From an optimization exercise on the open Yosys and OpenROAD flow, aimed at small area, a short achievable clock period and few clock cycles per item; shortcuts taken in it are not production practice. RTL that was checked went through simulation tests only; none was proved equivalent to the original. Not every run is shown, and edits may drop behaviour that the tests do not exercise. Function not checked in runs 5, 6 and 10: the RTL went through the layout flow alone. The flow treats the clock pin as an ideal source, which a real chip does not have. With no activity given, the tool overestimates toggling in this design, so its power and IR-drop figures are unreliable.

**Run 1: placed standard cells**

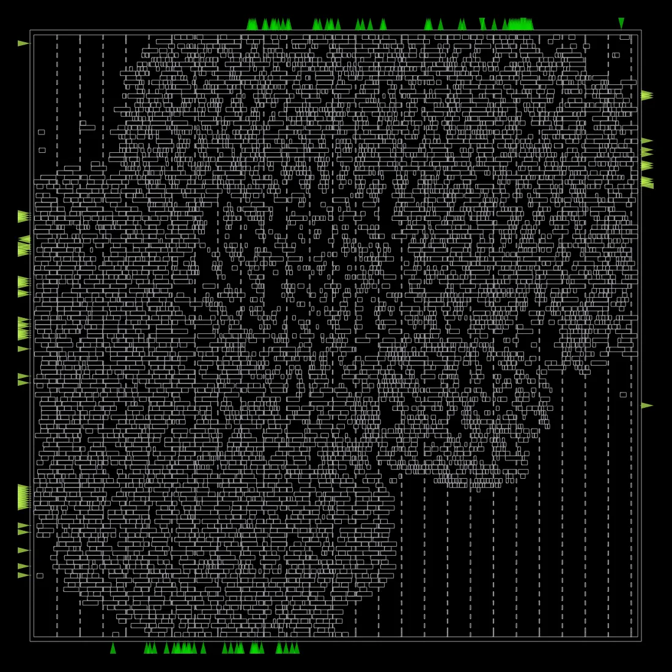
**Run 1: zoomed window**

Region (256, 72) to (296, 112) µm. Cells in gray, sequential cells in the stronger gray; small squares are vias.
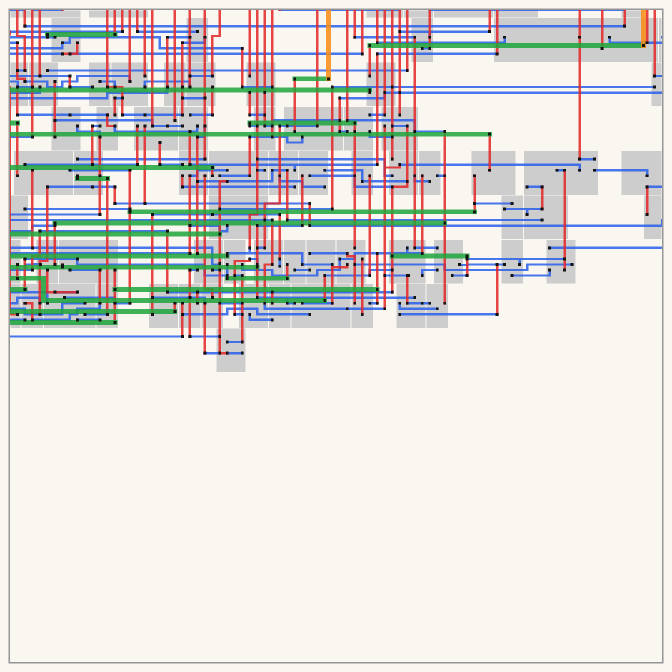
**Run 1: static IR drop**

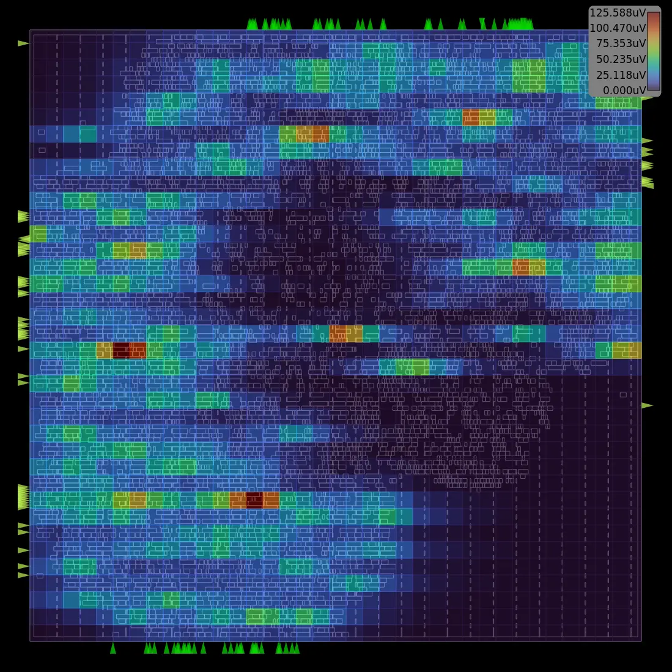
## design.v

```verilog
`timescale 1ns / 1ps
module MD5(
    input clk,
    input rst_n,
    input hash_en,
    input rst_en,
    input w_en,
    input [2:0] w_addr,
    input [63:0] w_data,
    input r_addr,
    output wire [63:0] r_data,
    output wire hash_rdy
);
    wire [31:0] F_bcd;
    wire [31:0] G_bcd;
    wire [31:0] H_bcd;
    wire [31:0] I_bcd;
    wire [31:0] f_sum;
    reg [31:0] f;
    reg [3:0] g;
    reg [1:0] state;
    reg [31:0] A;
    reg [31:0] B;
    reg [31:0] C;
    reg [31:0] D;
    reg [5:0] cnt;
    reg [31:0] M [15:0];
    reg [31:0] hash [3:0];
    integer i;
    localparam IDLE = 2'b00;
    localparam COMPUTE = 2'b01;
    localparam ADD = 2'b10;
    function [31:0] k;
        input [5:0] idx;
        begin
            case (idx)
                6'd0:  k = 32'hd76aa478; 6'd1:  k = 32'he8c7b756; 6'd2:  k = 32'h242070db; 6'd3:  k = 32'hc1bdceee;
                6'd4:  k = 32'hf57c0faf; 6'd5:  k = 32'h4787c62a; 6'd6:  k = 32'ha8304613; 6'd7:  k = 32'hfd469501;
                6'd8:  k = 32'h698098d8; 6'd9:  k = 32'h8b44f7af; 6'd10: k = 32'hffff5bb1; 6'd11: k = 32'h895cd7be;
                6'd12: k = 32'h6b901122; 6'd13: k = 32'hfd987193; 6'd14: k = 32'ha679438e; 6'd15: k = 32'h49b40821;
                6'd16: k = 32'hf61e2562; 6'd17: k = 32'hc040b340; 6'd18: k = 32'h265e5a51; 6'd19: k = 32'he9b6c7aa;
                6'd20: k = 32'hd62f105d; 6'd21: k = 32'h02441453; 6'd22: k = 32'hd8a1e681; 6'd23: k = 32'he7d3fbc8;
                6'd24: k = 32'h21e1cde6; 6'd25: k = 32'hc33707d6; 6'd26: k = 32'hf4d50d87; 6'd27: k = 32'h455a14ed;
                6'd28: k = 32'ha9e3e905; 6'd29: k = 32'hfcefa3f8; 6'd30: k = 32'h676f02d9; 6'd31: k = 32'h8d2a4c8a;
                6'd32: k = 32'hfffa3942; 6'd33: k = 32'h8771f681; 6'd34: k = 32'h6d9d6122; 6'd35: k = 32'hfde5380c;
                6'd36: k = 32'ha4beea44; 6'd37: k = 32'h4bdecfa9; 6'd38: k = 32'hf6bb4b60; 6'd39: k = 32'hbebfbc70;
                6'd40: k = 32'h289b7ec6; 6'd41: k = 32'heaa127fa; 6'd42: k = 32'hd4ef3085; 6'd43: k = 32'h04881d05;
                6'd44: k = 32'hd9d4d039; 6'd45: k = 32'he6db99e5; 6'd46: k = 32'h1fa27cf8; 6'd47: k = 32'hc4ac5665;
                6'd48: k = 32'hf4292244; 6'd49: k = 32'h432aff97; 6'd50: k = 32'hab9423a7; 6'd51: k = 32'hfc93a039;
                6'd52: k = 32'h655b59c3; 6'd53: k = 32'h8f0ccc92; 6'd54: k = 32'hffeff47d; 6'd55: k = 32'h85845dd1;
                6'd56: k = 32'h6fa87e4f; 6'd57: k = 32'hfe2ce6e0; 6'd58: k = 32'ha3014314; 6'd59: k = 32'h4e0811a1;
                6'd60: k = 32'hf7537e82; 6'd61: k = 32'hbd3af235; 6'd62: k = 32'h2ad7d2bb; default: k = 32'heb86d391;
            endcase
        end
    endfunction
    function [4:0] s;
        input [5:0] idx;
        begin
            case ({idx[5:4], idx[1:0]})
                4'b0000: s = 5'd7;  4'b0001: s = 5'd12; 4'b0010: s = 5'd17; 4'b0011: s = 5'd22;
                4'b0100: s = 5'd5;  4'b0101: s = 5'd9;  4'b0110: s = 5'd14; 4'b0111: s = 5'd20;
                4'b1000: s = 5'd4;  4'b1001: s = 5'd11; 4'b1010: s = 5'd16; 4'b1011: s = 5'd23;
                4'b1100: s = 5'd6;  4'b1101: s = 5'd10; 4'b1110: s = 5'd15; default: s = 5'd21;
            endcase
        end
    endfunction
    always @ (posedge clk, negedge rst_n) begin
        if (~rst_n) begin
            state <= IDLE;
            cnt <= 6'b000000;
            for (i = 0; i < 16; i = i + 1)
                M[i] <= 32'd0;
            hash[3] <= 32'h67452301;
            hash[2] <= 32'hefcdab89;
            hash[1] <= 32'h98badcfe;
            hash[0] <= 32'h10325476;
            A <= 0;
            B <= 0;
            C <= 0;
            D <= 0;
        end
        else begin
            case(state)
                IDLE:
                begin
                    if (w_en) begin
                        {M[{w_addr, 1'b1}], M[{w_addr, 1'b0}]} <= {w_data[7:0], w_data[15:8], w_data[23:16], w_data[31:24], w_data[39:32], w_data[47:40], w_data[55:48], w_data[63:56]};
                    end
                    if (hash_en) begin
                        state <= COMPUTE;
                        A <= rst_en ? 32'h67452301 : hash[3];
                        B <= rst_en ? 32'hefcdab89 : hash[2];
                        C <= rst_en ? 32'h98badcfe : hash[1];
                        D <= rst_en ? 32'h10325476 : hash[0];
                        if (rst_en) begin
                            hash[3] <= 32'h67452301;
                            hash[2] <= 32'hefcdab89;
                            hash[1] <= 32'h98badcfe;
                            hash[0] <= 32'h10325476;
                        end
                    end
                end
                COMPUTE:
                begin
                    cnt <= cnt + 1;
                    if (cnt == 63) begin
                        state <= ADD;
                    end
                    A <= D;
                    D <= C;
                    C <= B;
                    B <= B + ((f_sum << s(cnt)) | (f_sum >> (32 - s(cnt))));  
                end
                ADD:
                begin
                    state <= IDLE;
                    hash[3] <= A + hash[3];
                    hash[2] <= B + hash[2];
                    hash[1] <= C + hash[1];
                    hash[0] <= D + hash[0];
                end
                default:
                    state <= IDLE;
            endcase
        end
    end
    assign F_bcd = ((B & C) | ((~B) & D));
    assign G_bcd = ((B & D) | (C & (~D)));
    assign H_bcd = (B ^ C ^ D);
    assign I_bcd = (C ^ (B | (~D)));
    always @ (*) begin
        if (cnt < 16) begin
            f = F_bcd;
            g = cnt;
        end
        else if (cnt < 32) begin
            f = G_bcd;
            g = 5 * cnt + 1;
        end
        else if (cnt < 48) begin
            f = H_bcd;
            g = 3 * cnt + 5;
        end
        else begin
            f = I_bcd;
            g = 7 * cnt;
        end
    end
    assign f_sum = (f + A + k(cnt) + M[g]);
    assign hash_rdy = (state == IDLE);
    assign r_data = r_addr ? {hash[3], hash[2]} : {hash[1], hash[0]};
endmodule
```

## run.sh

```bash
#!/bin/bash
# synth_recipe.tcl (not shown) runs the flow's synth.tcl, then flattens the netlist and writes it again
# the make line also repeats each setting of config.mk as NAME=value (left out here)
make -C /OpenROAD-flow-scripts/flow DESIGN_CONFIG=/design/flow/config.mk WORK_HOME=/design/flow/orfs CLKGATE_MAP_FILE= SYNTH_SCRIPT=/design/flow/synth_recipe.tcl finish
```

## config.mk

```make
export PLATFORM = sky130hd
export DESIGN_NAME = MD5
export DESIGN_NICKNAME = MD5
export VERILOG_FILES = /design/flow/design.v
export SDC_FILE = /design/flow/constraint.sdc
export NUM_CORES = 4
export LEC_CHECK = 0
export CAP_MARGIN = 20
export CORE_MARGIN = 2
export CORE_UTILIZATION = 40
export SLEW_MARGIN = 20
```

## constraint.sdc

```tcl
create_clock -name core_clock -period 12.0 [get_ports {clk}]
set_input_delay 2.4000 -clock core_clock [delete_from_list [all_inputs] [get_ports {clk}]]
set_output_delay 2.4000 -clock core_clock [all_outputs]
set_load 0.01 [all_outputs]
```

==> flow_summary.ini, run 1 <==
[worst_hold_path]
min_path_cells = 1
worstHoldStart = M[0][30]

[synth]
ys_ff_latch = 776
synth-compound-area-share = 0.206
yosysTopAreaCellShare = 0.337
syn_inst = 5505

[global_routing]
gr-usage-met1 = 0.409
track_usage = 0.294

[final_layout]
drive_above_1_share = 0.189
top_regs = M: 512 flops, hash: 128 flops
top_area_cell_class = multi-input combinational cells

[placement]
hpwl_um = 142000
placed_cell_area_um2 = 56200
place.gp.congestion = 1.00
port_buffers = 137

[clock_network]
worstSkewPairLatency_ns = 0.74
numCtsBuffers = 90
cts_tree = done
clkTransAtPathRegs_ns = 0.06

[detailed_routing]
vias = 45800
ant_nets = 0
routed_wl_um = 202000

[run_status]
status = finished clean

[sta]
rsz0062_at_grt = false
setup_violations = 0

[worst_setup_path]
startpoint = cnt[0]
crit_buf_inv = 4

[floorplan]
taps = 1755
Testbench counts for the RTL of run 1, summed over its fixed seeds: cycles 28,032, blocks 384.
-- 'placed standard cells' (at the start) --
fillers: 12.4k
Cell Rows: 133
Non-Filler Instances: 7331

-- 'zoomed window' (at the start) --
color	layer
orange	metal 4
red	metal 2
green	metal 3
blue	metal 1
sequential cells in the window	0
cells with their middle in the window	59
most frequent	a21oi_1 (15), nor2_1 (11), nand2_1 (8)

-- 'static IR drop' (at the start) --

## Run 2: files that changed since run 1, shown whole
==> design.v <==
`timescale 1ns / 1ps
module MD5(
    input clk,
    input rst_n,
    input hash_en,
    input rst_en,
    input w_en,
    input [2:0] w_addr,
    input [63:0] w_data,
    input r_addr,
    output wire [63:0] r_data,
    output wire hash_rdy
);
    localparam [31:0] IV_A = 32'h67452301;
    localparam [31:0] IV_B = 32'hefcdab89;
    localparam [31:0] IV_C = 32'h98badcfe;
    localparam [31:0] IV_D = 32'h10325476;
    function [31:0] k;
        input [5:0] idx;
        begin
            case (idx)
                6'd0:  k = 32'hd76aa478; 6'd1:  k = 32'he8c7b756; 6'd2:  k = 32'h242070db; 6'd3:  k = 32'hc1bdceee;
                6'd4:  k = 32'hf57c0faf; 6'd5:  k = 32'h4787c62a; 6'd6:  k = 32'ha8304613; 6'd7:  k = 32'hfd469501;
                6'd8:  k = 32'h698098d8; 6'd9:  k = 32'h8b44f7af; 6'd10: k = 32'hffff5bb1; 6'd11: k = 32'h895cd7be;
                6'd12: k = 32'h6b901122; 6'd13: k = 32'hfd987193; 6'd14: k = 32'ha679438e; 6'd15: k = 32'h49b40821;
                6'd16: k = 32'hf61e2562; 6'd17: k = 32'hc040b340; 6'd18: k = 32'h265e5a51; 6'd19: k = 32'he9b6c7aa;
                6'd20: k = 32'hd62f105d; 6'd21: k = 32'h02441453; 6'd22: k = 32'hd8a1e681; 6'd23: k = 32'he7d3fbc8;
                6'd24: k = 32'h21e1cde6; 6'd25: k = 32'hc33707d6; 6'd26: k = 32'hf4d50d87; 6'd27: k = 32'h455a14ed;
                6'd28: k = 32'ha9e3e905; 6'd29: k = 32'hfcefa3f8; 6'd30: k = 32'h676f02d9; 6'd31: k = 32'h8d2a4c8a;
                6'd32: k = 32'hfffa3942; 6'd33: k = 32'h8771f681; 6'd34: k = 32'h6d9d6122; 6'd35: k = 32'hfde5380c;
                6'd36: k = 32'ha4beea44; 6'd37: k = 32'h4bdecfa9; 6'd38: k = 32'hf6bb4b60; 6'd39: k = 32'hbebfbc70;
                6'd40: k = 32'h289b7ec6; 6'd41: k = 32'heaa127fa; 6'd42: k = 32'hd4ef3085; 6'd43: k = 32'h04881d05;
                6'd44: k = 32'hd9d4d039; 6'd45: k = 32'he6db99e5; 6'd46: k = 32'h1fa27cf8; 6'd47: k = 32'hc4ac5665;
                6'd48: k = 32'hf4292244; 6'd49: k = 32'h432aff97; 6'd50: k = 32'hab9423a7; 6'd51: k = 32'hfc93a039;
                6'd52: k = 32'h655b59c3; 6'd53: k = 32'h8f0ccc92; 6'd54: k = 32'hffeff47d; 6'd55: k = 32'h85845dd1;
                6'd56: k = 32'h6fa87e4f; 6'd57: k = 32'hfe2ce6e0; 6'd58: k = 32'ha3014314; 6'd59: k = 32'h4e0811a1;
                6'd60: k = 32'hf7537e82; 6'd61: k = 32'hbd3af235; 6'd62: k = 32'h2ad7d2bb; default: k = 32'heb86d391;
            endcase
        end
    endfunction
    function [3:0] g;
        input [5:0] idx;
        begin
            case (idx[5:4])
                2'd0: g = idx[3:0];
                2'd1: g = 5 * idx[3:0] + 1;
                2'd2: g = 3 * idx[3:0] + 5;
                default: g = 7 * idx[3:0];
            endcase
        end
    endfunction
    function [31:0] fn;
        input [1:0] grp;
        input [31:0] b, c, d;
        begin
            case (grp)
                2'd0: fn = (b & c) | (~b & d);
                2'd1: fn = (b & d) | (c & ~d);
                2'd2: fn = b ^ c ^ d;
                default: fn = c ^ (b | ~d);
            endcase
        end
    endfunction
    function [31:0] rotl;
        input [31:0] x;
        input [4:0] n;
        begin
            rotl = (x << n) | (x >> (6'd32 - {1'b0, n}));
        end
    endfunction
    function [31:0] rot;
        input [3:0] sel;
        input [31:0] x;
        begin
            case (sel)
                4'd0:  rot = rotl(x, 5'd7);
                4'd1:  rot = rotl(x, 5'd12);
                4'd2:  rot = rotl(x, 5'd17);
                4'd3:  rot = rotl(x, 5'd22);
                4'd4:  rot = rotl(x, 5'd5);
                4'd5:  rot = rotl(x, 5'd9);
                4'd6:  rot = rotl(x, 5'd14);
                4'd7:  rot = rotl(x, 5'd20);
                4'd8:  rot = rotl(x, 5'd4);
                4'd9:  rot = rotl(x, 5'd11);
                4'd10: rot = rotl(x, 5'd16);
                4'd11: rot = rotl(x, 5'd23);
                4'd12: rot = rotl(x, 5'd6);
                4'd13: rot = rotl(x, 5'd10);
                4'd14: rot = rotl(x, 5'd15);
                default: rot = rotl(x, 5'd21);
            endcase
        end
    endfunction
    function [31:0] bswap;
        input [31:0] x;
        begin
            bswap = {x[7:0], x[15:8], x[23:16], x[31:24]};
        end
    endfunction
    reg busy;
    reg r61, r62, fin;        
    reg [3:0] fsel;           
    reg [15:0] rsel;          
    reg [5:0] rn;             
    reg [3:0] gn;             
    reg [31:0] B, C, D;
    reg [31:0] P;             
    reg [31:0] ha, hb, hc, hd;
    reg [63:0] slot [0:7];
    wire [31:0] Z1 = (r61 ? ha : r62 ? hd : hc) + B;
    wire [31:0] Z2 = hb + B;
    wire [31:0] f = ({32{fsel[0]}} & ((B & C) | (~B & D)))
                  | ({32{fsel[1]}} & ((B & D) | (C & ~D)))
                  | ({32{fsel[2]}} & (B ^ C ^ D))
                  | ({32{fsel[3]}} & (C ^ (B | ~D)));
    wire [31:0] t = f + P;
    reg [31:0] rt;
    integer j;
    always @(*) begin
        rt = 32'd0;
        for (j = 0; j < 16; j = j + 1)
            if (rsel[j])
                rt = rt | rot(j, t);
    end
    wire [31:0] Bn = (fin ? Z2 : B) + rt;
    wire byp = ~busy & w_en & (w_addr == 3'd0);
    wire [63:0] sl = slot[gn[3:1]];
    wire [31:0] w_raw = byp ? w_data[63:32] : (gn[0] ? sl[31:0] : sl[63:32]);
    wire [31:0] An = busy ? D : (rst_en ? IV_A : ha);
    wire [31:0] Pn = An + k(rn) + bswap(w_raw);
    wire [5:0] rn1 = rn + 6'd1;
    wire [3:0] gstep = (rn[5:4] == 2'd0) ? 4'd1 : (rn[5:4] == 2'd1) ? 4'd5 :
                       (rn[5:4] == 2'd2) ? 4'd3 : 4'd7;
    wire [3:0] gn1 = (rn[3:0] == 4'd15) ? g(rn1) : gn + gstep;
    always @(posedge clk) begin
        for (j = 0; j < 8; j = j + 1)
            if (~busy & w_en & (w_addr == j))
                slot[j] <= w_data;
        P <= Pn;
        if (busy) begin
            B <= Bn;
            C <= B;
            D <= C;
        end else begin
            B <= rst_en ? IV_B : hb;
            C <= rst_en ? IV_C : hc;
            D <= rst_en ? IV_D : hd;
        end
    end
    always @(posedge clk or negedge rst_n) begin
        if (~rst_n) begin
            busy <= 1'b0;
            r61 <= 1'b0;
            r62 <= 1'b0;
            fin <= 1'b0;
            fsel <= 4'b0001;
            rsel <= 16'd1;
            rn <= 6'd0;
            gn <= 4'd0;
            ha <= IV_A;
            hb <= IV_B;
            hc <= IV_C;
            hd <= IV_D;
        end else if (busy) begin
            r61 <= (rn == 6'd61);
            r62 <= (rn == 6'd62);
            fin <= (rn == 6'd63);
            fsel <= 4'b0001 << rn[5:4];
            rsel <= 16'd1 << {rn[5:4], rn[1:0]};
            rn <= rn1;
            gn <= gn1;
            if (r61)
                ha <= Z1;
            if (r62)
                hd <= Z1;
            if (fin) begin
                hc <= Z1;
                hb <= Bn;
                busy <= 1'b0;
                rn <= 6'd0;
                gn <= 4'd0;
            end
        end else if (hash_en) begin
            busy <= 1'b1;
            fsel <= 4'b0001;
            rsel <= 16'd1;
            rn <= 6'd1;
            gn <= 4'd1;
            if (rst_en) begin
                ha <= IV_A;
                hb <= IV_B;
                hc <= IV_C;
                hd <= IV_D;
            end
        end
    end
    assign hash_rdy = ~busy;
    assign r_data = r_addr ? {ha, hb} : {hc, hd};
endmodule
==> config.mk <==
export PLATFORM = sky130hd
export DESIGN_NAME = MD5
export DESIGN_NICKNAME = MD5
export VERILOG_FILES = /design/flow/design.v
export SDC_FILE = /design/flow/constraint.sdc
export NUM_CORES = 4
export LEC_CHECK = 0
export CAP_MARGIN = 20
export CORE_MARGIN = 2
export CORE_UTILIZATION = 40
export SETUP_SLACK_MARGIN = 5
export SLEW_MARGIN = 20
==> run 2 against run 1 <==
Worst hold slack got worse by 0.023 ns. Wire length decreased by 10%. Critical path type unchanged. Fmax increased by 61%. Non-clock buffer count increased by 76. Synthesized area is 9.9% lower. Global-route usage down 0.44 points. Cell area decreased by 7.6%. Clock-buffer cell count stayed put. Synthesized cell count down 16%.
==> flow_summary.ini, run 2 <==
[placement]
port_buffers = 137
placed_cell_area_um2 = 50600
place.gp.congestion = 0.979
hpwl_um = 120000

[worst_hold_path]
worstHoldStart = rsel[6]

[sta]
setup_violations = 0
worst_pin_slew_ns = 1.16
rsz0062_at_grt = true
tns_ns = 0

[clock_network]
worstSkewPairLatency_ns = 0.71
numCtsBuffers = 88
clkTransAtPathRegs_ns = 0.06
cts_tree = done

[global_routing]
track_usage = 0.289
gr-usage-met1 = 0.400

[final_layout]
drive_above_1_share = 0.146
clkCellAreaFrac = 0.0522

[floorplan]
io_pins = 138

[synth]
ys.flop_type = edfxtp_1
yosysTopAreaCellShare = 0.323
syn_inst = 4646
synth-compound-area-share = 0.234
ys_ff_latch = 802

[run_status]
status = finished clean

[detailed_routing]
vias = 40500
routed_wl_um = 181000
wl_per_cell_um = 28.7
drt-met1-wl_um = 75600

[worst_setup_path]
worstReg2RegStart = fsel[1]
crit_buf_inv = 6
startpoint = fsel[1]
Testbench counts for the RTL of run 2, summed over its fixed seeds: cycles 27,648, blocks 384.
**Run 2: placed standard cells**

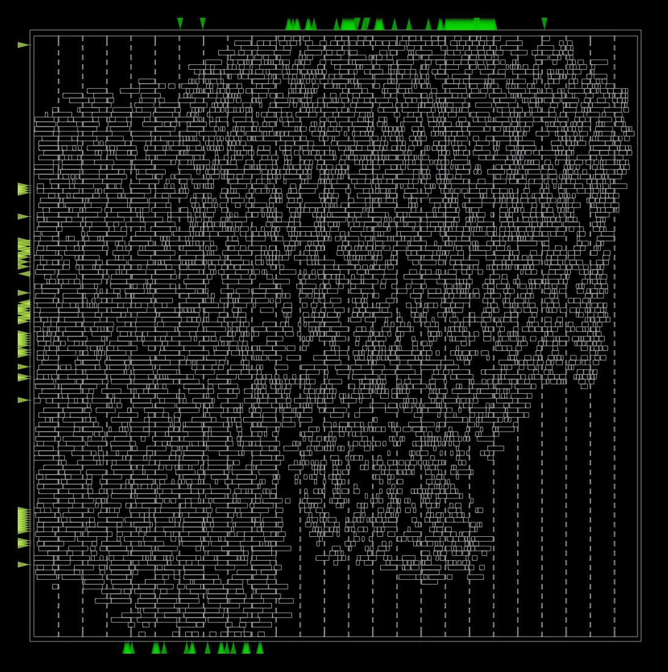
post-layout util: 0.466
Cell Rows: 126
Well Taps: 1536
Non-Filler Instances: 6312
fillers: 10.9k

**Run 2: zoomed window**

Region (242, 67) to (282, 107) µm. Cells in gray, sequential cells in the stronger gray; small squares are vias.
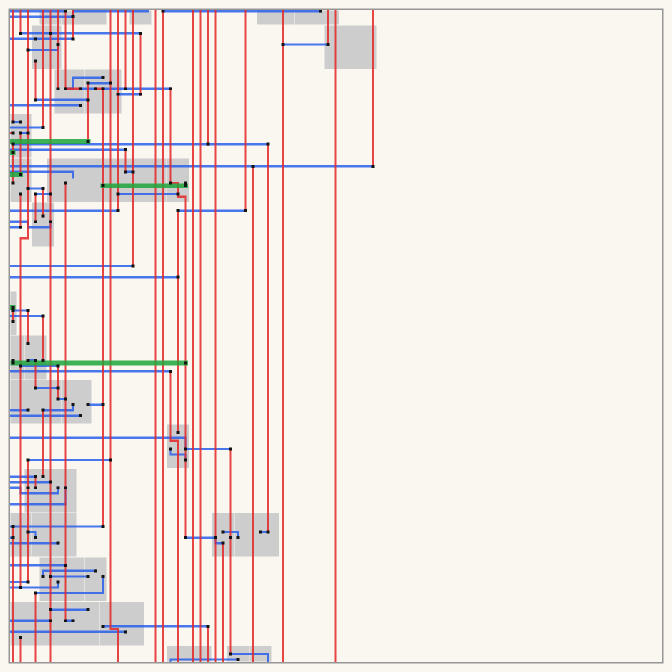

**Run 2: signal wires by layer**

Scale bar: 100 µm. Two of the layers only.
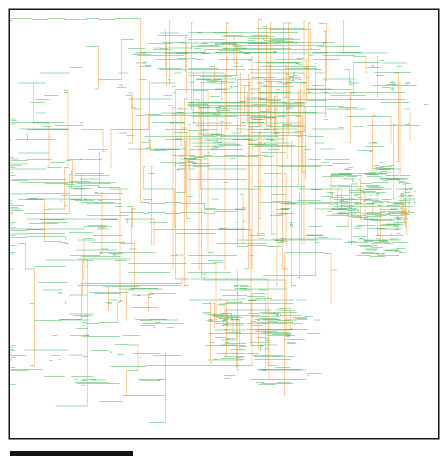
color	layer	wire length
orange	metal 4	8280 µm
green	metal 3	15700 µm

==> run 3: changes to the inputs <==
--- a/config.mk
+++ b/config.mk
@@ -6,4 +6,5 @@
 export NUM_CORES = 4
 export LEC_CHECK = 0
+export ABC_AREA = 1
 export CAP_MARGIN = 20
 export CORE_MARGIN = 2
==> run 3 against run 2 <==
Still clean on timing, DRC and antenna. Critical path depth decreased by 27. Non-clock buffer count is 108 lower. Register-to-register slack gained 0.36 ns. Clock skew shrank 0.025 ns. Synthesized area up 1.4%. Fmax grew 1.2%. Sequential share of layout area is 0.62 points higher. Flip-flop and latch count unchanged. Critical path type is now input port to primary output. Highest routed layer unchanged.
==> flow_summary.ini, run 3 <==
[run_status]
status = finished clean

[final_layout]
synthToLayoutAreaGrowth_pct = 12.3
clkCellAreaFrac = 0.0533
n_fill_cell = 11800
drive_above_1_share = 0.0703
finalNonFillerCells = 7406
top_area_cell_class = multi-input combinational cells

[detailed_routing]
vias = 44600
ant_nets = 0
wl_per_cell_um = 25.8
routed_wl_um = 191000

[floorplan]
io_pins = 138
taps = 1612
rows = 127
initial_core_util = 0.403

[global_routing]
gr-usage-met1 = 0.428
track_usage = 0.304
grt_pass1_wl_um = 279000

[sta]
rsz0062_at_grt = true
setup_violations = 0
worst_pin_slew_ns = 1.11
tns_ns = 0
holdWs_ns = 0.506

[worst_setup_path]
ff2ff_path_depth = 30
ff2ff_setup_slack_ns = 5.33
crit_buf_inv = 3
worstReg2RegStart = B[9]
slowest_delay_ns = 0.65
startpoint = r_addr
worst-path-max-fanout = 66

[synth]
ys.flop_type = edfxtp_1
synth_top_family_by_area = compound AO/OA/AOI/OAI gates
ys_ff_latch = 802
synth-compound-area-share = 0.219
yosysTopAreaCellShare = 0.319
synth_area_um2 = 48200
syn_inst = 5686

[worst_hold_path]
min_path_cells = 2
worstHoldStart = hd[1]

[placement]
place.gp.congestion = 0.978
hpwl_um = 134000
port_buffers = 137
dp.cells = 7242
placed_cell_area_um2 = 51200

[clock_network]
clkTransAtPathRegs_ns = 0.05
numCtsBuffers = 87
cts_tree = done
worstSkewPairLatency_ns = 0.70
**Run 3: static IR drop**

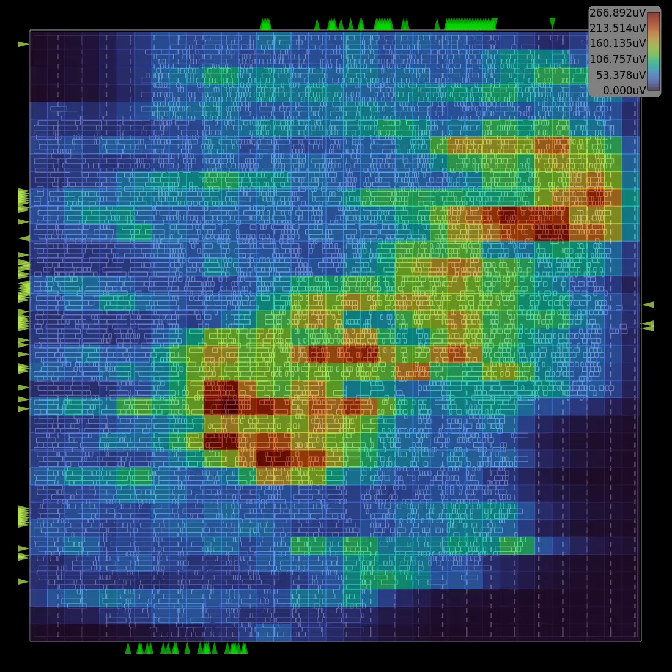

**Run 3: ports around the boundary**

Pins as bars across the die edge, other pins in gray.
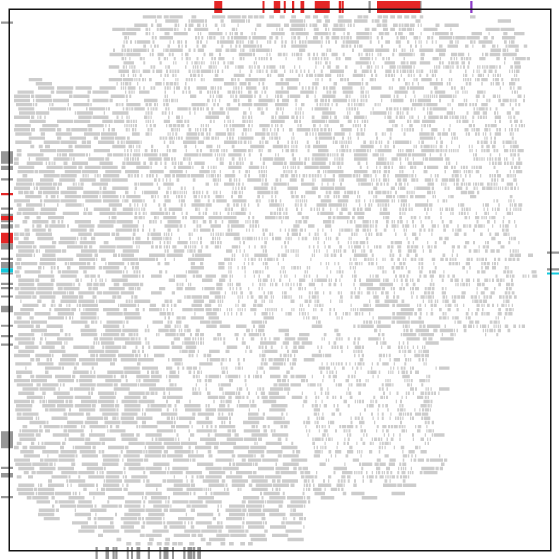
color	port	pins	direction	edge
purple	rst_n	1	input	top
cyan	w_addr	3	input	2 left, 1 right
red	r_data	64	output	56 top, 8 left
all pins by edge	59 top, 54 left, 22 bottom, 3 right

**Run 3: sequential cells colored by netlist name**

Scale bar: 100 µm. Other sequential cells in the stronger gray, the rest of the logic in the fainter gray.
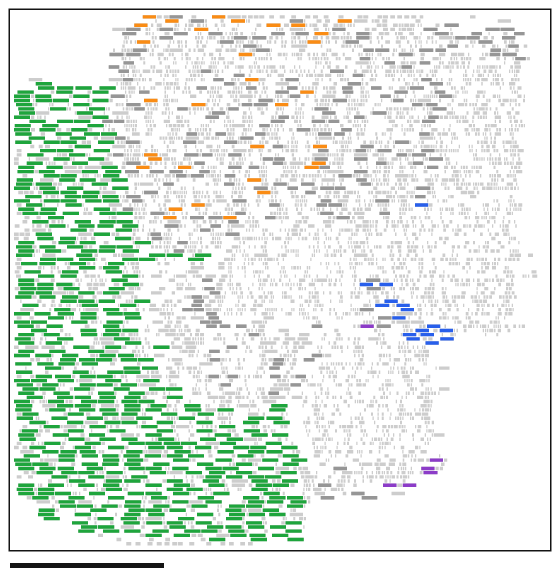
color	signal	sequential cells
purple	rn	6
blue	rsel	16
green	slot	512
orange	ha	32
not colored	236
FF/Latch Area: 22100 µm²
post-layout util: 0.452
register share of the cell area: 0.408

==> run 4: changes to the inputs <==
==> flow/run.sh (new file) <==
#!/bin/bash
# The standard layout (standard.sh, unchanged synthesis and steps), with a
# larger setup margin for the resizer's timing repair so that it keeps
# working below the 12 ns clock. The SDC and everything else are the standard flow's.
set -euo pipefail
MARGIN=6.5
sed "s/SETUP_SLACK_MARGIN=[0-9.]*/SETUP_SLACK_MARGIN=${MARGIN}/" standard.sh > standard_margin.sh
bash standard_margin.sh > standard.log 2>&1
==> standard.sh (new file) <==
#!/bin/bash
# synth_recipe.tcl (not shown) runs the flow's synth.tcl, then flattens the netlist and writes it again
# the make line also repeats each setting of config.mk as NAME=value (left out here)
make -C /OpenROAD-flow-scripts/flow DESIGN_CONFIG=/design/flow/config.mk WORK_HOME=/design/flow/orfs CLKGATE_MAP_FILE= SYNTH_SCRIPT=/design/flow/synth_recipe.tcl "${@:-finish}"
removed: run.sh
==> run 4 against run 3 <==
Clock-buffer cell count decreased by 7. Still clean. Non-clock buffer count increased by 259. Critical path depth increased by 1. Critical path type unchanged. Global-route usage increased by 1.6 points. Flip-flop and latch count unchanged. Worst setup slack improved by 1.3 ns. Cell area increased by 11%. Via count increased by 5.3%. Sequential share of layout area decreased by 4.0 points. Synthesized area unchanged.
==> flow_summary.ini, run 4 <==
[final_layout]
fin_util = 0.503
drive_above_1_share = 0.199
clkCellAreaFrac = 0.0521
n_fill_cell = 11100
synthToLayoutAreaGrowth_pct = 24.9

[floorplan]
initial_core_util = 0.403
taps = 1612
io_pins = 138

[detailed_routing]
ant_nets = 0
wl_per_cell_um = 26.8
drt-met1-wl_um = 82300
routed_wl_um = 206000

[sta]
tns_ns = 0
rsz0062_at_grt = true
worst_pin_slew_ns = 1.12
holdWs_ns = 0.510

[clock_network]
numCtsBuffers = 88
clkTransAtPathRegs_ns = 0.06
worstSkewPairLatency_ns = 0.70

[worst_setup_path]
worstReg2RegStart = fsel[1]
slowest_delay_ns = 0.21
startpoint = r_addr
ff2ff_path_depth = 36

[worst_hold_path]
min_path_cells = 2
worstHoldStart = hd[6]

[synth]
synth-compound-area-share = 0.219
synth_area_um2 = 48200
syn_inst = 5686

[global_routing]
gr-usage-met1 = 0.437
track_usage = 0.319
grt_pass1_wl_um = 292000

[placement]
hpwl_um = 134000
dp.cells = 7236
placed_cell_area_um2 = 51400

[run_status]
status = finished clean
**Run 4: static IR drop**

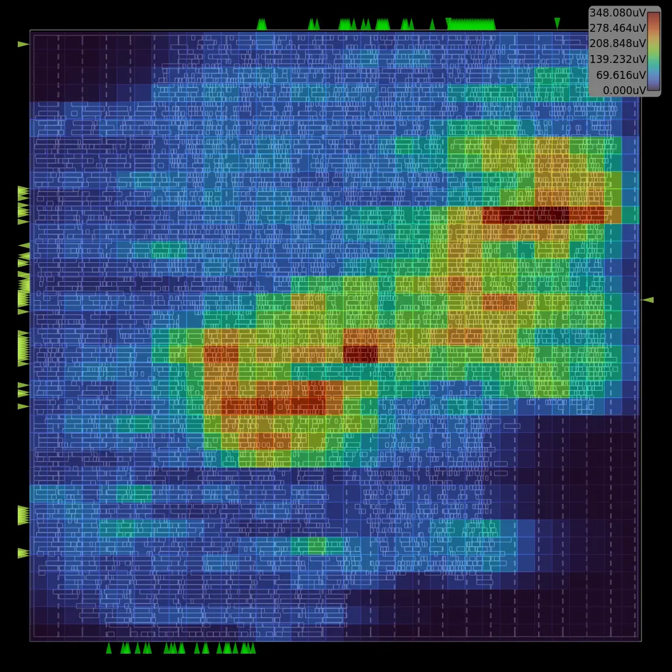

**Run 4: zoomed window**

Region (243, 68) to (283, 108) µm. Cells in gray, sequential cells in the stronger gray; small squares are vias.
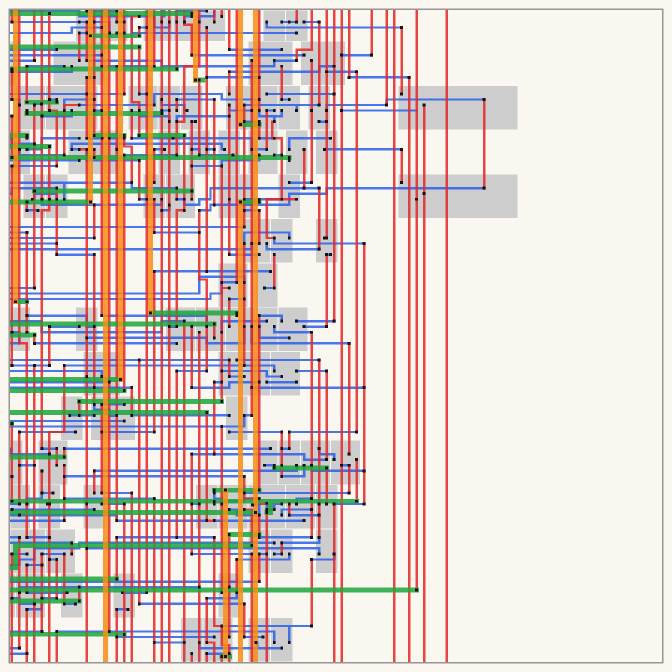
color	layer
red	metal 2
green	metal 3
orange	metal 4
blue	metal 1
most frequent	nand2_1 (16), inv_1 (13), o21ai_0 (13)
cells with their middle in the window	78
sequential cells in the window	0

**Run 4: ports around the boundary**

Pins as bars across the die edge, other pins in gray.
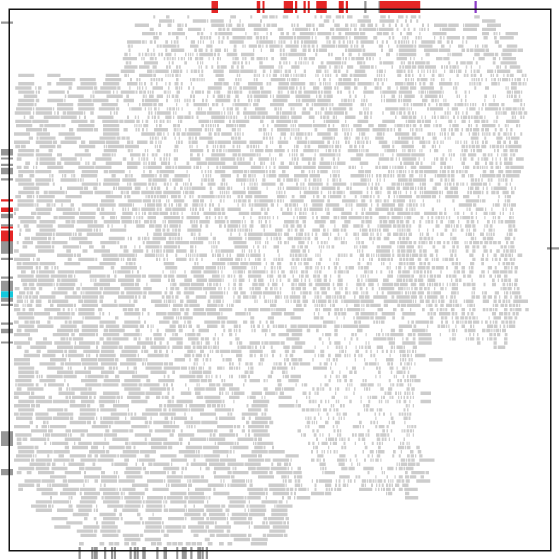
overall die height: 351 µm
Die X: 351 µm
PortBufs: 137

==> run 5: a larger rewrite; changed files in full <==
==> design.v <==
`timescale 1ns / 1ps
module MD5(
    input clk,
    input rst_n,
    input hash_en,
    input rst_en,
    input w_en,
    input [2:0] w_addr,
    input [63:0] w_data,
    input r_addr,
    output wire [63:0] r_data,
    output wire hash_rdy
);
    localparam [31:0] IV_A = 32'h67452301;
    localparam [31:0] IV_B = 32'hefcdab89;
    localparam [31:0] IV_C = 32'h98badcfe;
    localparam [31:0] IV_D = 32'h10325476;
    function [31:0] k;
        input [5:0] idx;
        begin
            case (idx)
                6'd0:  k = 32'hd76aa478; 6'd1:  k = 32'he8c7b756; 6'd2:  k = 32'h242070db; 6'd3:  k = 32'hc1bdceee;
                6'd4:  k = 32'hf57c0faf; 6'd5:  k = 32'h4787c62a; 6'd6:  k = 32'ha8304613; 6'd7:  k = 32'hfd469501;
                6'd8:  k = 32'h698098d8; 6'd9:  k = 32'h8b44f7af; 6'd10: k = 32'hffff5bb1; 6'd11: k = 32'h895cd7be;
                6'd12: k = 32'h6b901122; 6'd13: k = 32'hfd987193; 6'd14: k = 32'ha679438e; 6'd15: k = 32'h49b40821;
                6'd16: k = 32'hf61e2562; 6'd17: k = 32'hc040b340; 6'd18: k = 32'h265e5a51; 6'd19: k = 32'he9b6c7aa;
                6'd20: k = 32'hd62f105d; 6'd21: k = 32'h02441453; 6'd22: k = 32'hd8a1e681; 6'd23: k = 32'he7d3fbc8;
                6'd24: k = 32'h21e1cde6; 6'd25: k = 32'hc33707d6; 6'd26: k = 32'hf4d50d87; 6'd27: k = 32'h455a14ed;
                6'd28: k = 32'ha9e3e905; 6'd29: k = 32'hfcefa3f8; 6'd30: k = 32'h676f02d9; 6'd31: k = 32'h8d2a4c8a;
                6'd32: k = 32'hfffa3942; 6'd33: k = 32'h8771f681; 6'd34: k = 32'h6d9d6122; 6'd35: k = 32'hfde5380c;
                6'd36: k = 32'ha4beea44; 6'd37: k = 32'h4bdecfa9; 6'd38: k = 32'hf6bb4b60; 6'd39: k = 32'hbebfbc70;
                6'd40: k = 32'h289b7ec6; 6'd41: k = 32'heaa127fa; 6'd42: k = 32'hd4ef3085; 6'd43: k = 32'h04881d05;
                6'd44: k = 32'hd9d4d039; 6'd45: k = 32'he6db99e5; 6'd46: k = 32'h1fa27cf8; 6'd47: k = 32'hc4ac5665;
                6'd48: k = 32'hf4292244; 6'd49: k = 32'h432aff97; 6'd50: k = 32'hab9423a7; 6'd51: k = 32'hfc93a039;
                6'd52: k = 32'h655b59c3; 6'd53: k = 32'h8f0ccc92; 6'd54: k = 32'hffeff47d; 6'd55: k = 32'h85845dd1;
                6'd56: k = 32'h6fa87e4f; 6'd57: k = 32'hfe2ce6e0; 6'd58: k = 32'ha3014314; 6'd59: k = 32'h4e0811a1;
                6'd60: k = 32'hf7537e82; 6'd61: k = 32'hbd3af235; 6'd62: k = 32'h2ad7d2bb; default: k = 32'heb86d391;
            endcase
        end
    endfunction
    function [3:0] g;
        input [5:0] idx;
        begin
            case (idx[5:4])
                2'd0: g = idx[3:0];
                2'd1: g = 5 * idx[3:0] + 1;
                2'd2: g = 3 * idx[3:0] + 5;
                default: g = 7 * idx[3:0];
            endcase
        end
    endfunction
    function [31:0] fn;
        input [1:0] grp;
        input [31:0] b, c, d;
        begin
            case (grp)
                2'd0: fn = (b & c) | (~b & d);
                2'd1: fn = (b & d) | (c & ~d);
                2'd2: fn = b ^ c ^ d;
                default: fn = c ^ (b | ~d);
            endcase
        end
    endfunction
    function [31:0] rotl;
        input [31:0] x;
        input [4:0] n;
        begin
            rotl = (x << n) | (x >> (6'd32 - {1'b0, n}));
        end
    endfunction
    function [31:0] bswap;
        input [31:0] x;
        begin
            bswap = {x[7:0], x[15:8], x[23:16], x[31:24]};
        end
    endfunction
    localparam [7:0] TT_F = 8'hca;
    localparam [7:0] TT_G = 8'he4;
    localparam [7:0] TT_H = 8'h96;
    localparam [7:0] TT_I = 8'h39;
    function [7:0] rsel_of;             
        input [5:0] idx;
        begin
            case ({idx[5:4], idx[1:0]})
                4'd0:  rsel_of = {4'b0001, 4'b1000};    
                4'd1:  rsel_of = {4'b0010, 4'b1000};    
                4'd2:  rsel_of = {4'b0100, 4'b1000};    
                4'd3:  rsel_of = {4'b1000, 4'b0100};    
                4'd4:  rsel_of = {4'b0001, 4'b0010};    
                4'd5:  rsel_of = {4'b0010, 4'b0001};    
                4'd6:  rsel_of = {4'b0100, 4'b0001};    
                4'd7:  rsel_of = {4'b1000, 4'b0001};    
                4'd8:  rsel_of = {4'b0001, 4'b0001};    
                4'd9:  rsel_of = {4'b0010, 4'b0100};    
                4'd10: rsel_of = {4'b0100, 4'b0100};    
                4'd11: rsel_of = {4'b1000, 4'b1000};    
                4'd12: rsel_of = {4'b0001, 4'b0100};    
                4'd13: rsel_of = {4'b0010, 4'b0010};    
                4'd14: rsel_of = {4'b0100, 4'b0010};    
                default: rsel_of = {4'b1000, 4'b0010};  
            endcase
        end
    endfunction
    reg busy;
    reg r61, r62, fin;        
    reg [7:0] tt;             
    reg [3:0] rfine, rcoarse;
    reg [5:0] rn;             
    reg [15:0] gn;            
    reg [31:0] B, C, D;
    reg [31:0] P;             
    reg [31:0] ha, hb, hc, hd;
    reg [63:0] slot [0:7];
    wire [31:0] Z1 = (r61 ? ha : r62 ? hd : hc) + B;
    wire [31:0] Z2 = hb + B;
    reg [31:0] f;
    integer j;
    always @(*)
        for (j = 0; j < 32; j = j + 1)
            f[j] = tt[{B[j], C[j], D[j]}];
    wire [31:0] t = f + P;
    wire [31:0] r1 = ({32{rfine[0]}} & rotl(t, 5'd4)) | ({32{rfine[1]}} & rotl(t, 5'd5))
                   | ({32{rfine[2]}} & rotl(t, 5'd6)) | ({32{rfine[3]}} & rotl(t, 5'd7));
    wire [31:0] rt = ({32{rcoarse[0]}} & r1) | ({32{rcoarse[1]}} & rotl(r1, 5'd5))
                   | ({32{rcoarse[2]}} & rotl(r1, 5'd10)) | ({32{rcoarse[3]}} & rotl(r1, 5'd16));
    wire [31:0] Bn = (fin ? Z2 : B) + rt;
    wire byp = ~busy & w_en & (w_addr == 3'd0);
    reg [31:0] wsel;
    always @(*) begin
        wsel = 32'd0;
        for (j = 0; j < 8; j = j + 1)
            wsel = wsel | ({32{gn[2*j]}} & slot[j][63:32]) | ({32{gn[2*j+1]}} & slot[j][31:0]);
    end
    wire [31:0] w_raw = byp ? w_data[63:32] : wsel;
    wire [31:0] An = busy ? D : (rst_en ? IV_A : ha);
    wire [31:0] Pn = An + k(rn) + bswap(w_raw);
    wire [5:0] rn1 = rn + 6'd1;
    reg [15:0] gn1;
    always @(*) begin
        if (rn[3:0] == 4'd15)
            gn1 = (rn[5:4] == 2'd0) ? 16'h0002 : (rn[5:4] == 2'd1) ? 16'h0020 : 16'h0001;
        else case (rn[5:4])
            2'd0: gn1 = {gn[14:0], gn[15]};
            2'd1: gn1 = {gn[10:0], gn[15:11]};
            2'd2: gn1 = {gn[12:0], gn[15:13]};
            default: gn1 = {gn[8:0], gn[15:9]};
        endcase
    end
    always @(posedge clk) begin
        for (j = 0; j < 8; j = j + 1)
            if (~busy & w_en & (w_addr == j))
                slot[j] <= w_data;
        P <= Pn;
        if (busy) begin
            B <= Bn;
            C <= B;
            D <= C;
        end else begin
            B <= rst_en ? IV_B : hb;
            C <= rst_en ? IV_C : hc;
            D <= rst_en ? IV_D : hd;
        end
    end
    always @(posedge clk or negedge rst_n) begin
        if (~rst_n) begin
            busy <= 1'b0;
            r61 <= 1'b0;
            r62 <= 1'b0;
            fin <= 1'b0;
            tt <= TT_F;
            {rcoarse, rfine} <= rsel_of(6'd0);
            rn <= 6'd0;
            gn <= 16'h0001;
            ha <= IV_A;
            hb <= IV_B;
            hc <= IV_C;
            hd <= IV_D;
        end else if (busy) begin
            r61 <= (rn == 6'd61);
            r62 <= (rn == 6'd62);
            fin <= (rn == 6'd63);
            case (rn[5:4])
                2'd0: tt <= TT_F;
                2'd1: tt <= TT_G;
                2'd2: tt <= TT_H;
                default: tt <= TT_I;
            endcase
            {rcoarse, rfine} <= rsel_of(rn);
            rn <= rn1;
            gn <= gn1;
            if (r61)
                ha <= Z1;
            if (r62)
                hd <= Z1;
            if (fin) begin
                hc <= Z1;
                hb <= Bn;
                busy <= 1'b0;
                rn <= 6'd0;
                gn <= 16'h0001;
            end
        end else if (hash_en) begin
            busy <= 1'b1;
            tt <= TT_F;
            {rcoarse, rfine} <= rsel_of(6'd0);
            rn <= 6'd1;
            gn <= 16'h0002;
            if (rst_en) begin
                ha <= IV_A;
                hb <= IV_B;
                hc <= IV_C;
                hd <= IV_D;
            end
        end
    end
    assign hash_rdy = ~busy;
    assign r_data = r_addr ? {ha, hb} : {hc, hd};
endmodule
==> flow/run.sh <==
#!/bin/bash
# The standard layout (standard.sh, unchanged synthesis and steps), with a
# larger setup margin for the resizer's timing repair so that it keeps
# working below the 12 ns clock. The SDC and everything else are the standard flow's.
set -euo pipefail
MARGIN=6.3
sed "s/SETUP_SLACK_MARGIN=[0-9.]*/SETUP_SLACK_MARGIN=${MARGIN}/" standard.sh > standard_margin.sh
bash standard_margin.sh > standard.log 2>&1
==> run 5 against run 4 <==
Wire length shrank 8.1%. Sequential share of layout area rose by 2.4 points. Global-route usage down 1.5 points. Critical path depth is 33 higher. Die area down 3.4%. Core utilization shrank 1.1 points. Critical endpoint is now hb[22]. Largest cell class unchanged. Highest routed layer unchanged.
==> flow_summary.ini, run 5 <==
[run_status]
status = finished clean

[worst_setup_path]
worstReg2RegStart = tt[6]
startpoint = tt[6]
crit_buf_inv = 8
slowest_delay_ns = 0.73
ff2ff_setup_slack_ns = 6.03

[sta]
tns_ns = 0
setup_violations = 0
worst_pin_slew_ns = 1.17
holdWs_ns = 0.508

[floorplan]
rows = 125
taps = 1524
initial_core_util = 0.402
io_pins = 138

[synth]
synth_area_um2 = 46600
ys.flop_type = edfxtp_1
synth_top_family_by_area = compound AO/OA/AOI/OAI gates

[detailed_routing]
vias = 43200
routed_wl_um = 189000
ant_nets = 0
wl_per_cell_um = 26.2

[final_layout]
finalNonFillerCells = 7219
clkCellAreaFrac = 0.0496
top_area_cell_class = multi-input combinational cells

[worst_hold_path]
min_path_cells = 2
worstHoldStart = hd[21]

[placement]
port_buffers = 137
placed_cell_area_um2 = 49600
hpwl_um = 129000

[clock_network]
worstSkewPairLatency_ns = 0.70
**Run 5: ports around the boundary**

Pins as bars across the die edge, other pins in gray.
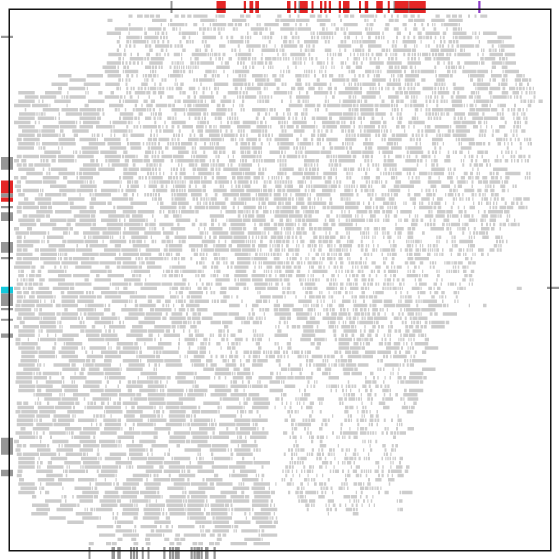
color	port	pins	direction	edge
cyan	w_addr	3	input	left
red	r_data	64	output	56 top, 8 left
purple	rst_n	1	input	top
all pins by edge	61 top, 52 left, 24 bottom, 1 right
Die X: 345 µm
overall die height: 345 µm

**Run 5: sequential cells colored by netlist name**

Scale bar: 100 µm. Other sequential cells in the stronger gray, the rest of the logic in the fainter gray.
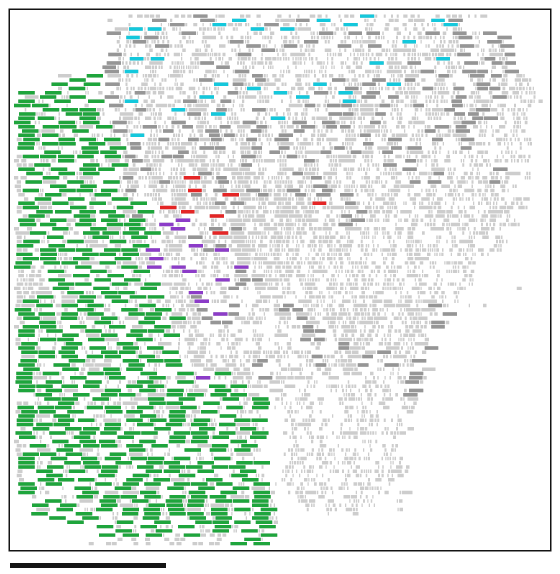
color	signal	sequential cells
cyan	ha	32
red	tt	8
purple	gn	16
green	slot	512
not colored	242
post-layout util: 0.492
FF/Latch Area: 22300 µm²
register share of the cell area: 0.392

**Run 5: signal wires by layer**

Scale bar: 100 µm. Two of the layers only.
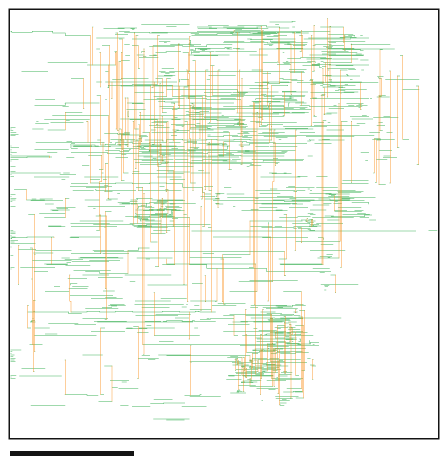
color	layer	wire length
green	metal 3	17500 µm
orange	metal 4	9520 µm

==> run 6: changes to the inputs <==
--- a/design.v
+++ b/design.v
@@ -69,4 +69,25 @@
         end
     endfunction
+    function [31:0] add_bk;
+        input [31:0] a, b;
+        reg [31:0] p, G, P;
+        integer l, i;
+        begin
+            p = a ^ b;
+            G = a & b;
+            P = p;
+            for (l = 0; l < 5; l = l + 1)
+                for (i = (2 << l) - 1; i < 32; i = i + (2 << l)) begin
+                    G[i] = G[i] | (P[i] & G[i - (1 << l)]);
+                    P[i] = P[i] & P[i - (1 << l)];
+                end
+            for (l = 3; l >= 0; l = l - 1)
+                for (i = (3 << l) - 1; i < 32; i = i + (2 << l)) begin
+                    G[i] = G[i] | (P[i] & G[i - (1 << l)]);
+                    P[i] = P[i] & P[i - (1 << l)];
+                end
+            add_bk = p ^ {G[30:0], 1'b0};
+        end
+    endfunction
     function [31:0] bswap;
         input [31:0] x;
@@ -104,5 +125,5 @@
     reg busy;
     reg r61, r62, fin;        
-    reg [7:0] tt;             
+    reg [31:0] fr;            
     reg [3:0] rfine, rcoarse;
     reg [5:0] rn;             
@@ -111,13 +132,13 @@
     reg [31:0] P;             
     reg [31:0] ha, hb, hc, hd;
+    reg iv;                   
     reg [63:0] slot [0:7];
-    wire [31:0] Z1 = (r61 ? ha : r62 ? hd : hc) + B;
-    wire [31:0] Z2 = hb + B;
-    reg [31:0] f;
-    integer j;
-    always @(*)
-        for (j = 0; j < 32; j = j + 1)
-            f[j] = tt[{B[j], C[j], D[j]}];
-    wire [31:0] t = f + P;
+    wire [31:0] Ha = iv ? IV_A : ha;
+    wire [31:0] Hb = iv ? IV_B : hb;
+    wire [31:0] Hc = iv ? IV_C : hc;
+    wire [31:0] Hd = iv ? IV_D : hd;
+    wire [31:0] Z1 = add_bk(r61 ? Ha : r62 ? Hd : Hc, B);
+    wire [31:0] Z2 = Hb + B;
+    wire [31:0] t = fr + P;
     wire [31:0] r1 = ({32{rfine[0]}} & rotl(t, 5'd4)) | ({32{rfine[1]}} & rotl(t, 5'd5))
                    | ({32{rfine[2]}} & rotl(t, 5'd6)) | ({32{rfine[3]}} & rotl(t, 5'd7));
@@ -125,4 +146,18 @@
                    | ({32{rcoarse[2]}} & rotl(r1, 5'd10)) | ({32{rcoarse[3]}} & rotl(r1, 5'd16));
     wire [31:0] Bn = (fin ? Z2 : B) + rt;
+    wire [7:0] ttn = (rn[5:4] == 2'd0) ? TT_F : (rn[5:4] == 2'd1) ? TT_G :
+                     (rn[5:4] == 2'd2) ? TT_H : TT_I;
+    reg [31:0] x1, x0;
+    integer j;
+    always @(*)
+        for (j = 0; j < 32; j = j + 1) begin
+            x1[j] = ttn[{1'b1, B[j], C[j]}];
+            x0[j] = ttn[{1'b0, B[j], C[j]}];
+        end
+    wire [31:0] fn_busy = (Bn & x1) | (~Bn & x0);
+    wire [31:0] B0 = rst_en ? IV_B : Hb;
+    wire [31:0] C0 = rst_en ? IV_C : Hc;
+    wire [31:0] D0 = rst_en ? IV_D : Hd;
+    wire [31:0] fn_start = (B0 & C0) | (~B0 & D0);
     wire byp = ~busy & w_en & (w_addr == 3'd0);
     reg [31:0] wsel;
@@ -133,6 +168,10 @@
     end
     wire [31:0] w_raw = byp ? w_data[63:32] : wsel;
-    wire [31:0] An = busy ? D : (rst_en ? IV_A : ha);
-    wire [31:0] Pn = An + k(rn) + bswap(w_raw);
+    wire [31:0] An = busy ? D : (rst_en ? IV_A : Ha);
+    wire [31:0] Kn = k(rn);
+    wire [31:0] Wn = bswap(w_raw);
+    wire [31:0] Ps = An ^ Kn ^ Wn;
+    wire [31:0] Pc = (An & Kn) | (An & Wn) | (Kn & Wn);
+    wire [31:0] Pn = add_bk(Ps, {Pc[30:0], 1'b0});
     wire [5:0] rn1 = rn + 6'd1;
     reg [15:0] gn1;
@@ -152,4 +191,5 @@
                 slot[j] <= w_data;
         P <= Pn;
+        fr <= busy ? fn_busy : fn_start;
         if (busy) begin
             B <= Bn;
@@ -157,7 +197,17 @@
             D <= C;
         end else begin
-            B <= rst_en ? IV_B : hb;
-            C <= rst_en ? IV_C : hc;
-            D <= rst_en ? IV_D : hd;
+            B <= B0;
+            C <= C0;
+            D <= D0;
+        end
+    end
+    always @(posedge clk) begin
+        if (r61)
+            ha <= Z1;
+        if (r62)
+            hd <= Z1;
+        if (fin) begin
+            hc <= Z1;
+            hb <= Bn;
         end
     end
@@ -165,36 +215,21 @@
         if (~rst_n) begin
             busy <= 1'b0;
+            iv <= 1'b1;
             r61 <= 1'b0;
             r62 <= 1'b0;
             fin <= 1'b0;
-            tt <= TT_F;
             {rcoarse, rfine} <= rsel_of(6'd0);
             rn <= 6'd0;
             gn <= 16'h0001;
-            ha <= IV_A;
-            hb <= IV_B;
-            hc <= IV_C;
-            hd <= IV_D;
         end else if (busy) begin
             r61 <= (rn == 6'd61);
             r62 <= (rn == 6'd62);
             fin <= (rn == 6'd63);
-            case (rn[5:4])
-                2'd0: tt <= TT_F;
-                2'd1: tt <= TT_G;
-                2'd2: tt <= TT_H;
-                default: tt <= TT_I;
-            endcase
             {rcoarse, rfine} <= rsel_of(rn);
             rn <= rn1;
             gn <= gn1;
-            if (r61)
-                ha <= Z1;
-            if (r62)
-                hd <= Z1;
             if (fin) begin
-                hc <= Z1;
-                hb <= Bn;
                 busy <= 1'b0;
+                iv <= 1'b0;
                 rn <= 6'd0;
                 gn <= 16'h0001;
@@ -202,17 +237,12 @@
         end else if (hash_en) begin
             busy <= 1'b1;
-            tt <= TT_F;
             {rcoarse, rfine} <= rsel_of(6'd0);
             rn <= 6'd1;
             gn <= 16'h0002;
-            if (rst_en) begin
-                ha <= IV_A;
-                hb <= IV_B;
-                hc <= IV_C;
-                hd <= IV_D;
-            end
+            if (rst_en)
+                iv <= 1'b1;
         end
     end
     assign hash_rdy = ~busy;
-    assign r_data = r_addr ? {ha, hb} : {hc, hd};
+    assign r_data = r_addr ? {Ha, Hb} : {Hc, Hd};
 endmodule
==> run 6 against run 5 <==
Worst setup slack worse by 0.067 ns. Global-route usage fell by 0.72 points. Flip-flop and latch count rose by 25. Register-to-register slack hardly changed. Fmax decreased by 1.1%. Wire length is 3.3% lower. Synthesized area grew 0.26%. Clock-buffer cell count is 23 higher. Worst hold slack improved by 0.034 ns. Non-clock buffer count decreased by 92.
==> flow_summary.ini, run 6 <==
[floorplan]
fp.dieW_um = 346
initial_core_util = 0.403
io_pins = 138
rows = 125
dieHeight_um = 346
taps = 1524

[global_routing]
grt_max_degree = 84
grt_pass1_wl_um = 265000
track_usage = 0.297

[sta]
holdWs_ns = 0.543
rsz0062_at_grt = true
setup_violations = 0
tns_ns = 0
worst_pin_slew_ns = 1.14

[worst_setup_path]
worst-path-max-fanout = 38
crit_buf_inv = 7
ff2ff_path_depth = 23
ff2ff_setup_slack_ns = 6.03
startpoint = rst_en
worstReg2RegStart = rn[1]
slowest_delay_ns = 0.52

[detailed_routing]
drt-met1-wl_um = 75700
ant_nets = 0
first_iter_violations = 5399
routed_wl_um = 183000

[final_layout]
nets = 5639
top_area_cell_class = sequential cells
drive_above_1_share = 0.122
synthToLayoutAreaGrowth_pct = 18.1
largest_register_ffs = 512
finalNonFillerCells = 6915

[synth]
yosysTopAreaCellShare = 0.411
syn_inst = 5201
ys_ff_latch = 835
synth_top_family_by_area = simple AND/OR/NAND/NOR gates
ys.flop_type = edfxtp_1
synth_area_um2 = 46700
synth-compound-area-share = 0.170

[placement]
dp.cells = 6678
placed_cell_area_um2 = 49800
place.gp.congestion = 0.980
hpwl_um = 127000

[clock_network]
cts_tree = done
numCtsBuffers = 90
clkTransAtPathRegs_ns = 0.06
cts-root-buf = clkbuf_16

[worst_hold_path]
worstHoldStart = hb[27]

[run_status]
status = finished clean
**Run 6: signal wires by layer**

Scale bar: 100 µm. Two of the layers only.
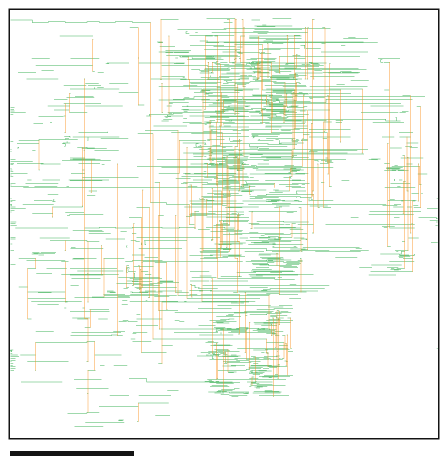
color	layer	wire length
orange	metal 4	7370 µm
green	metal 3	19600 µm

**Run 6: sequential cells colored by netlist name**

Scale bar: 100 µm. Other sequential cells in the stronger gray, the rest of the logic in the fainter gray.
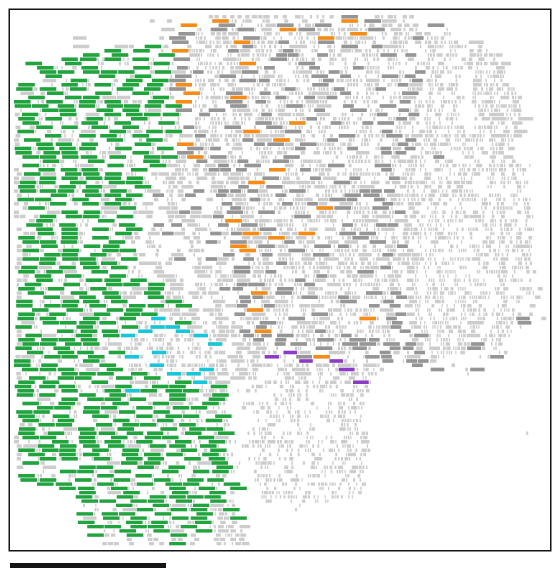
color	signal	sequential cells
purple	rn	6
green	slot	512
orange	ha	32
cyan	gn	16
register share of the cell area: 0.423
FF/Latch Area: 23400 µm²
post-layout util: 0.475

**Run 6: placed standard cells**

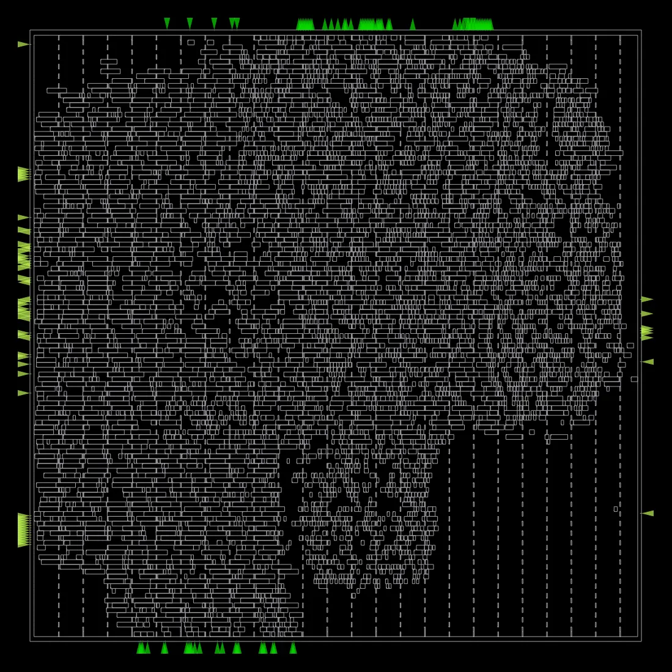
Core ar.: 116000 µm²
fillers: 11.1k

==> run 7: changes to the inputs <==
--- a/design.v
+++ b/design.v
@@ -173,5 +173,5 @@
     wire [31:0] Ps = An ^ Kn ^ Wn;
     wire [31:0] Pc = (An & Kn) | (An & Wn) | (Kn & Wn);
-    wire [31:0] Pn = add_bk(Ps, {Pc[30:0], 1'b0});
+    wire [31:0] Pn = Ps + {Pc[30:0], 1'b0};
     wire [5:0] rn1 = rn + 6'd1;
     reg [15:0] gn1;
==> run 7 against run 6 <==
Still clean on timing, DRC and antenna. First-iteration DRC count grew 8.5%. Register-to-register slack gained 0.48 ns. Core utilization shrank 0.32 points. Die area grew 0.19%. Sequential share of layout area grew 0.26 points. Worst hold slack lost 0.041 ns. Cell area shrank 0.67%. Cell count grew 0.74%. Via count grew 1.6%. Critical path type is now input port to primary output. Largest cell class unchanged.
==> flow_summary.ini, run 7 <==
[synth]
syn_inst = 5245
ys_ff_latch = 835
synth_area_um2 = 46800
yosysTopAreaCellShare = 0.411

[placement]
dp.cells = 6725
placed_cell_area_um2 = 50000
port_buffers = 137

[run_status]
status = finished clean

[final_layout]
synthToLayoutAreaGrowth_pct = 17.1
n_fill_cell = 11100

[floorplan]
rows = 125
io_pins = 138
core_area_um2 = 116000
initial_core_util = 0.403

[global_routing]
grt_pass1_wl_um = 268000

[worst_setup_path]
worst-path-max-fanout = 6
crit_buf_inv = 4
worstReg2RegStart = rn[1]
ff2ff_setup_slack_ns = 6.51

[detailed_routing]
ant_nets = 0
wl_per_cell_um = 26.9

[sta]
holdWs_ns = 0.502

[worst_hold_path]
min_path_cells = 2
Testbench counts for the RTL of run 7, summed over its fixed seeds: cycles 27,648, blocks 384.
**Run 7: sequential cells colored by netlist name**

Scale bar: 100 µm. Other sequential cells in the stronger gray, the rest of the logic in the fainter gray.
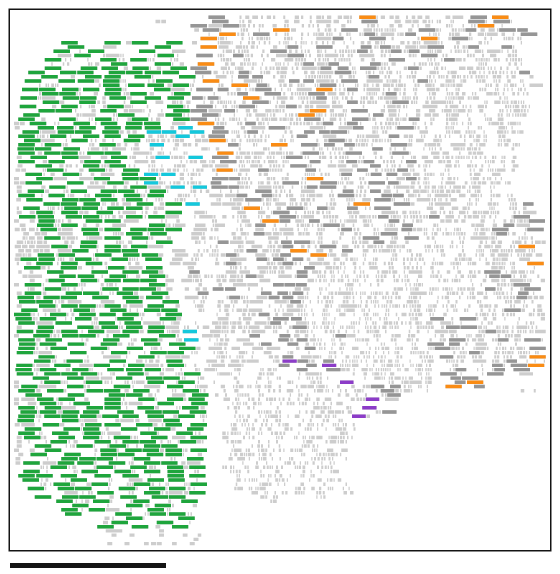
color	signal	sequential cells
purple	rn	6
orange	ha	32
cyan	gn	16
green	slot	512

**Run 7: static IR drop**

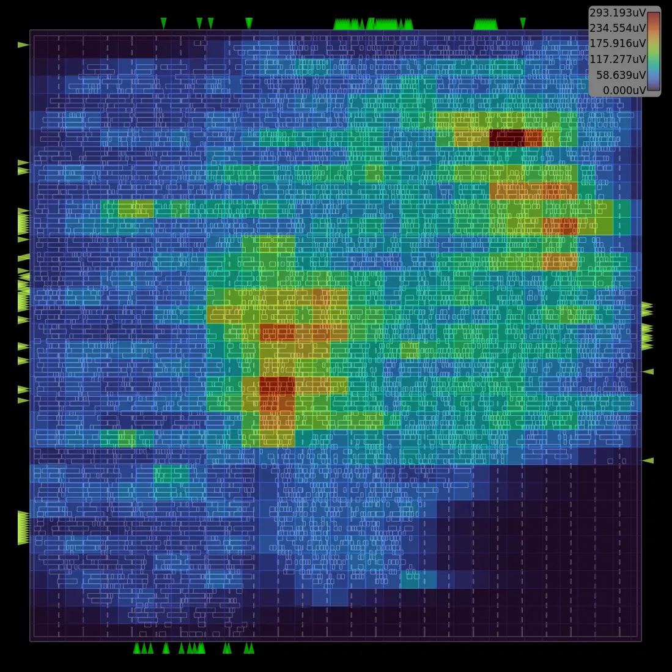

**Run 7: ports around the boundary**

Pins as bars across the die edge, other pins in gray.
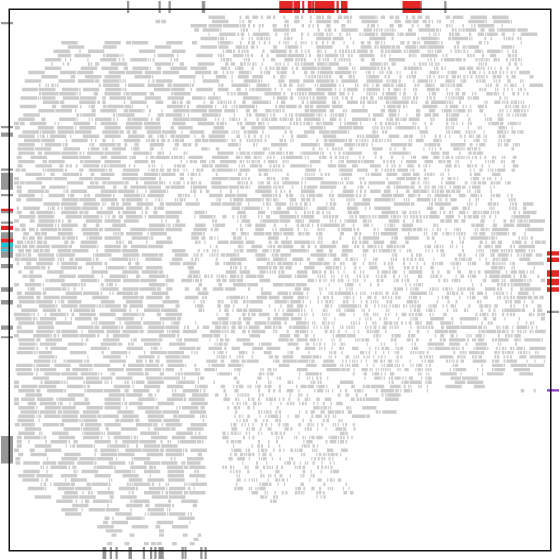
color	port	pins	direction	edge
purple	rst_n	1	input	right
cyan	w_addr	3	input	left
red	r_data	64	output	47 top, 12 right, 5 left
all pins by edge	55 top, 53 left, 16 bottom, 14 right
overall die height: 346 µm
Die X: 346 µm

==> run 8: changes to the inputs <==
--- a/config.mk
+++ b/config.mk
@@ -9,5 +9,5 @@
 export CAP_MARGIN = 20
 export CORE_MARGIN = 2
-export CORE_UTILIZATION = 40
+export CORE_UTILIZATION = 55
 export SETUP_SLACK_MARGIN = 5
 export SLEW_MARGIN = 20
==> run 8 against run 7 <==
Global-route usage is 9.6 points higher. Cell count is 5.7% lower. Highest routed layer unchanged. Sequential share of layout area grew 0.76 points. Register-to-register slack worse by 0.07 ns. Worst hold slack better by 0.035 ns. Critical path type unchanged.
==> flow_summary.ini, run 8 <==
[floorplan]
taps = 1134
io_pins = 138
fp.dieW_um = 296
initial_core_util = 0.557
dieHeight_um = 296
rows = 106
core_area_um2 = 84000

[sta]
rsz0062_at_grt = true
setup_violations = 0
tns_ns = 0

[synth]
ys.flop_type = edfxtp_1
synth-compound-area-share = 0.176
syn_inst = 5245

[final_layout]
register_area_um2 = 23300
n_fill_cell = 7033
drive_above_1_share = 0.106
nets = 5663
top_area_cell_class = sequential cells
seq_area_frac = 0.434
finalNonFillerCells = 6567
synthToLayoutAreaGrowth_pct = 15.0
largest_register_ffs = 512

[worst_setup_path]
worstReg2RegStart = fr[0]
startpoint = r_addr
crit_buf_inv = 4
ff2ff_path_depth = 29
slowest_delay_ns = 0.31

[run_status]
status = finished clean

[detailed_routing]
drt-met1-wl_um = 68700
wl_per_cell_um = 27.1
ant_nets = 0

[placement]
place.gp.congestion = 1.00
dp.cells = 6336

[clock_network]
worstSkewPairLatency_ns = 0.68

[worst_hold_path]
worstHoldStart = hc[6]

[global_routing]
gr-usage-met1 = 0.529
grt_pass1_wl_um = 256000
**Run 8: static IR drop**

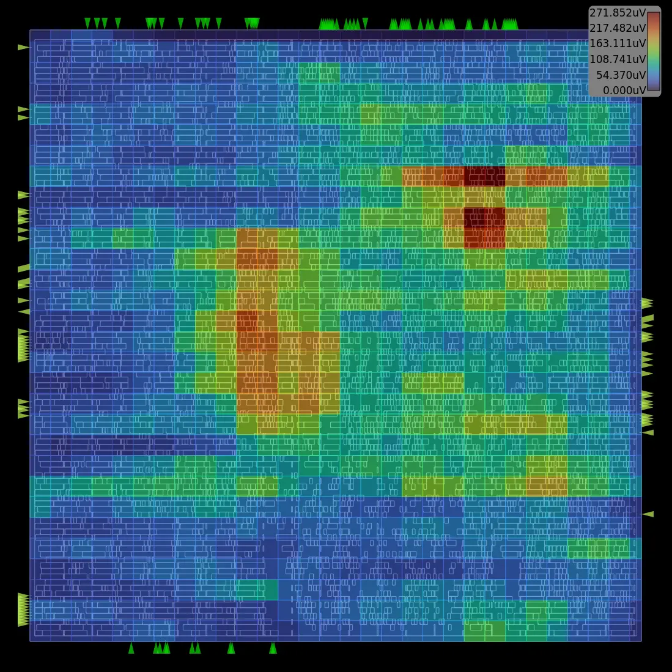

**Run 8: sequential cells colored by netlist name**

Scale bar: 100 µm. Other sequential cells in the stronger gray, the rest of the logic in the fainter gray.
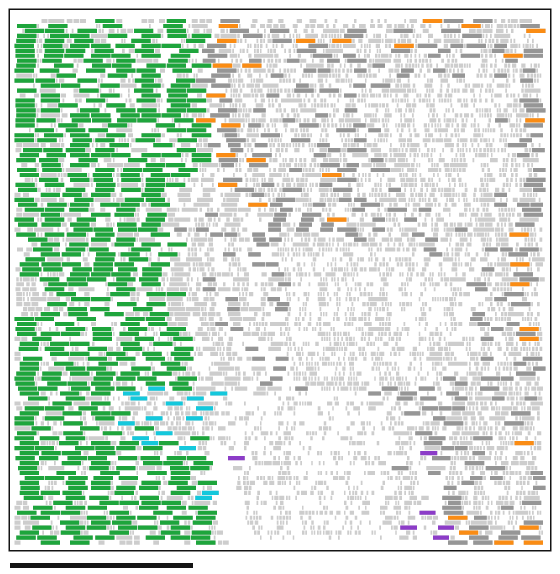
color	signal	sequential cells
purple	rn	6
orange	ha	32
cyan	gn	16
green	slot	512

**Run 8: ports around the boundary**

Pins as bars across the die edge, other pins in gray.
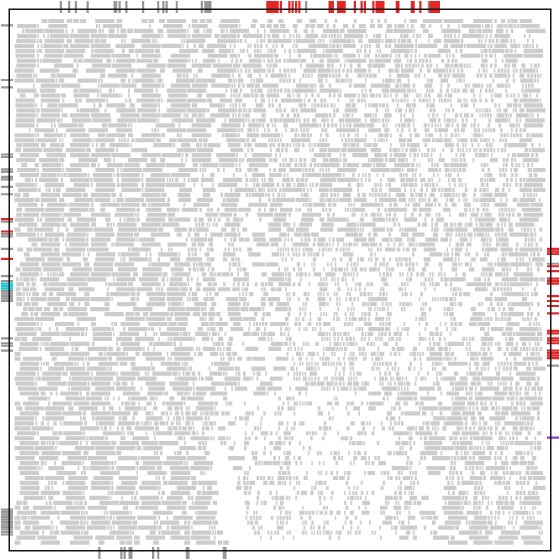
color	port	pins	direction	edge
purple	rst_n	1	input	right
cyan	w_addr	3	input	left
red	r_data	64	output	40 top, 21 right, 3 left
all pins by edge	60 top, 43 left, 24 right, 11 bottom

==> run 9: changes to the inputs <==
--- a/config.mk
+++ b/config.mk
@@ -10,4 +10,7 @@
 export CORE_MARGIN = 2
 export CORE_UTILIZATION = 55
+export CTS_BUF_LIST = sky130_fd_sc_hd__clkbuf_16
+export CTS_CLUSTER_DIAMETER = 100
+export CTS_CLUSTER_SIZE = 20
 export SETUP_SLACK_MARGIN = 5
 export SLEW_MARGIN = 20
==> run 9 against run 8 <==
Flip-flop and latch count stayed put. Global-route usage is 0.69 points lower. Largest cell class unchanged. Sequential share of layout area is 0.93 points higher. Worst setup slack worse by 0.13 ns. First-iteration DRC count is 1.3% higher. Highest routed layer unchanged. Clock-buffer cell count is 69 lower. Critical path type unchanged. Synthesized area stayed put. Non-clock buffer count is 8 higher.
==> flow_summary.ini, run 9 <==
[detailed_routing]
wl_per_cell_um = 27.1
first_iter_violations = 5103
drt-met1-wl_um = 68400
ant_nets = 0

[placement]
port_buffers = 137
hpwl_um = 120000

[clock_network]
worstSkewPairLatency_ns = 0.68
numCtsBuffers = 50

[synth]
synth_top_family_by_area = compound AO/OA/AOI/OAI gates
synth_area_um2 = 46800
synth-compound-area-share = 0.176
ys.flop_type = edfxtp_1

[floorplan]
core_area_um2 = 84000
io_pins = 138
rows = 106

[run_status]
status = finished clean

[worst_setup_path]
startpoint = r_addr
crit_buf_inv = 2
worst-path-max-fanout = 13
slowest_delay_ns = 0.62

[global_routing]
gr-usage-met1 = 0.522
grt_pass1_wl_um = 252000

[final_layout]
top_area_cell_class = sequential cells
register_area_um2 = 23300
seq_area_frac = 0.443

[sta]
tns_ns = 0
setup_violations = 0
**Run 9: ports around the boundary**

Pins as bars across the die edge, other pins in gray.
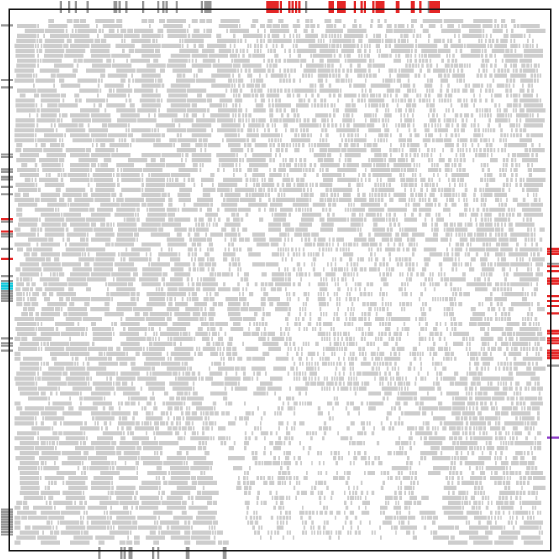
overall die height: 296 µm
Die X: 296 µm

**Run 9: zoomed window**

Region (202, 54) to (242, 94) µm. Cells in gray, sequential cells in the stronger gray; small squares are vias.
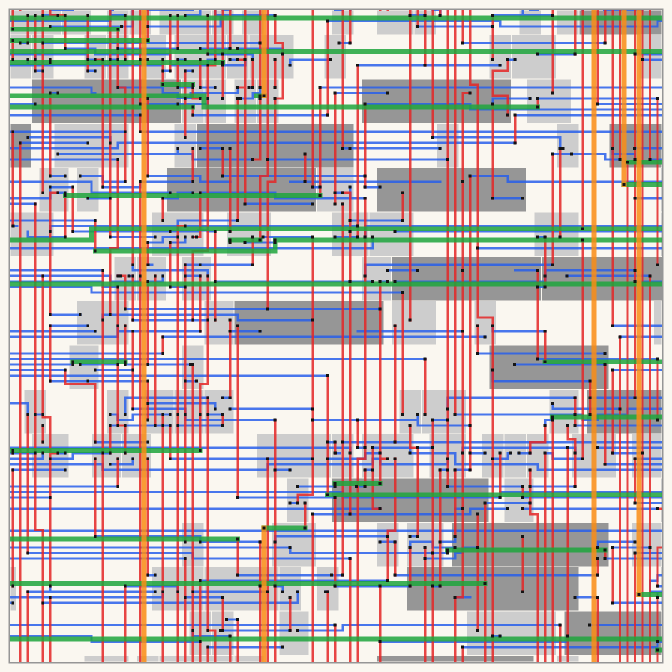

**Run 9: signal wires by layer**

Scale bar: 100 µm. Two of the layers only.
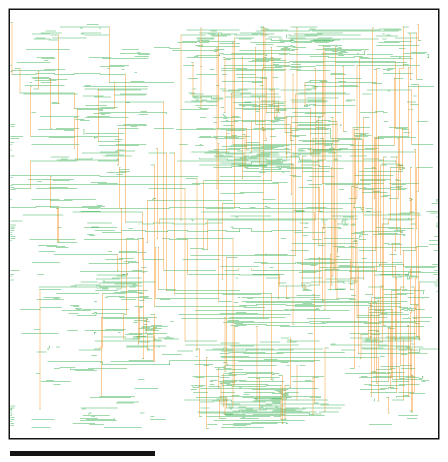
color	layer	wire length
green	metal 3	19200 µm
orange	metal 4	10200 µm
WL final: 176000 µm
vias post-DR: 41.4k

==> run 10: changes to the inputs <==
--- a/design.v
+++ b/design.v
@@ -39,27 +39,4 @@
         end
     endfunction
-    function [3:0] g;
-        input [5:0] idx;
-        begin
-            case (idx[5:4])
-                2'd0: g = idx[3:0];
-                2'd1: g = 5 * idx[3:0] + 1;
-                2'd2: g = 3 * idx[3:0] + 5;
-                default: g = 7 * idx[3:0];
-            endcase
-        end
-    endfunction
-    function [31:0] fn;
-        input [1:0] grp;
-        input [31:0] b, c, d;
-        begin
-            case (grp)
-                2'd0: fn = (b & c) | (~b & d);
-                2'd1: fn = (b & d) | (c & ~d);
-                2'd2: fn = b ^ c ^ d;
-                default: fn = c ^ (b | ~d);
-            endcase
-        end
-    endfunction
     function [31:0] rotl;
         input [31:0] x;
@@ -139,5 +116,4 @@
     wire [31:0] Hd = iv ? IV_D : hd;
     wire [31:0] Z1 = add_bk(r61 ? Ha : r62 ? Hd : Hc, B);
-    wire [31:0] Z2 = Hb + B;
     wire [31:0] t = fr + P;
     wire [31:0] r1 = ({32{rfine[0]}} & rotl(t, 5'd4)) | ({32{rfine[1]}} & rotl(t, 5'd5))
@@ -145,5 +121,5 @@
     wire [31:0] rt = ({32{rcoarse[0]}} & r1) | ({32{rcoarse[1]}} & rotl(r1, 5'd5))
                    | ({32{rcoarse[2]}} & rotl(r1, 5'd10)) | ({32{rcoarse[3]}} & rotl(r1, 5'd16));
-    wire [31:0] Bn = (fin ? Z2 : B) + rt;
+    wire [31:0] Bn = B + rt;
     wire [7:0] ttn = (rn[5:4] == 2'd0) ? TT_F : (rn[5:4] == 2'd1) ? TT_G :
                      (rn[5:4] == 2'd2) ? TT_H : TT_I;
@@ -155,9 +131,11 @@
             x0[j] = ttn[{1'b0, B[j], C[j]}];
         end
-    wire [31:0] fn_busy = (Bn & x1) | (~Bn & x0);
     wire [31:0] B0 = rst_en ? IV_B : Hb;
     wire [31:0] C0 = rst_en ? IV_C : Hc;
     wire [31:0] D0 = rst_en ? IV_D : Hd;
     wire [31:0] fn_start = (B0 & C0) | (~B0 & D0);
+    wire [31:0] y1 = busy ? x1 : fn_start;
+    wire [31:0] y0 = busy ? x0 : fn_start;
+    wire [31:0] frd = (Bn & y1) | (~Bn & y0);
     wire byp = ~busy & w_en & (w_addr == 3'd0);
     reg [31:0] wsel;
@@ -168,7 +146,7 @@
     end
     wire [31:0] w_raw = byp ? w_data[63:32] : wsel;
-    wire [31:0] An = busy ? D : (rst_en ? IV_A : Ha);
-    wire [31:0] Kn = k(rn);
-    wire [31:0] Wn = bswap(w_raw);
+    wire [31:0] An = busy ? (fin ? Hb : D) : (rst_en ? IV_A : Ha);
+    wire [31:0] Kn = fin ? B : k(rn);
+    wire [31:0] Wn = fin ? rt : bswap(w_raw);
     wire [31:0] Ps = An ^ Kn ^ Wn;
     wire [31:0] Pc = (An & Kn) | (An & Wn) | (Kn & Wn);
@@ -191,5 +169,5 @@
                 slot[j] <= w_data;
         P <= Pn;
-        fr <= busy ? fn_busy : fn_start;
+        fr <= frd;
         if (busy) begin
             B <= Bn;
@@ -209,5 +187,5 @@
         if (fin) begin
             hc <= Z1;
-            hb <= Bn;
+            hb <= Pn;
         end
     end
==> flow/run.sh (replaced) <==
#!/bin/bash
# The standard layout (standard.sh, unchanged synthesis and steps), with a
# larger setup margin for the resizer's timing repair so that it keeps
# working below the 12 ns clock, and plain buffers (buf_2) as the port
# buffers that buffer_ports inserts. The SDC and everything else are the standard flow's.
set -euo pipefail
MARGIN=6.3
export BUFFER_PORTS_ARGS="-buffer_cell sky130_fd_sc_hd__buf_2"
sed "s/SETUP_SLACK_MARGIN=[0-9.]*/SETUP_SLACK_MARGIN=${MARGIN}/" standard.sh > standard_margin.sh
bash standard_margin.sh > standard.log 2>&1
==> run 10 against run 9 <==
Wire length grew 3.8%. Critical endpoint is now hb[27]. Highest routed layer unchanged. Synthesized area is 1.8% lower. Global-route usage rose by 2.6 points. Largest cell class unchanged. Synthesized cell count down 3.6%.
==> flow_summary.ini, run 10 <==
[final_layout]
seq_area_frac = 0.461
clkCellAreaFrac = 0.0304
synthToLayoutAreaGrowth_pct = 10.3
nets = 5388
register_area_um2 = 23300
n_fill_cell = 7011

[detailed_routing]
ant_nets = 0
routed_wl_um = 183000
vias = 40900

[worst_setup_path]
ff2ff_path_depth = 25
worstReg2RegStart = rn[0]
ff2ff_setup_slack_ns = 6.11
slowest_delay_ns = 0.54

[worst_hold_path]
worstHoldStart = hc[9]
min_path_cells = 2

[floorplan]
io_pins = 138
core_area_um2 = 82400
fp.dieW_um = 293
dieHeight_um = 293

[placement]
dp.cells = 6067
placed_cell_area_um2 = 47700
place.gp.congestion = 1.04

[synth]
ys_ff_latch = 835
ys.flop_type = edfxtp_1
syn_inst = 5057

[clock_network]
clkTransAtPathRegs_ns = 0.10
numCtsBuffers = 50
cts-root-buf = clkbuf_16

[sta]
tns_ns = 0
rsz0062_at_grt = true
holdWs_ns = 0.543
setup_violations = 0

[global_routing]
gr-usage-met1 = 0.524

[run_status]
status = finished clean
**Run 10: sequential cells colored by netlist name**

Scale bar: 100 µm. Other sequential cells in the stronger gray, the rest of the logic in the fainter gray.
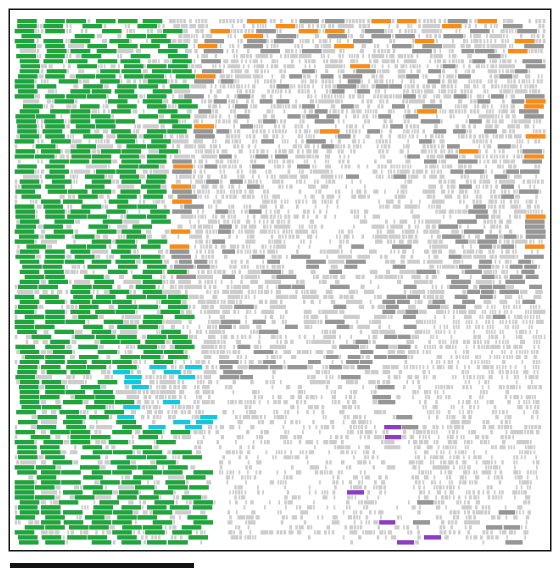
color	signal	sequential cells
purple	rn	6
orange	ha	32
cyan	gn	16
green	slot	512
not colored	269

**Run 10: static IR drop**

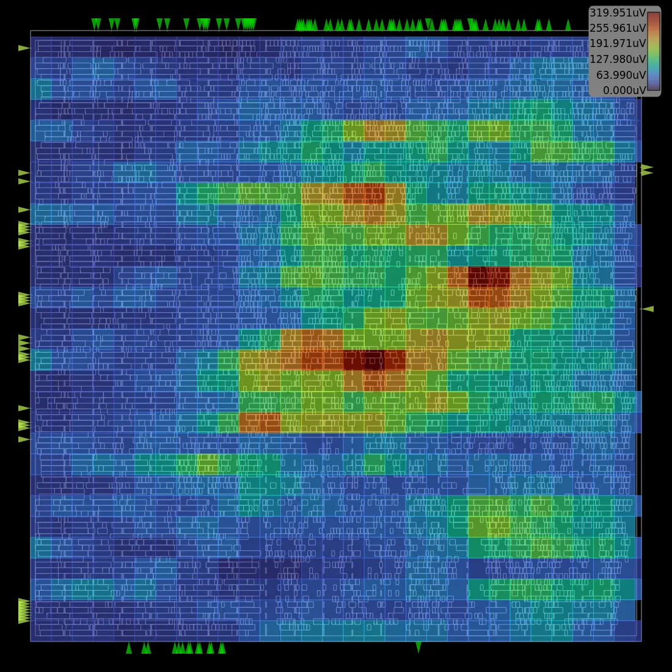

**Run 10: zoomed window**

Region (200, 53) to (240, 93) µm. Cells in gray, sequential cells in the stronger gray; small squares are vias.
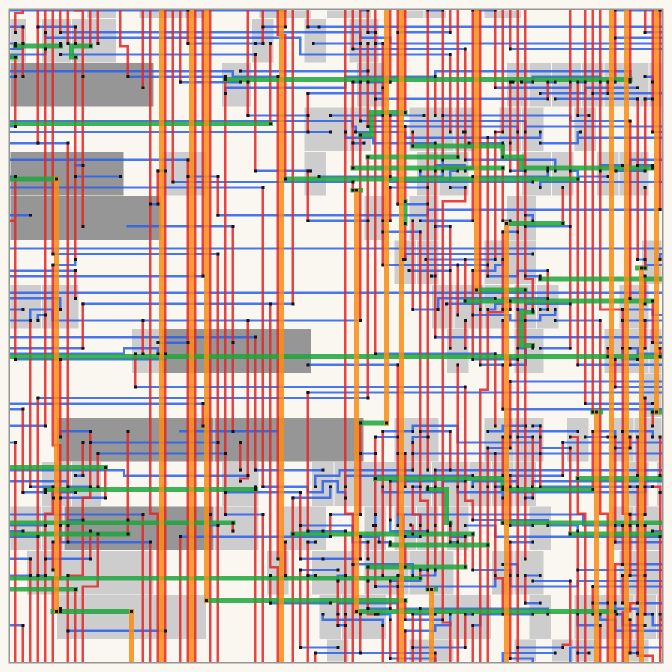
color	layer
orange	metal 4
green	metal 3
blue	metal 1
red	metal 2
netlist names of flops here include	rcoarse (2), rn (2)
cells with their middle in the window	104
most frequent	nand2_1 (33), inv_1 (11)
sequential cells in the window	7

==> run 11: changes to the inputs <==
--- a/design.v
+++ b/design.v
@@ -102,4 +102,5 @@
     reg busy;
     reg r61, r62, fin;        
+    reg last;                 
     reg [31:0] fr;            
     reg [3:0] rfine, rcoarse;
@@ -115,5 +116,5 @@
     wire [31:0] Hc = iv ? IV_C : hc;
     wire [31:0] Hd = iv ? IV_D : hd;
-    wire [31:0] Z1 = add_bk(r61 ? Ha : r62 ? Hd : Hc, B);
+    wire [31:0] Z1 = add_bk(r61 ? Ha : r62 ? Hd : fin ? Hc : Hb, B);
     wire [31:0] t = fr + P;
     wire [31:0] r1 = ({32{rfine[0]}} & rotl(t, 5'd4)) | ({32{rfine[1]}} & rotl(t, 5'd5))
@@ -146,7 +147,7 @@
     end
     wire [31:0] w_raw = byp ? w_data[63:32] : wsel;
-    wire [31:0] An = busy ? (fin ? Hb : D) : (rst_en ? IV_A : Ha);
-    wire [31:0] Kn = fin ? B : k(rn);
-    wire [31:0] Wn = fin ? rt : bswap(w_raw);
+    wire [31:0] An = busy ? D : (rst_en ? IV_A : Ha);
+    wire [31:0] Kn = k(rn);
+    wire [31:0] Wn = bswap(w_raw);
     wire [31:0] Ps = An ^ Kn ^ Wn;
     wire [31:0] Pc = (An & Kn) | (An & Wn) | (Kn & Wn);
@@ -185,8 +186,8 @@
         if (r62)
             hd <= Z1;
-        if (fin) begin
+        if (fin)
             hc <= Z1;
-            hb <= Pn;
-        end
+        if (last)
+            hb <= Z1;
     end
     always @(posedge clk or negedge rst_n) begin
@@ -197,4 +198,5 @@
             r62 <= 1'b0;
             fin <= 1'b0;
+            last <= 1'b0;
             {rcoarse, rfine} <= rsel_of(6'd0);
             rn <= 6'd0;
@@ -207,5 +209,6 @@
             rn <= rn1;
             gn <= gn1;
-            if (fin) begin
+            last <= fin;
+            if (last) begin
                 busy <= 1'b0;
                 iv <= 1'b0;
--- a/config.mk
+++ b/config.mk
@@ -12,5 +12,5 @@
 export CTS_BUF_LIST = sky130_fd_sc_hd__clkbuf_16
 export CTS_CLUSTER_DIAMETER = 100
-export CTS_CLUSTER_SIZE = 20
+export CTS_CLUSTER_SIZE = 24
 export SETUP_SLACK_MARGIN = 5
 export SLEW_MARGIN = 20
==> run 11 against run 10 <==
Worst hold slack gained 0.0021 ns. Via count shrank 2.7%. Clock skew down 0.019 ns. Fmax up 1.9%. Still clean. Largest cell class unchanged. Critical path depth decreased by 22. Global-route usage decreased by 2.2 points.
==> flow_summary.ini, run 11 <==
[worst_setup_path]
crit_buf_inv = 2
ff2ff_setup_slack_ns = 6.33
ff2ff_path_depth = 21

[global_routing]
grt_max_degree = 65
track_usage = 0.395

[synth]
ys.flop_type = edfxtp_1
syn_inst = 5035
synth_top_family_by_area = compound AO/OA/AOI/OAI gates
synth-compound-area-share = 0.175
yosysTopAreaCellShare = 0.422
ys_ff_latch = 836

[sta]
rsz0062_at_grt = true
tns_ns = 0
worst_pin_slew_ns = 1.21

[clock_network]
cts-root-buf = clkbuf_16
clkTransAtPathRegs_ns = 0.10

[placement]
place.gp.congestion = 1.01

[floorplan]
io_pins = 138
core_area_um2 = 82100
initial_core_util = 0.555

[run_status]
status = finished clean

[detailed_routing]
first_iter_violations = 5755
drt-met1-wl_um = 69800

[final_layout]
nets = 5352
synthToLayoutAreaGrowth_pct = 9.93
drive_above_1_share = 0.113
clkCellAreaFrac = 0.0270
Testbench counts for the RTL of run 11, summed over its fixed seeds: cycles 28,032, blocks 384.
**Run 11: ports around the boundary**

Pins as bars across the die edge, other pins in gray.
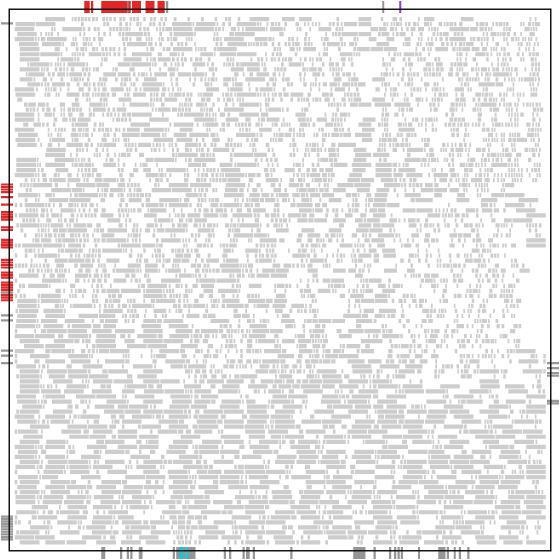
color	port	pins	direction	edge
cyan	w_addr	3	input	bottom
red	r_data	64	output	34 top, 30 left
purple	rst_n	1	input	top
Die X: 292 µm
overall die height: 292 µm

**Run 11: sequential cells colored by netlist name**

Scale bar: 100 µm. Other sequential cells in the stronger gray, the rest of the logic in the fainter gray.
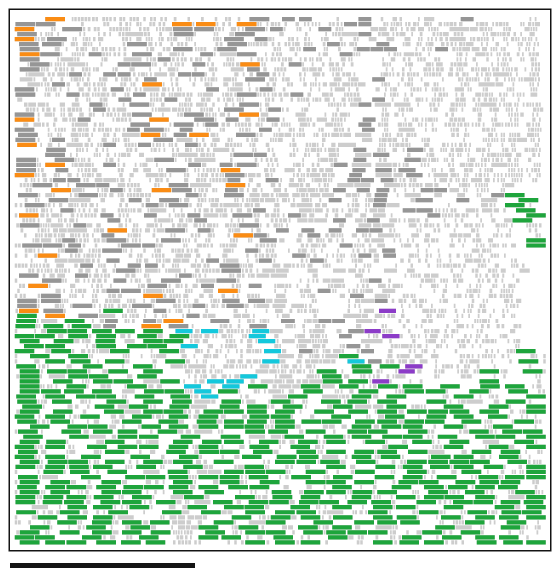
color	signal	sequential cells
green	slot	512
orange	ha	32
cyan	gn	16
purple	rn	6
not colored	270
post-layout util: 0.610
register share of the cell area: 0.467

**Run 11: zoomed window**

Region (199, 53) to (239, 93) µm. Cells in gray, sequential cells in the stronger gray; small squares are vias.
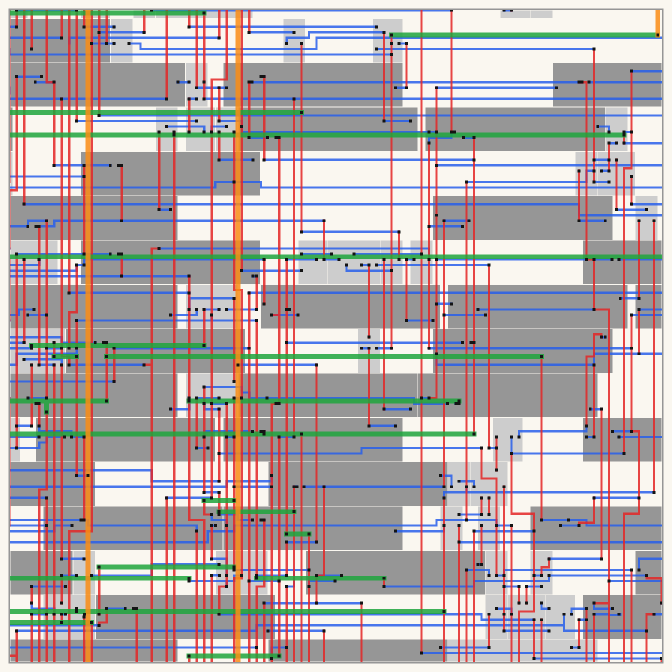
color	layer
blue	metal 1
red	metal 2
green	metal 3
orange	metal 4
cells with their middle in the window	61
most frequent	edfxtp_1 (27), nand2_1 (17), a21oi_1 (4)
sequential cells in the window	28
netlist names of flops here include	slot (27), rn (1)

==> run 12: changes to the inputs <==
--- a/config.mk
+++ b/config.mk
@@ -12,5 +12,5 @@
 export CTS_BUF_LIST = sky130_fd_sc_hd__clkbuf_16
 export CTS_CLUSTER_DIAMETER = 100
-export CTS_CLUSTER_SIZE = 24
+export CTS_CLUSTER_SIZE = 20
 export SETUP_SLACK_MARGIN = 5
 export SLEW_MARGIN = 20
==> run 12 against run 11 <==
Still clean on timing, DRC and antenna. Worst hold slack worse by 0.0088 ns. Flip-flop and latch count stayed put. Critical path depth stayed put. Sequential share of layout area is 0.31 points lower. Wire length rose by 0.18%. Non-clock buffer count is 6 higher. Synthesized cell count unchanged. Global-route usage increased by 0.13 points. Worst setup slack better by 0.0077 ns. Clock-buffer cell count increased by 7. Fmax rose by 0.13%.
==> flow_summary.ini, run 12 <==
[placement]
dp.cells = 6062
hpwl_um = 119000
placed_cell_area_um2 = 47300
port_buffers = 137

[synth]
synth-compound-area-share = 0.175
yosysTopAreaCellShare = 0.422
synth_area_um2 = 45600

[clock_network]
clkTransAtPathRegs_ns = 0.09
numCtsBuffers = 50
cts_tree = done
cts-root-buf = clkbuf_16
worstSkewPairLatency_ns = 0.68

[detailed_routing]
ant_nets = 0
vias = 39900
first_iter_violations = 5916
drt-met1-wl_um = 69100

[sta]
holdWs_ns = 0.536
setup_violations = 0
tns_ns = 0
worst_pin_slew_ns = 1.16

[worst_setup_path]
slowest_delay_ns = 0.46
ff2ff_setup_slack_ns = 6.31
ff2ff_path_depth = 24
worst-path-max-fanout = 10
startpoint = r_addr

[final_layout]
clkCellAreaFrac = 0.0310
drive_above_1_share = 0.116
largest_register_ffs = 512

[worst_hold_path]
worstHoldStart = hc[26]
min_path_cells = 2

[floorplan]
initial_core_util = 0.555
rows = 105

[global_routing]
gr-usage-met1 = 0.570

[run_status]
status = finished clean
**Run 12: sequential cells colored by netlist name**

Scale bar: 100 µm. Other sequential cells in the stronger gray, the rest of the logic in the fainter gray.
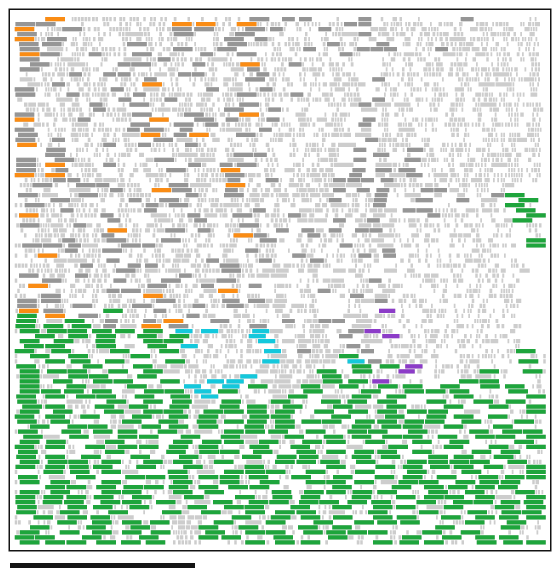
FF/Latch Area: 23400 µm²
post-layout util: 0.614
register share of the cell area: 0.464

**Run 12: placed standard cells**

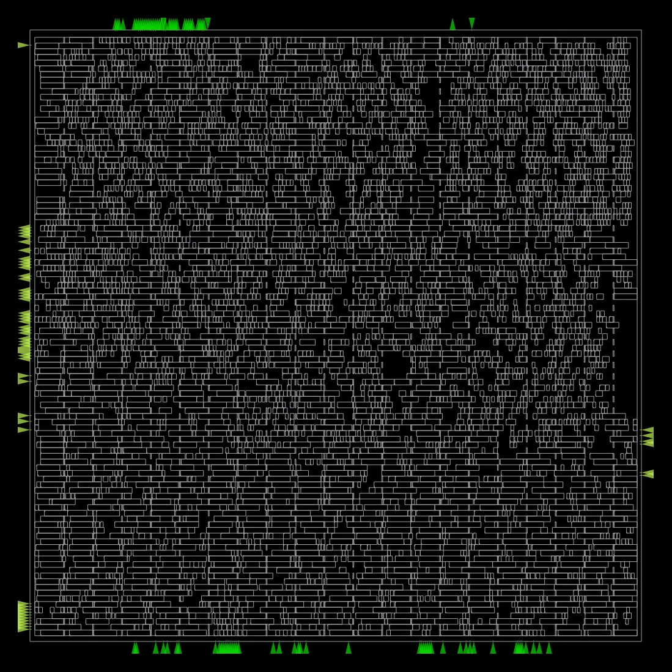
fillers: 7010
Well Taps: 1070

**Run 12: ports around the boundary**

Pins as bars across the die edge, other pins in gray.
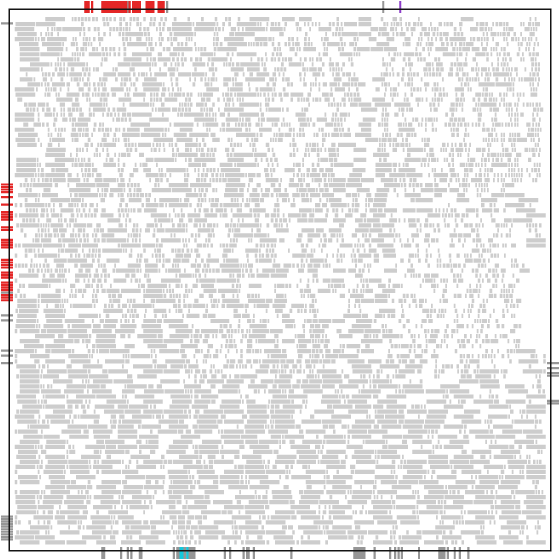
color	port	pins	direction	edge
purple	rst_n	1	input	top
cyan	w_addr	3	input	bottom
red	r_data	64	output	34 top, 30 left
all pins by edge	47 left, 47 bottom, 38 top, 6 right

==> run 13: changes to the inputs <==
--- a/design.v
+++ b/design.v
@@ -103,5 +103,5 @@
     reg r61, r62, fin;        
     reg last;                 
-    reg [31:0] fr;            
+    reg [7:0] tt;             
     reg [3:0] rfine, rcoarse;
     reg [5:0] rn;             
@@ -117,5 +117,10 @@
     wire [31:0] Hd = iv ? IV_D : hd;
     wire [31:0] Z1 = add_bk(r61 ? Ha : r62 ? Hd : fin ? Hc : Hb, B);
-    wire [31:0] t = fr + P;
+    reg [31:0] f;
+    integer j;
+    always @(*)
+        for (j = 0; j < 32; j = j + 1)
+            f[j] = tt[{B[j], C[j], D[j]}];
+    wire [31:0] t = f + P;
     wire [31:0] r1 = ({32{rfine[0]}} & rotl(t, 5'd4)) | ({32{rfine[1]}} & rotl(t, 5'd5))
                    | ({32{rfine[2]}} & rotl(t, 5'd6)) | ({32{rfine[3]}} & rotl(t, 5'd7));
@@ -123,20 +128,7 @@
                    | ({32{rcoarse[2]}} & rotl(r1, 5'd10)) | ({32{rcoarse[3]}} & rotl(r1, 5'd16));
     wire [31:0] Bn = B + rt;
-    wire [7:0] ttn = (rn[5:4] == 2'd0) ? TT_F : (rn[5:4] == 2'd1) ? TT_G :
-                     (rn[5:4] == 2'd2) ? TT_H : TT_I;
-    reg [31:0] x1, x0;
-    integer j;
-    always @(*)
-        for (j = 0; j < 32; j = j + 1) begin
-            x1[j] = ttn[{1'b1, B[j], C[j]}];
-            x0[j] = ttn[{1'b0, B[j], C[j]}];
-        end
     wire [31:0] B0 = rst_en ? IV_B : Hb;
     wire [31:0] C0 = rst_en ? IV_C : Hc;
     wire [31:0] D0 = rst_en ? IV_D : Hd;
-    wire [31:0] fn_start = (B0 & C0) | (~B0 & D0);
-    wire [31:0] y1 = busy ? x1 : fn_start;
-    wire [31:0] y0 = busy ? x0 : fn_start;
-    wire [31:0] frd = (Bn & y1) | (~Bn & y0);
     wire byp = ~busy & w_en & (w_addr == 3'd0);
     reg [31:0] wsel;
@@ -170,5 +162,4 @@
                 slot[j] <= w_data;
         P <= Pn;
-        fr <= frd;
         if (busy) begin
             B <= Bn;
@@ -200,4 +191,5 @@
             last <= 1'b0;
             {rcoarse, rfine} <= rsel_of(6'd0);
+            tt <= TT_F;
             rn <= 6'd0;
             gn <= 16'h0001;
@@ -207,4 +199,10 @@
             fin <= (rn == 6'd63);
             {rcoarse, rfine} <= rsel_of(rn);
+            case (rn[5:4])
+                2'd0: tt <= TT_F;
+                2'd1: tt <= TT_G;
+                2'd2: tt <= TT_H;
+                default: tt <= TT_I;
+            endcase
             rn <= rn1;
             gn <= gn1;
@@ -219,4 +217,5 @@
             busy <= 1'b1;
             {rcoarse, rfine} <= rsel_of(6'd0);
+            tt <= TT_F;
             rn <= 6'd1;
             gn <= 16'h0002;
==> run 13 against run 12 <==
Still clean. Cell count is 4.2% lower. Core utilization increased by 0.90 points. Critical path depth is 1 higher. Non-clock buffer count grew 5. Synthesized cell count down 4.9%. Global-route usage decreased by 0.61 points. Critical endpoint is now r_data[10].
==> flow_summary.ini, run 13 <==
[placement]
dp.cells = 5806
hpwl_um = 114000
placed_cell_area_um2 = 46100
place.gp.congestion = 1.02

[sta]
setup_violations = 0
holdWs_ns = 0.547
rsz0062_at_grt = true
worst_pin_slew_ns = 1.07

[synth]
ys.flop_type = edfxtp_1
ys_ff_latch = 812
synth_top_family_by_area = compound AO/OA/AOI/OAI gates
synth_area_um2 = 44200

[detailed_routing]
wl_per_cell_um = 27.9
vias = 38300
routed_wl_um = 166000
first_iter_violations = 5068
drt-met1-wl_um = 63100
ant_nets = 0

[final_layout]
n_fill_cell = 6832
synthToLayoutAreaGrowth_pct = 12.7
clkCellAreaFrac = 0.0278
finalNonFillerCells = 5947
fin_util = 0.623
top_area_cell_class = sequential cells
drive_above_1_share = 0.144
largest_register_ffs = 512

[run_status]
status = finished clean

[global_routing]
track_usage = 0.390
grt_max_degree = 70

[worst_setup_path]
ff2ff_path_depth = 33
startpoint = r_addr
crit_buf_inv = 3
worst-path-max-fanout = 28
worstReg2RegStart = tt[3]

[clock_network]
cts-root-buf = clkbuf_16
clkTransAtPathRegs_ns = 0.09
worstSkewPairLatency_ns = 0.65
cts_tree = done

[floorplan]
io_pins = 138
taps = 1060
initial_core_util = 0.553

[worst_hold_path]
worstHoldStart = C[24]
min_path_cells = 2
Testbench counts for the RTL of run 13, summed over its fixed seeds: cycles 28,032, blocks 384.
**Run 13: zoomed window**

Region (196, 52) to (236, 92) µm. Cells in gray, sequential cells in the stronger gray; small squares are vias.
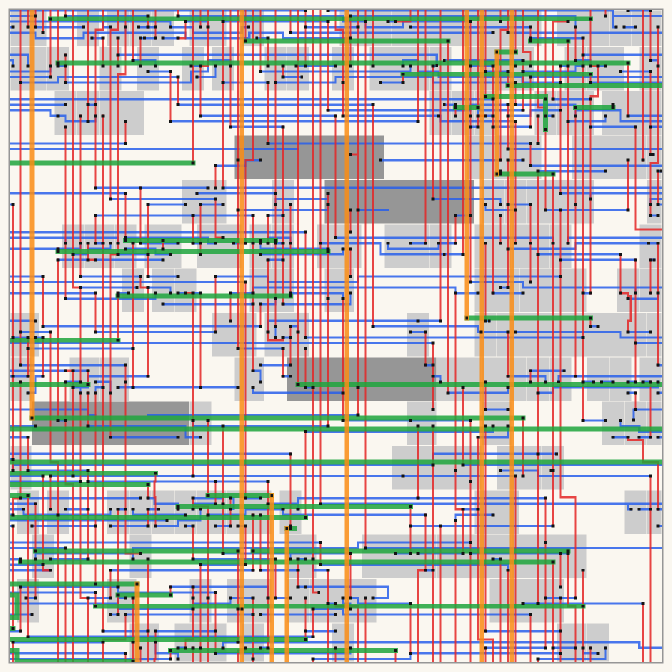
color	layer
red	metal 2
blue	metal 1
orange	metal 4
green	metal 3
cells with their middle in the window	129
sequential cells in the window	4
netlist names of flops here include	rfine (4)
most frequent	nand2_1 (32), inv_1 (21), nor2_1 (11)

**Run 13: placed standard cells**

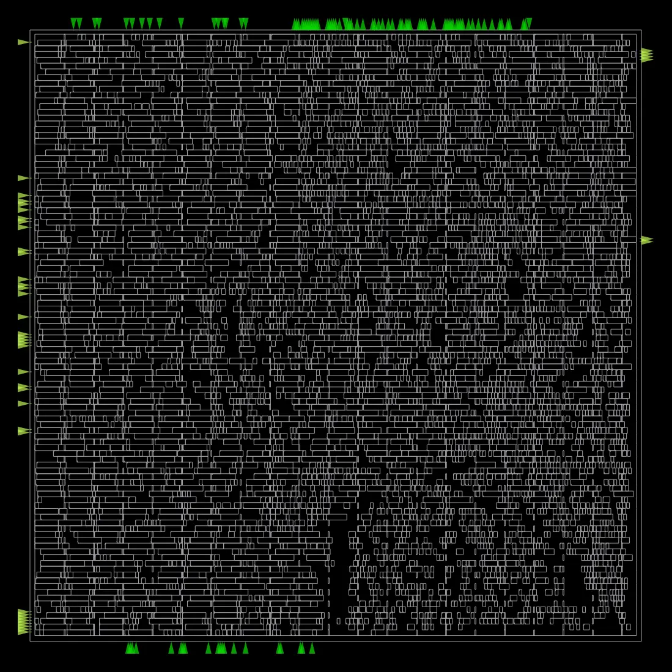
register share of the cell area: 0.460
Core ar.: 80000 µm²
Cell Rows: 104

**Run 13: ports around the boundary**

Pins as bars across the die edge, other pins in gray.
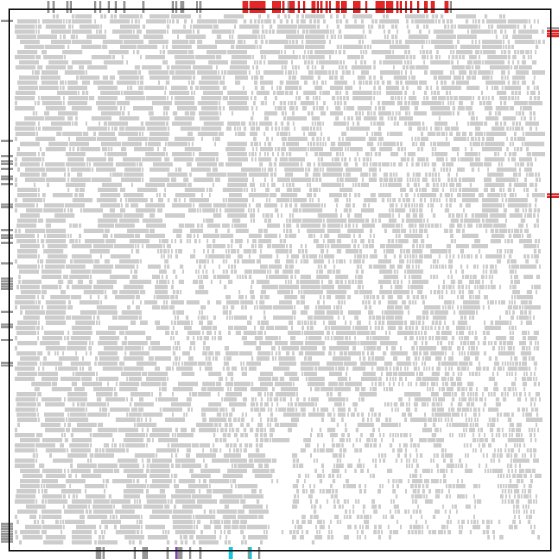
Die X: 288 µm
overall die height: 288 µm

==> run 14: changes to the inputs <==
--- a/flow/run.sh
+++ b/flow/run.sh
@@ -5,5 +5,5 @@
 # buffers that buffer_ports inserts. The SDC and everything else are the standard flow's.
 set -euo pipefail
-MARGIN=6.3
+MARGIN=6.4
 export BUFFER_PORTS_ARGS="-buffer_cell sky130_fd_sc_hd__buf_2"
 sed "s/SETUP_SLACK_MARGIN=[0-9.]*/SETUP_SLACK_MARGIN=${MARGIN}/" standard.sh > standard_margin.sh
==> run 14 against run 13 <==
Synthesized area is the same. Cell area increased by 1.7%. Clock skew grew 0.025 ns. Critical path depth is 1 higher. Wire length up 1.3%. Die area unchanged. Non-clock buffer count up 25. Critical path type unchanged.
==> flow_summary.ini, run 14 <==
[synth]
ys_ff_latch = 812
synth_area_um2 = 44200
yosysTopAreaCellShare = 0.434

[clock_network]
numCtsBuffers = 49
cts-root-buf = clkbuf_16

[final_layout]
nets = 5158
top_area_cell_class = sequential cells
fin_util = 0.634
clkCellAreaFrac = 0.0290
drive_above_1_share = 0.159

[worst_setup_path]
startpoint = r_addr
ff2ff_path_depth = 30

[worst_hold_path]
worstHoldStart = C[7]

[detailed_routing]
wl_per_cell_um = 28.2
drt-met1-wl_um = 64700
ant_nets = 0
first_iter_violations = 5326

[sta]
holdWs_ns = 0.540

[floorplan]
core_area_um2 = 80000
dieHeight_um = 288

[placement]
dp.cells = 5802
place.gp.congestion = 1.01
port_buffers = 137

[run_status]
status = finished clean

[global_routing]
gr-usage-met1 = 0.520
**Run 14: sequential cells colored by netlist name**

Scale bar: 100 µm. Other sequential cells in the stronger gray, the rest of the logic in the fainter gray.
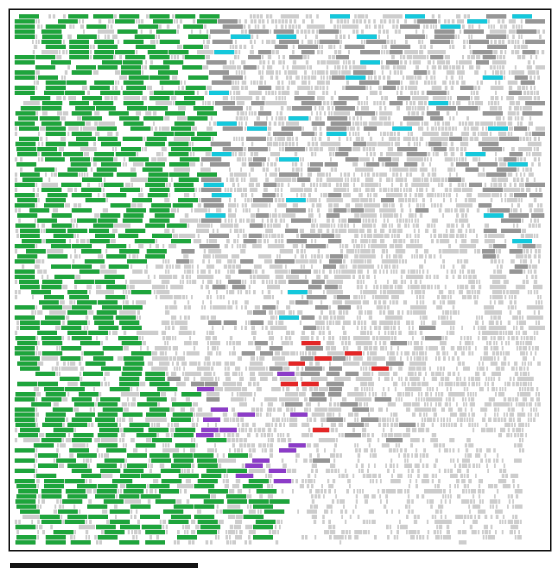
color	signal	sequential cells
red	tt	8
cyan	ha	32
purple	gn	16
green	slot	512
not colored	244

**Run 14: signal wires by layer**

Scale bar: 100 µm. Two of the layers only.
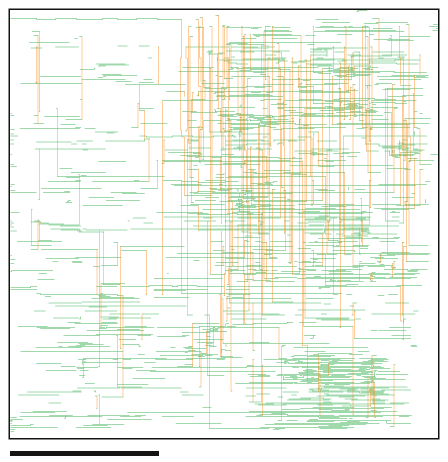
color	layer	wire length
orange	metal 4	11000 µm
green	metal 3	18400 µm
GRT Util Overall: 0.391
WL final: 168000 µm

**Run 14: static IR drop**

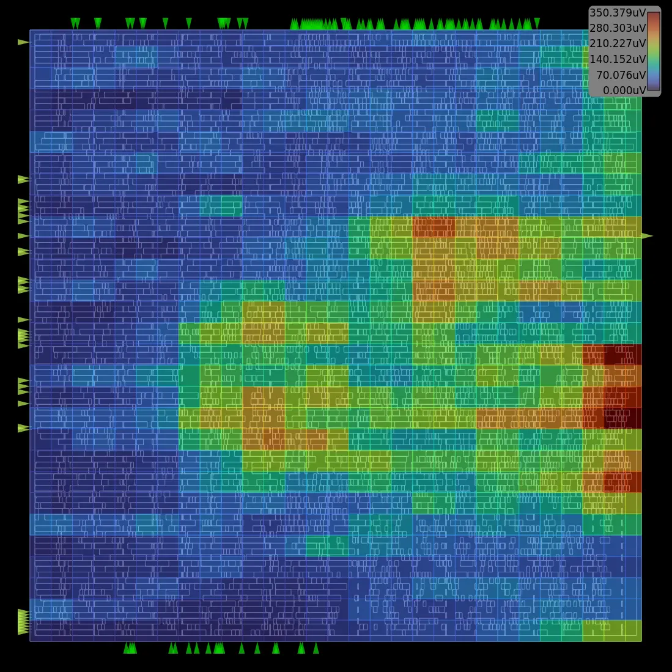

==> run 15: changes to the inputs <==
==> flow/run.sh (replaced) <==
#!/bin/bash
# The standard layout (standard.sh, unchanged synthesis and steps), with:
# - a larger setup margin for the resizer's timing repair, so that it keeps
#   working below the 12 ns clock;
# - plain buffers (buf_2) as the port buffers that buffer_ports inserts;
# - after CTS, io_eco.tcl: stronger sizes for the gates and port buffers
#   that drive r_data (the r_addr -> r_data paths are the slowest).
# The SDC and everything else are the standard flow's.
set -euo pipefail
MARGIN=6.3
export BUFFER_PORTS_ARGS="-buffer_cell sky130_fd_sc_hd__buf_2"
export POST_CTS_TCL="$PWD/flow/io_eco.tcl"
sed "s/SETUP_SLACK_MARGIN=[0-9.]*/SETUP_SLACK_MARGIN=${MARGIN}/" standard.sh > standard_margin.sh
bash standard_margin.sh > standard.log 2>&1
==> flow/io_eco.tcl (new file) <==
# Hook run after CTS (POST_CTS_TCL): the r_addr -> r_data paths, the
# slowest in the layout, end in a small mux gate driving each r_data port
# buffer. Give each of those gates, and the port buffers, a stronger size
# of the same cell, then legalise the placement again.
proc io_eco_bigger { inst sizes } {
  set m [[$inst getMaster] getName]
  if { ![regexp {^(.*)_([0-9]+)$} $m -> base size] } { return }
  foreach sz $sizes {
    if { $sz <= $size } { continue }
    set cand "${base}_$sz"
    if { [[ord::get_db] findMaster $cand] != "NULL" } {
      replace_cell [$inst getName] $cand
      puts "io_eco: [$inst getName] $m -> $cand"
      return
    }
  }
}
set block [ord::get_db_block]
foreach bterm [$block getBTerms] {
  if { ![string match "r_data*" [$bterm getName]] } { continue }
  set net [$bterm getNet]
  set buf ""
  foreach it [$net getITerms] {
    if { [$it isOutputSignal] } { set buf [$it getInst] }
  }
  if { $buf == "" } { continue }
  set gate ""
  foreach it [$buf getITerms] {
    if { [$it isInputSignal] } {
      foreach it2 [[$it getNet] getITerms] {
        if { [$it2 isOutputSignal] } { set gate [$it2 getInst] }
      }
    }
  }
  if { $gate != "" } { io_eco_bigger $gate {2 4} }
  io_eco_bigger $buf {4}
}
detailed_placement
check_placement -verbose
==> run 15 against run 14 <==
Cell count shrank 0.52%. Worst hold slack gained 0.0053 ns. Highest routed layer unchanged. Critical endpoint is now B[30]. Synthesized cell count is the same. Via count shrank 0.68%. Non-clock buffer count shrank 29.
==> flow_summary.ini, run 15 <==
[detailed_routing]
first_iter_violations = 4858
ant_nets = 0
drt-met1-wl_um = 63800
routed_wl_um = 167000

[synth]
ys.flop_type = edfxtp_1
synth_top_family_by_area = compound AO/OA/AOI/OAI gates
synth-compound-area-share = 0.180

[run_status]
status = finished clean

[floorplan]
fp.dieW_um = 288
core_area_um2 = 80000
initial_core_util = 0.553
io_pins = 138

[sta]
setup_violations = 0

[worst_setup_path]
worstReg2RegStart = tt[3]
crit_buf_inv = 3
ff2ff_setup_slack_ns = 6.30

[clock_network]
cts_tree = done
worstSkewPairLatency_ns = 0.65

[final_layout]
finalNonFillerCells = 5943
top_area_cell_class = sequential cells
synthToLayoutAreaGrowth_pct = 13.7
seq_area_frac = 0.456

[global_routing]
grt_pass1_wl_um = 237000
**Run 15: sequential cells colored by netlist name**

Scale bar: 100 µm. Other sequential cells in the stronger gray, the rest of the logic in the fainter gray.
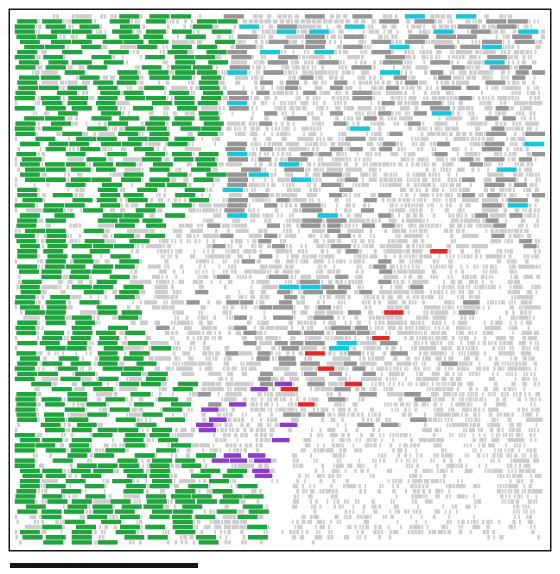
color	signal	sequential cells
red	tt	8
purple	gn	16
green	slot	512
cyan	ha	32
post-layout util: 0.629
FF/Latch Area: 22900 µm²

**Run 15: ports around the boundary**

Pins as bars across the die edge, other pins in gray.
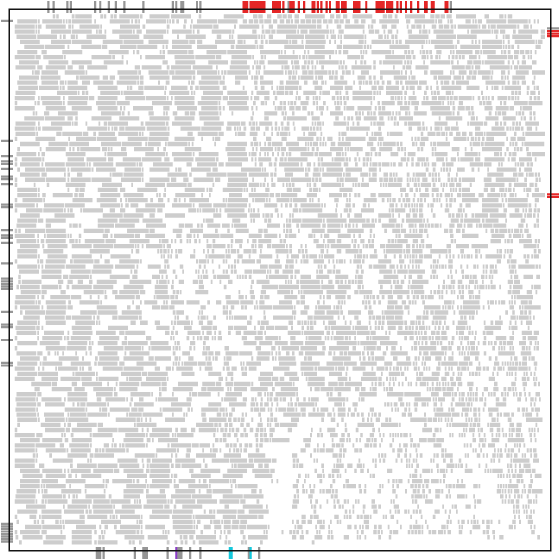
color	port	pins	direction	edge
red	r_data	64	output	59 top, 5 right
cyan	w_addr	3	input	bottom
purple	rst_n	1	input	bottom
all pins by edge	77 top, 35 left, 20 bottom, 6 right

**Run 15: static IR drop**

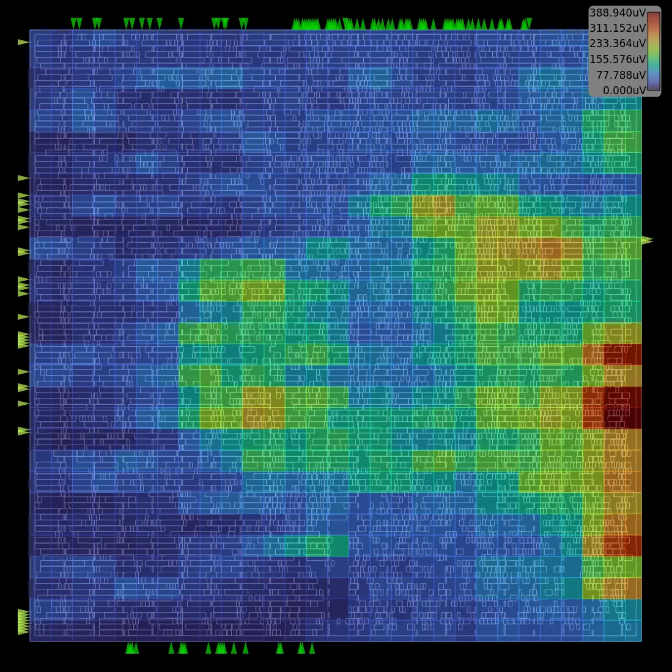

what the ideal ports hide:
Ports are ideal in the flow. The routed layouts listed here were re-timed in OpenROAD. Step 1 assumes that a clkbuf_16 drives the clock port and a buf_2 every other input. Step 2 moves the port delays by t, midway between the first and last clock arrival at a register: inputs arrive t later, outputs are due t later. That takes back most of the time a late clock gives input paths. a / b / c = ideal ports / drivers / drivers and shift; a / b = the first two.
run | t, ns | setup WS [ns] | hold slack, ns | worst setup path after step 2 | worst data-port slew with drivers (ns)
run 1 | 0.787 | 0.712 / 0.712 / 0.712 | 0.503 / 0.503 / 0.503 | register to register | 0.12
run 2 | 0.754 | 4.973 / 4.973 / 4.575 | 0.480 / 0.480 / 0.480 | input to register | 0.11
run 3 | 0.744 | 5.053 / 5.028 / 4.481 | 0.506 / 0.506 / 0.506 | input to register | 0.13
run 4 | 0.758 | 6.327 / 6.066 / 5.938 | 0.510 / 0.510 / 0.510 | input to register | 0.36
run 5 | 0.757 | 6.026 / 6.026 / 5.683 | 0.508 / 0.508 / 0.508 | input to register | 0.27
run 6 | 0.732 | 5.960 / 5.871 / 5.260 | 0.543 / 0.543 / 0.543 | input to register | 0.41
run 7 | 0.760 | 6.246 / 5.937 / 5.695 | 0.502 / 0.502 / 0.502 | input to register | 0.36
run 8 | 0.738 | 6.215 / 6.080 / 5.758 | 0.537 / 0.537 / 0.537 | input to register | 0.13
run 9 | 0.725 | 6.083 / 5.975 / 5.793 | 0.547 / 0.547 / 0.547 | input to register | 0.17
run 10 | 0.727 | 6.109 / 6.109 / 5.517 | 0.543 / 0.543 / 0.543 | input to register | 0.18
run 11 | 0.715 | 6.221 / 6.076 / 5.680 | 0.545 / 0.545 / 0.545 | input to register | 0.23
run 12 | 0.722 | 6.229 / 6.092 / 5.704 | 0.536 / 0.536 / 0.536 | input to register | 0.22
run 13 | 0.696 | 6.185 / 6.078 / 5.754 | 0.547 / 0.547 / 0.547 | input to register | 0.16
run 14 | 0.699 | 6.319 / 6.115 / 5.822 | 0.540 / 0.540 / 0.540 | input to register | 0.21
run 15 | 0.695 | 6.299 / 6.110 / 5.755 | 0.545 / 0.545 / 0.545 | input to register | 0.24
After both steps every run listed still meets setup and hold. For run 6, which loses most, drivers alone change the setup slack by -0.089 ns; drivers and shift together by -0.700 ns.
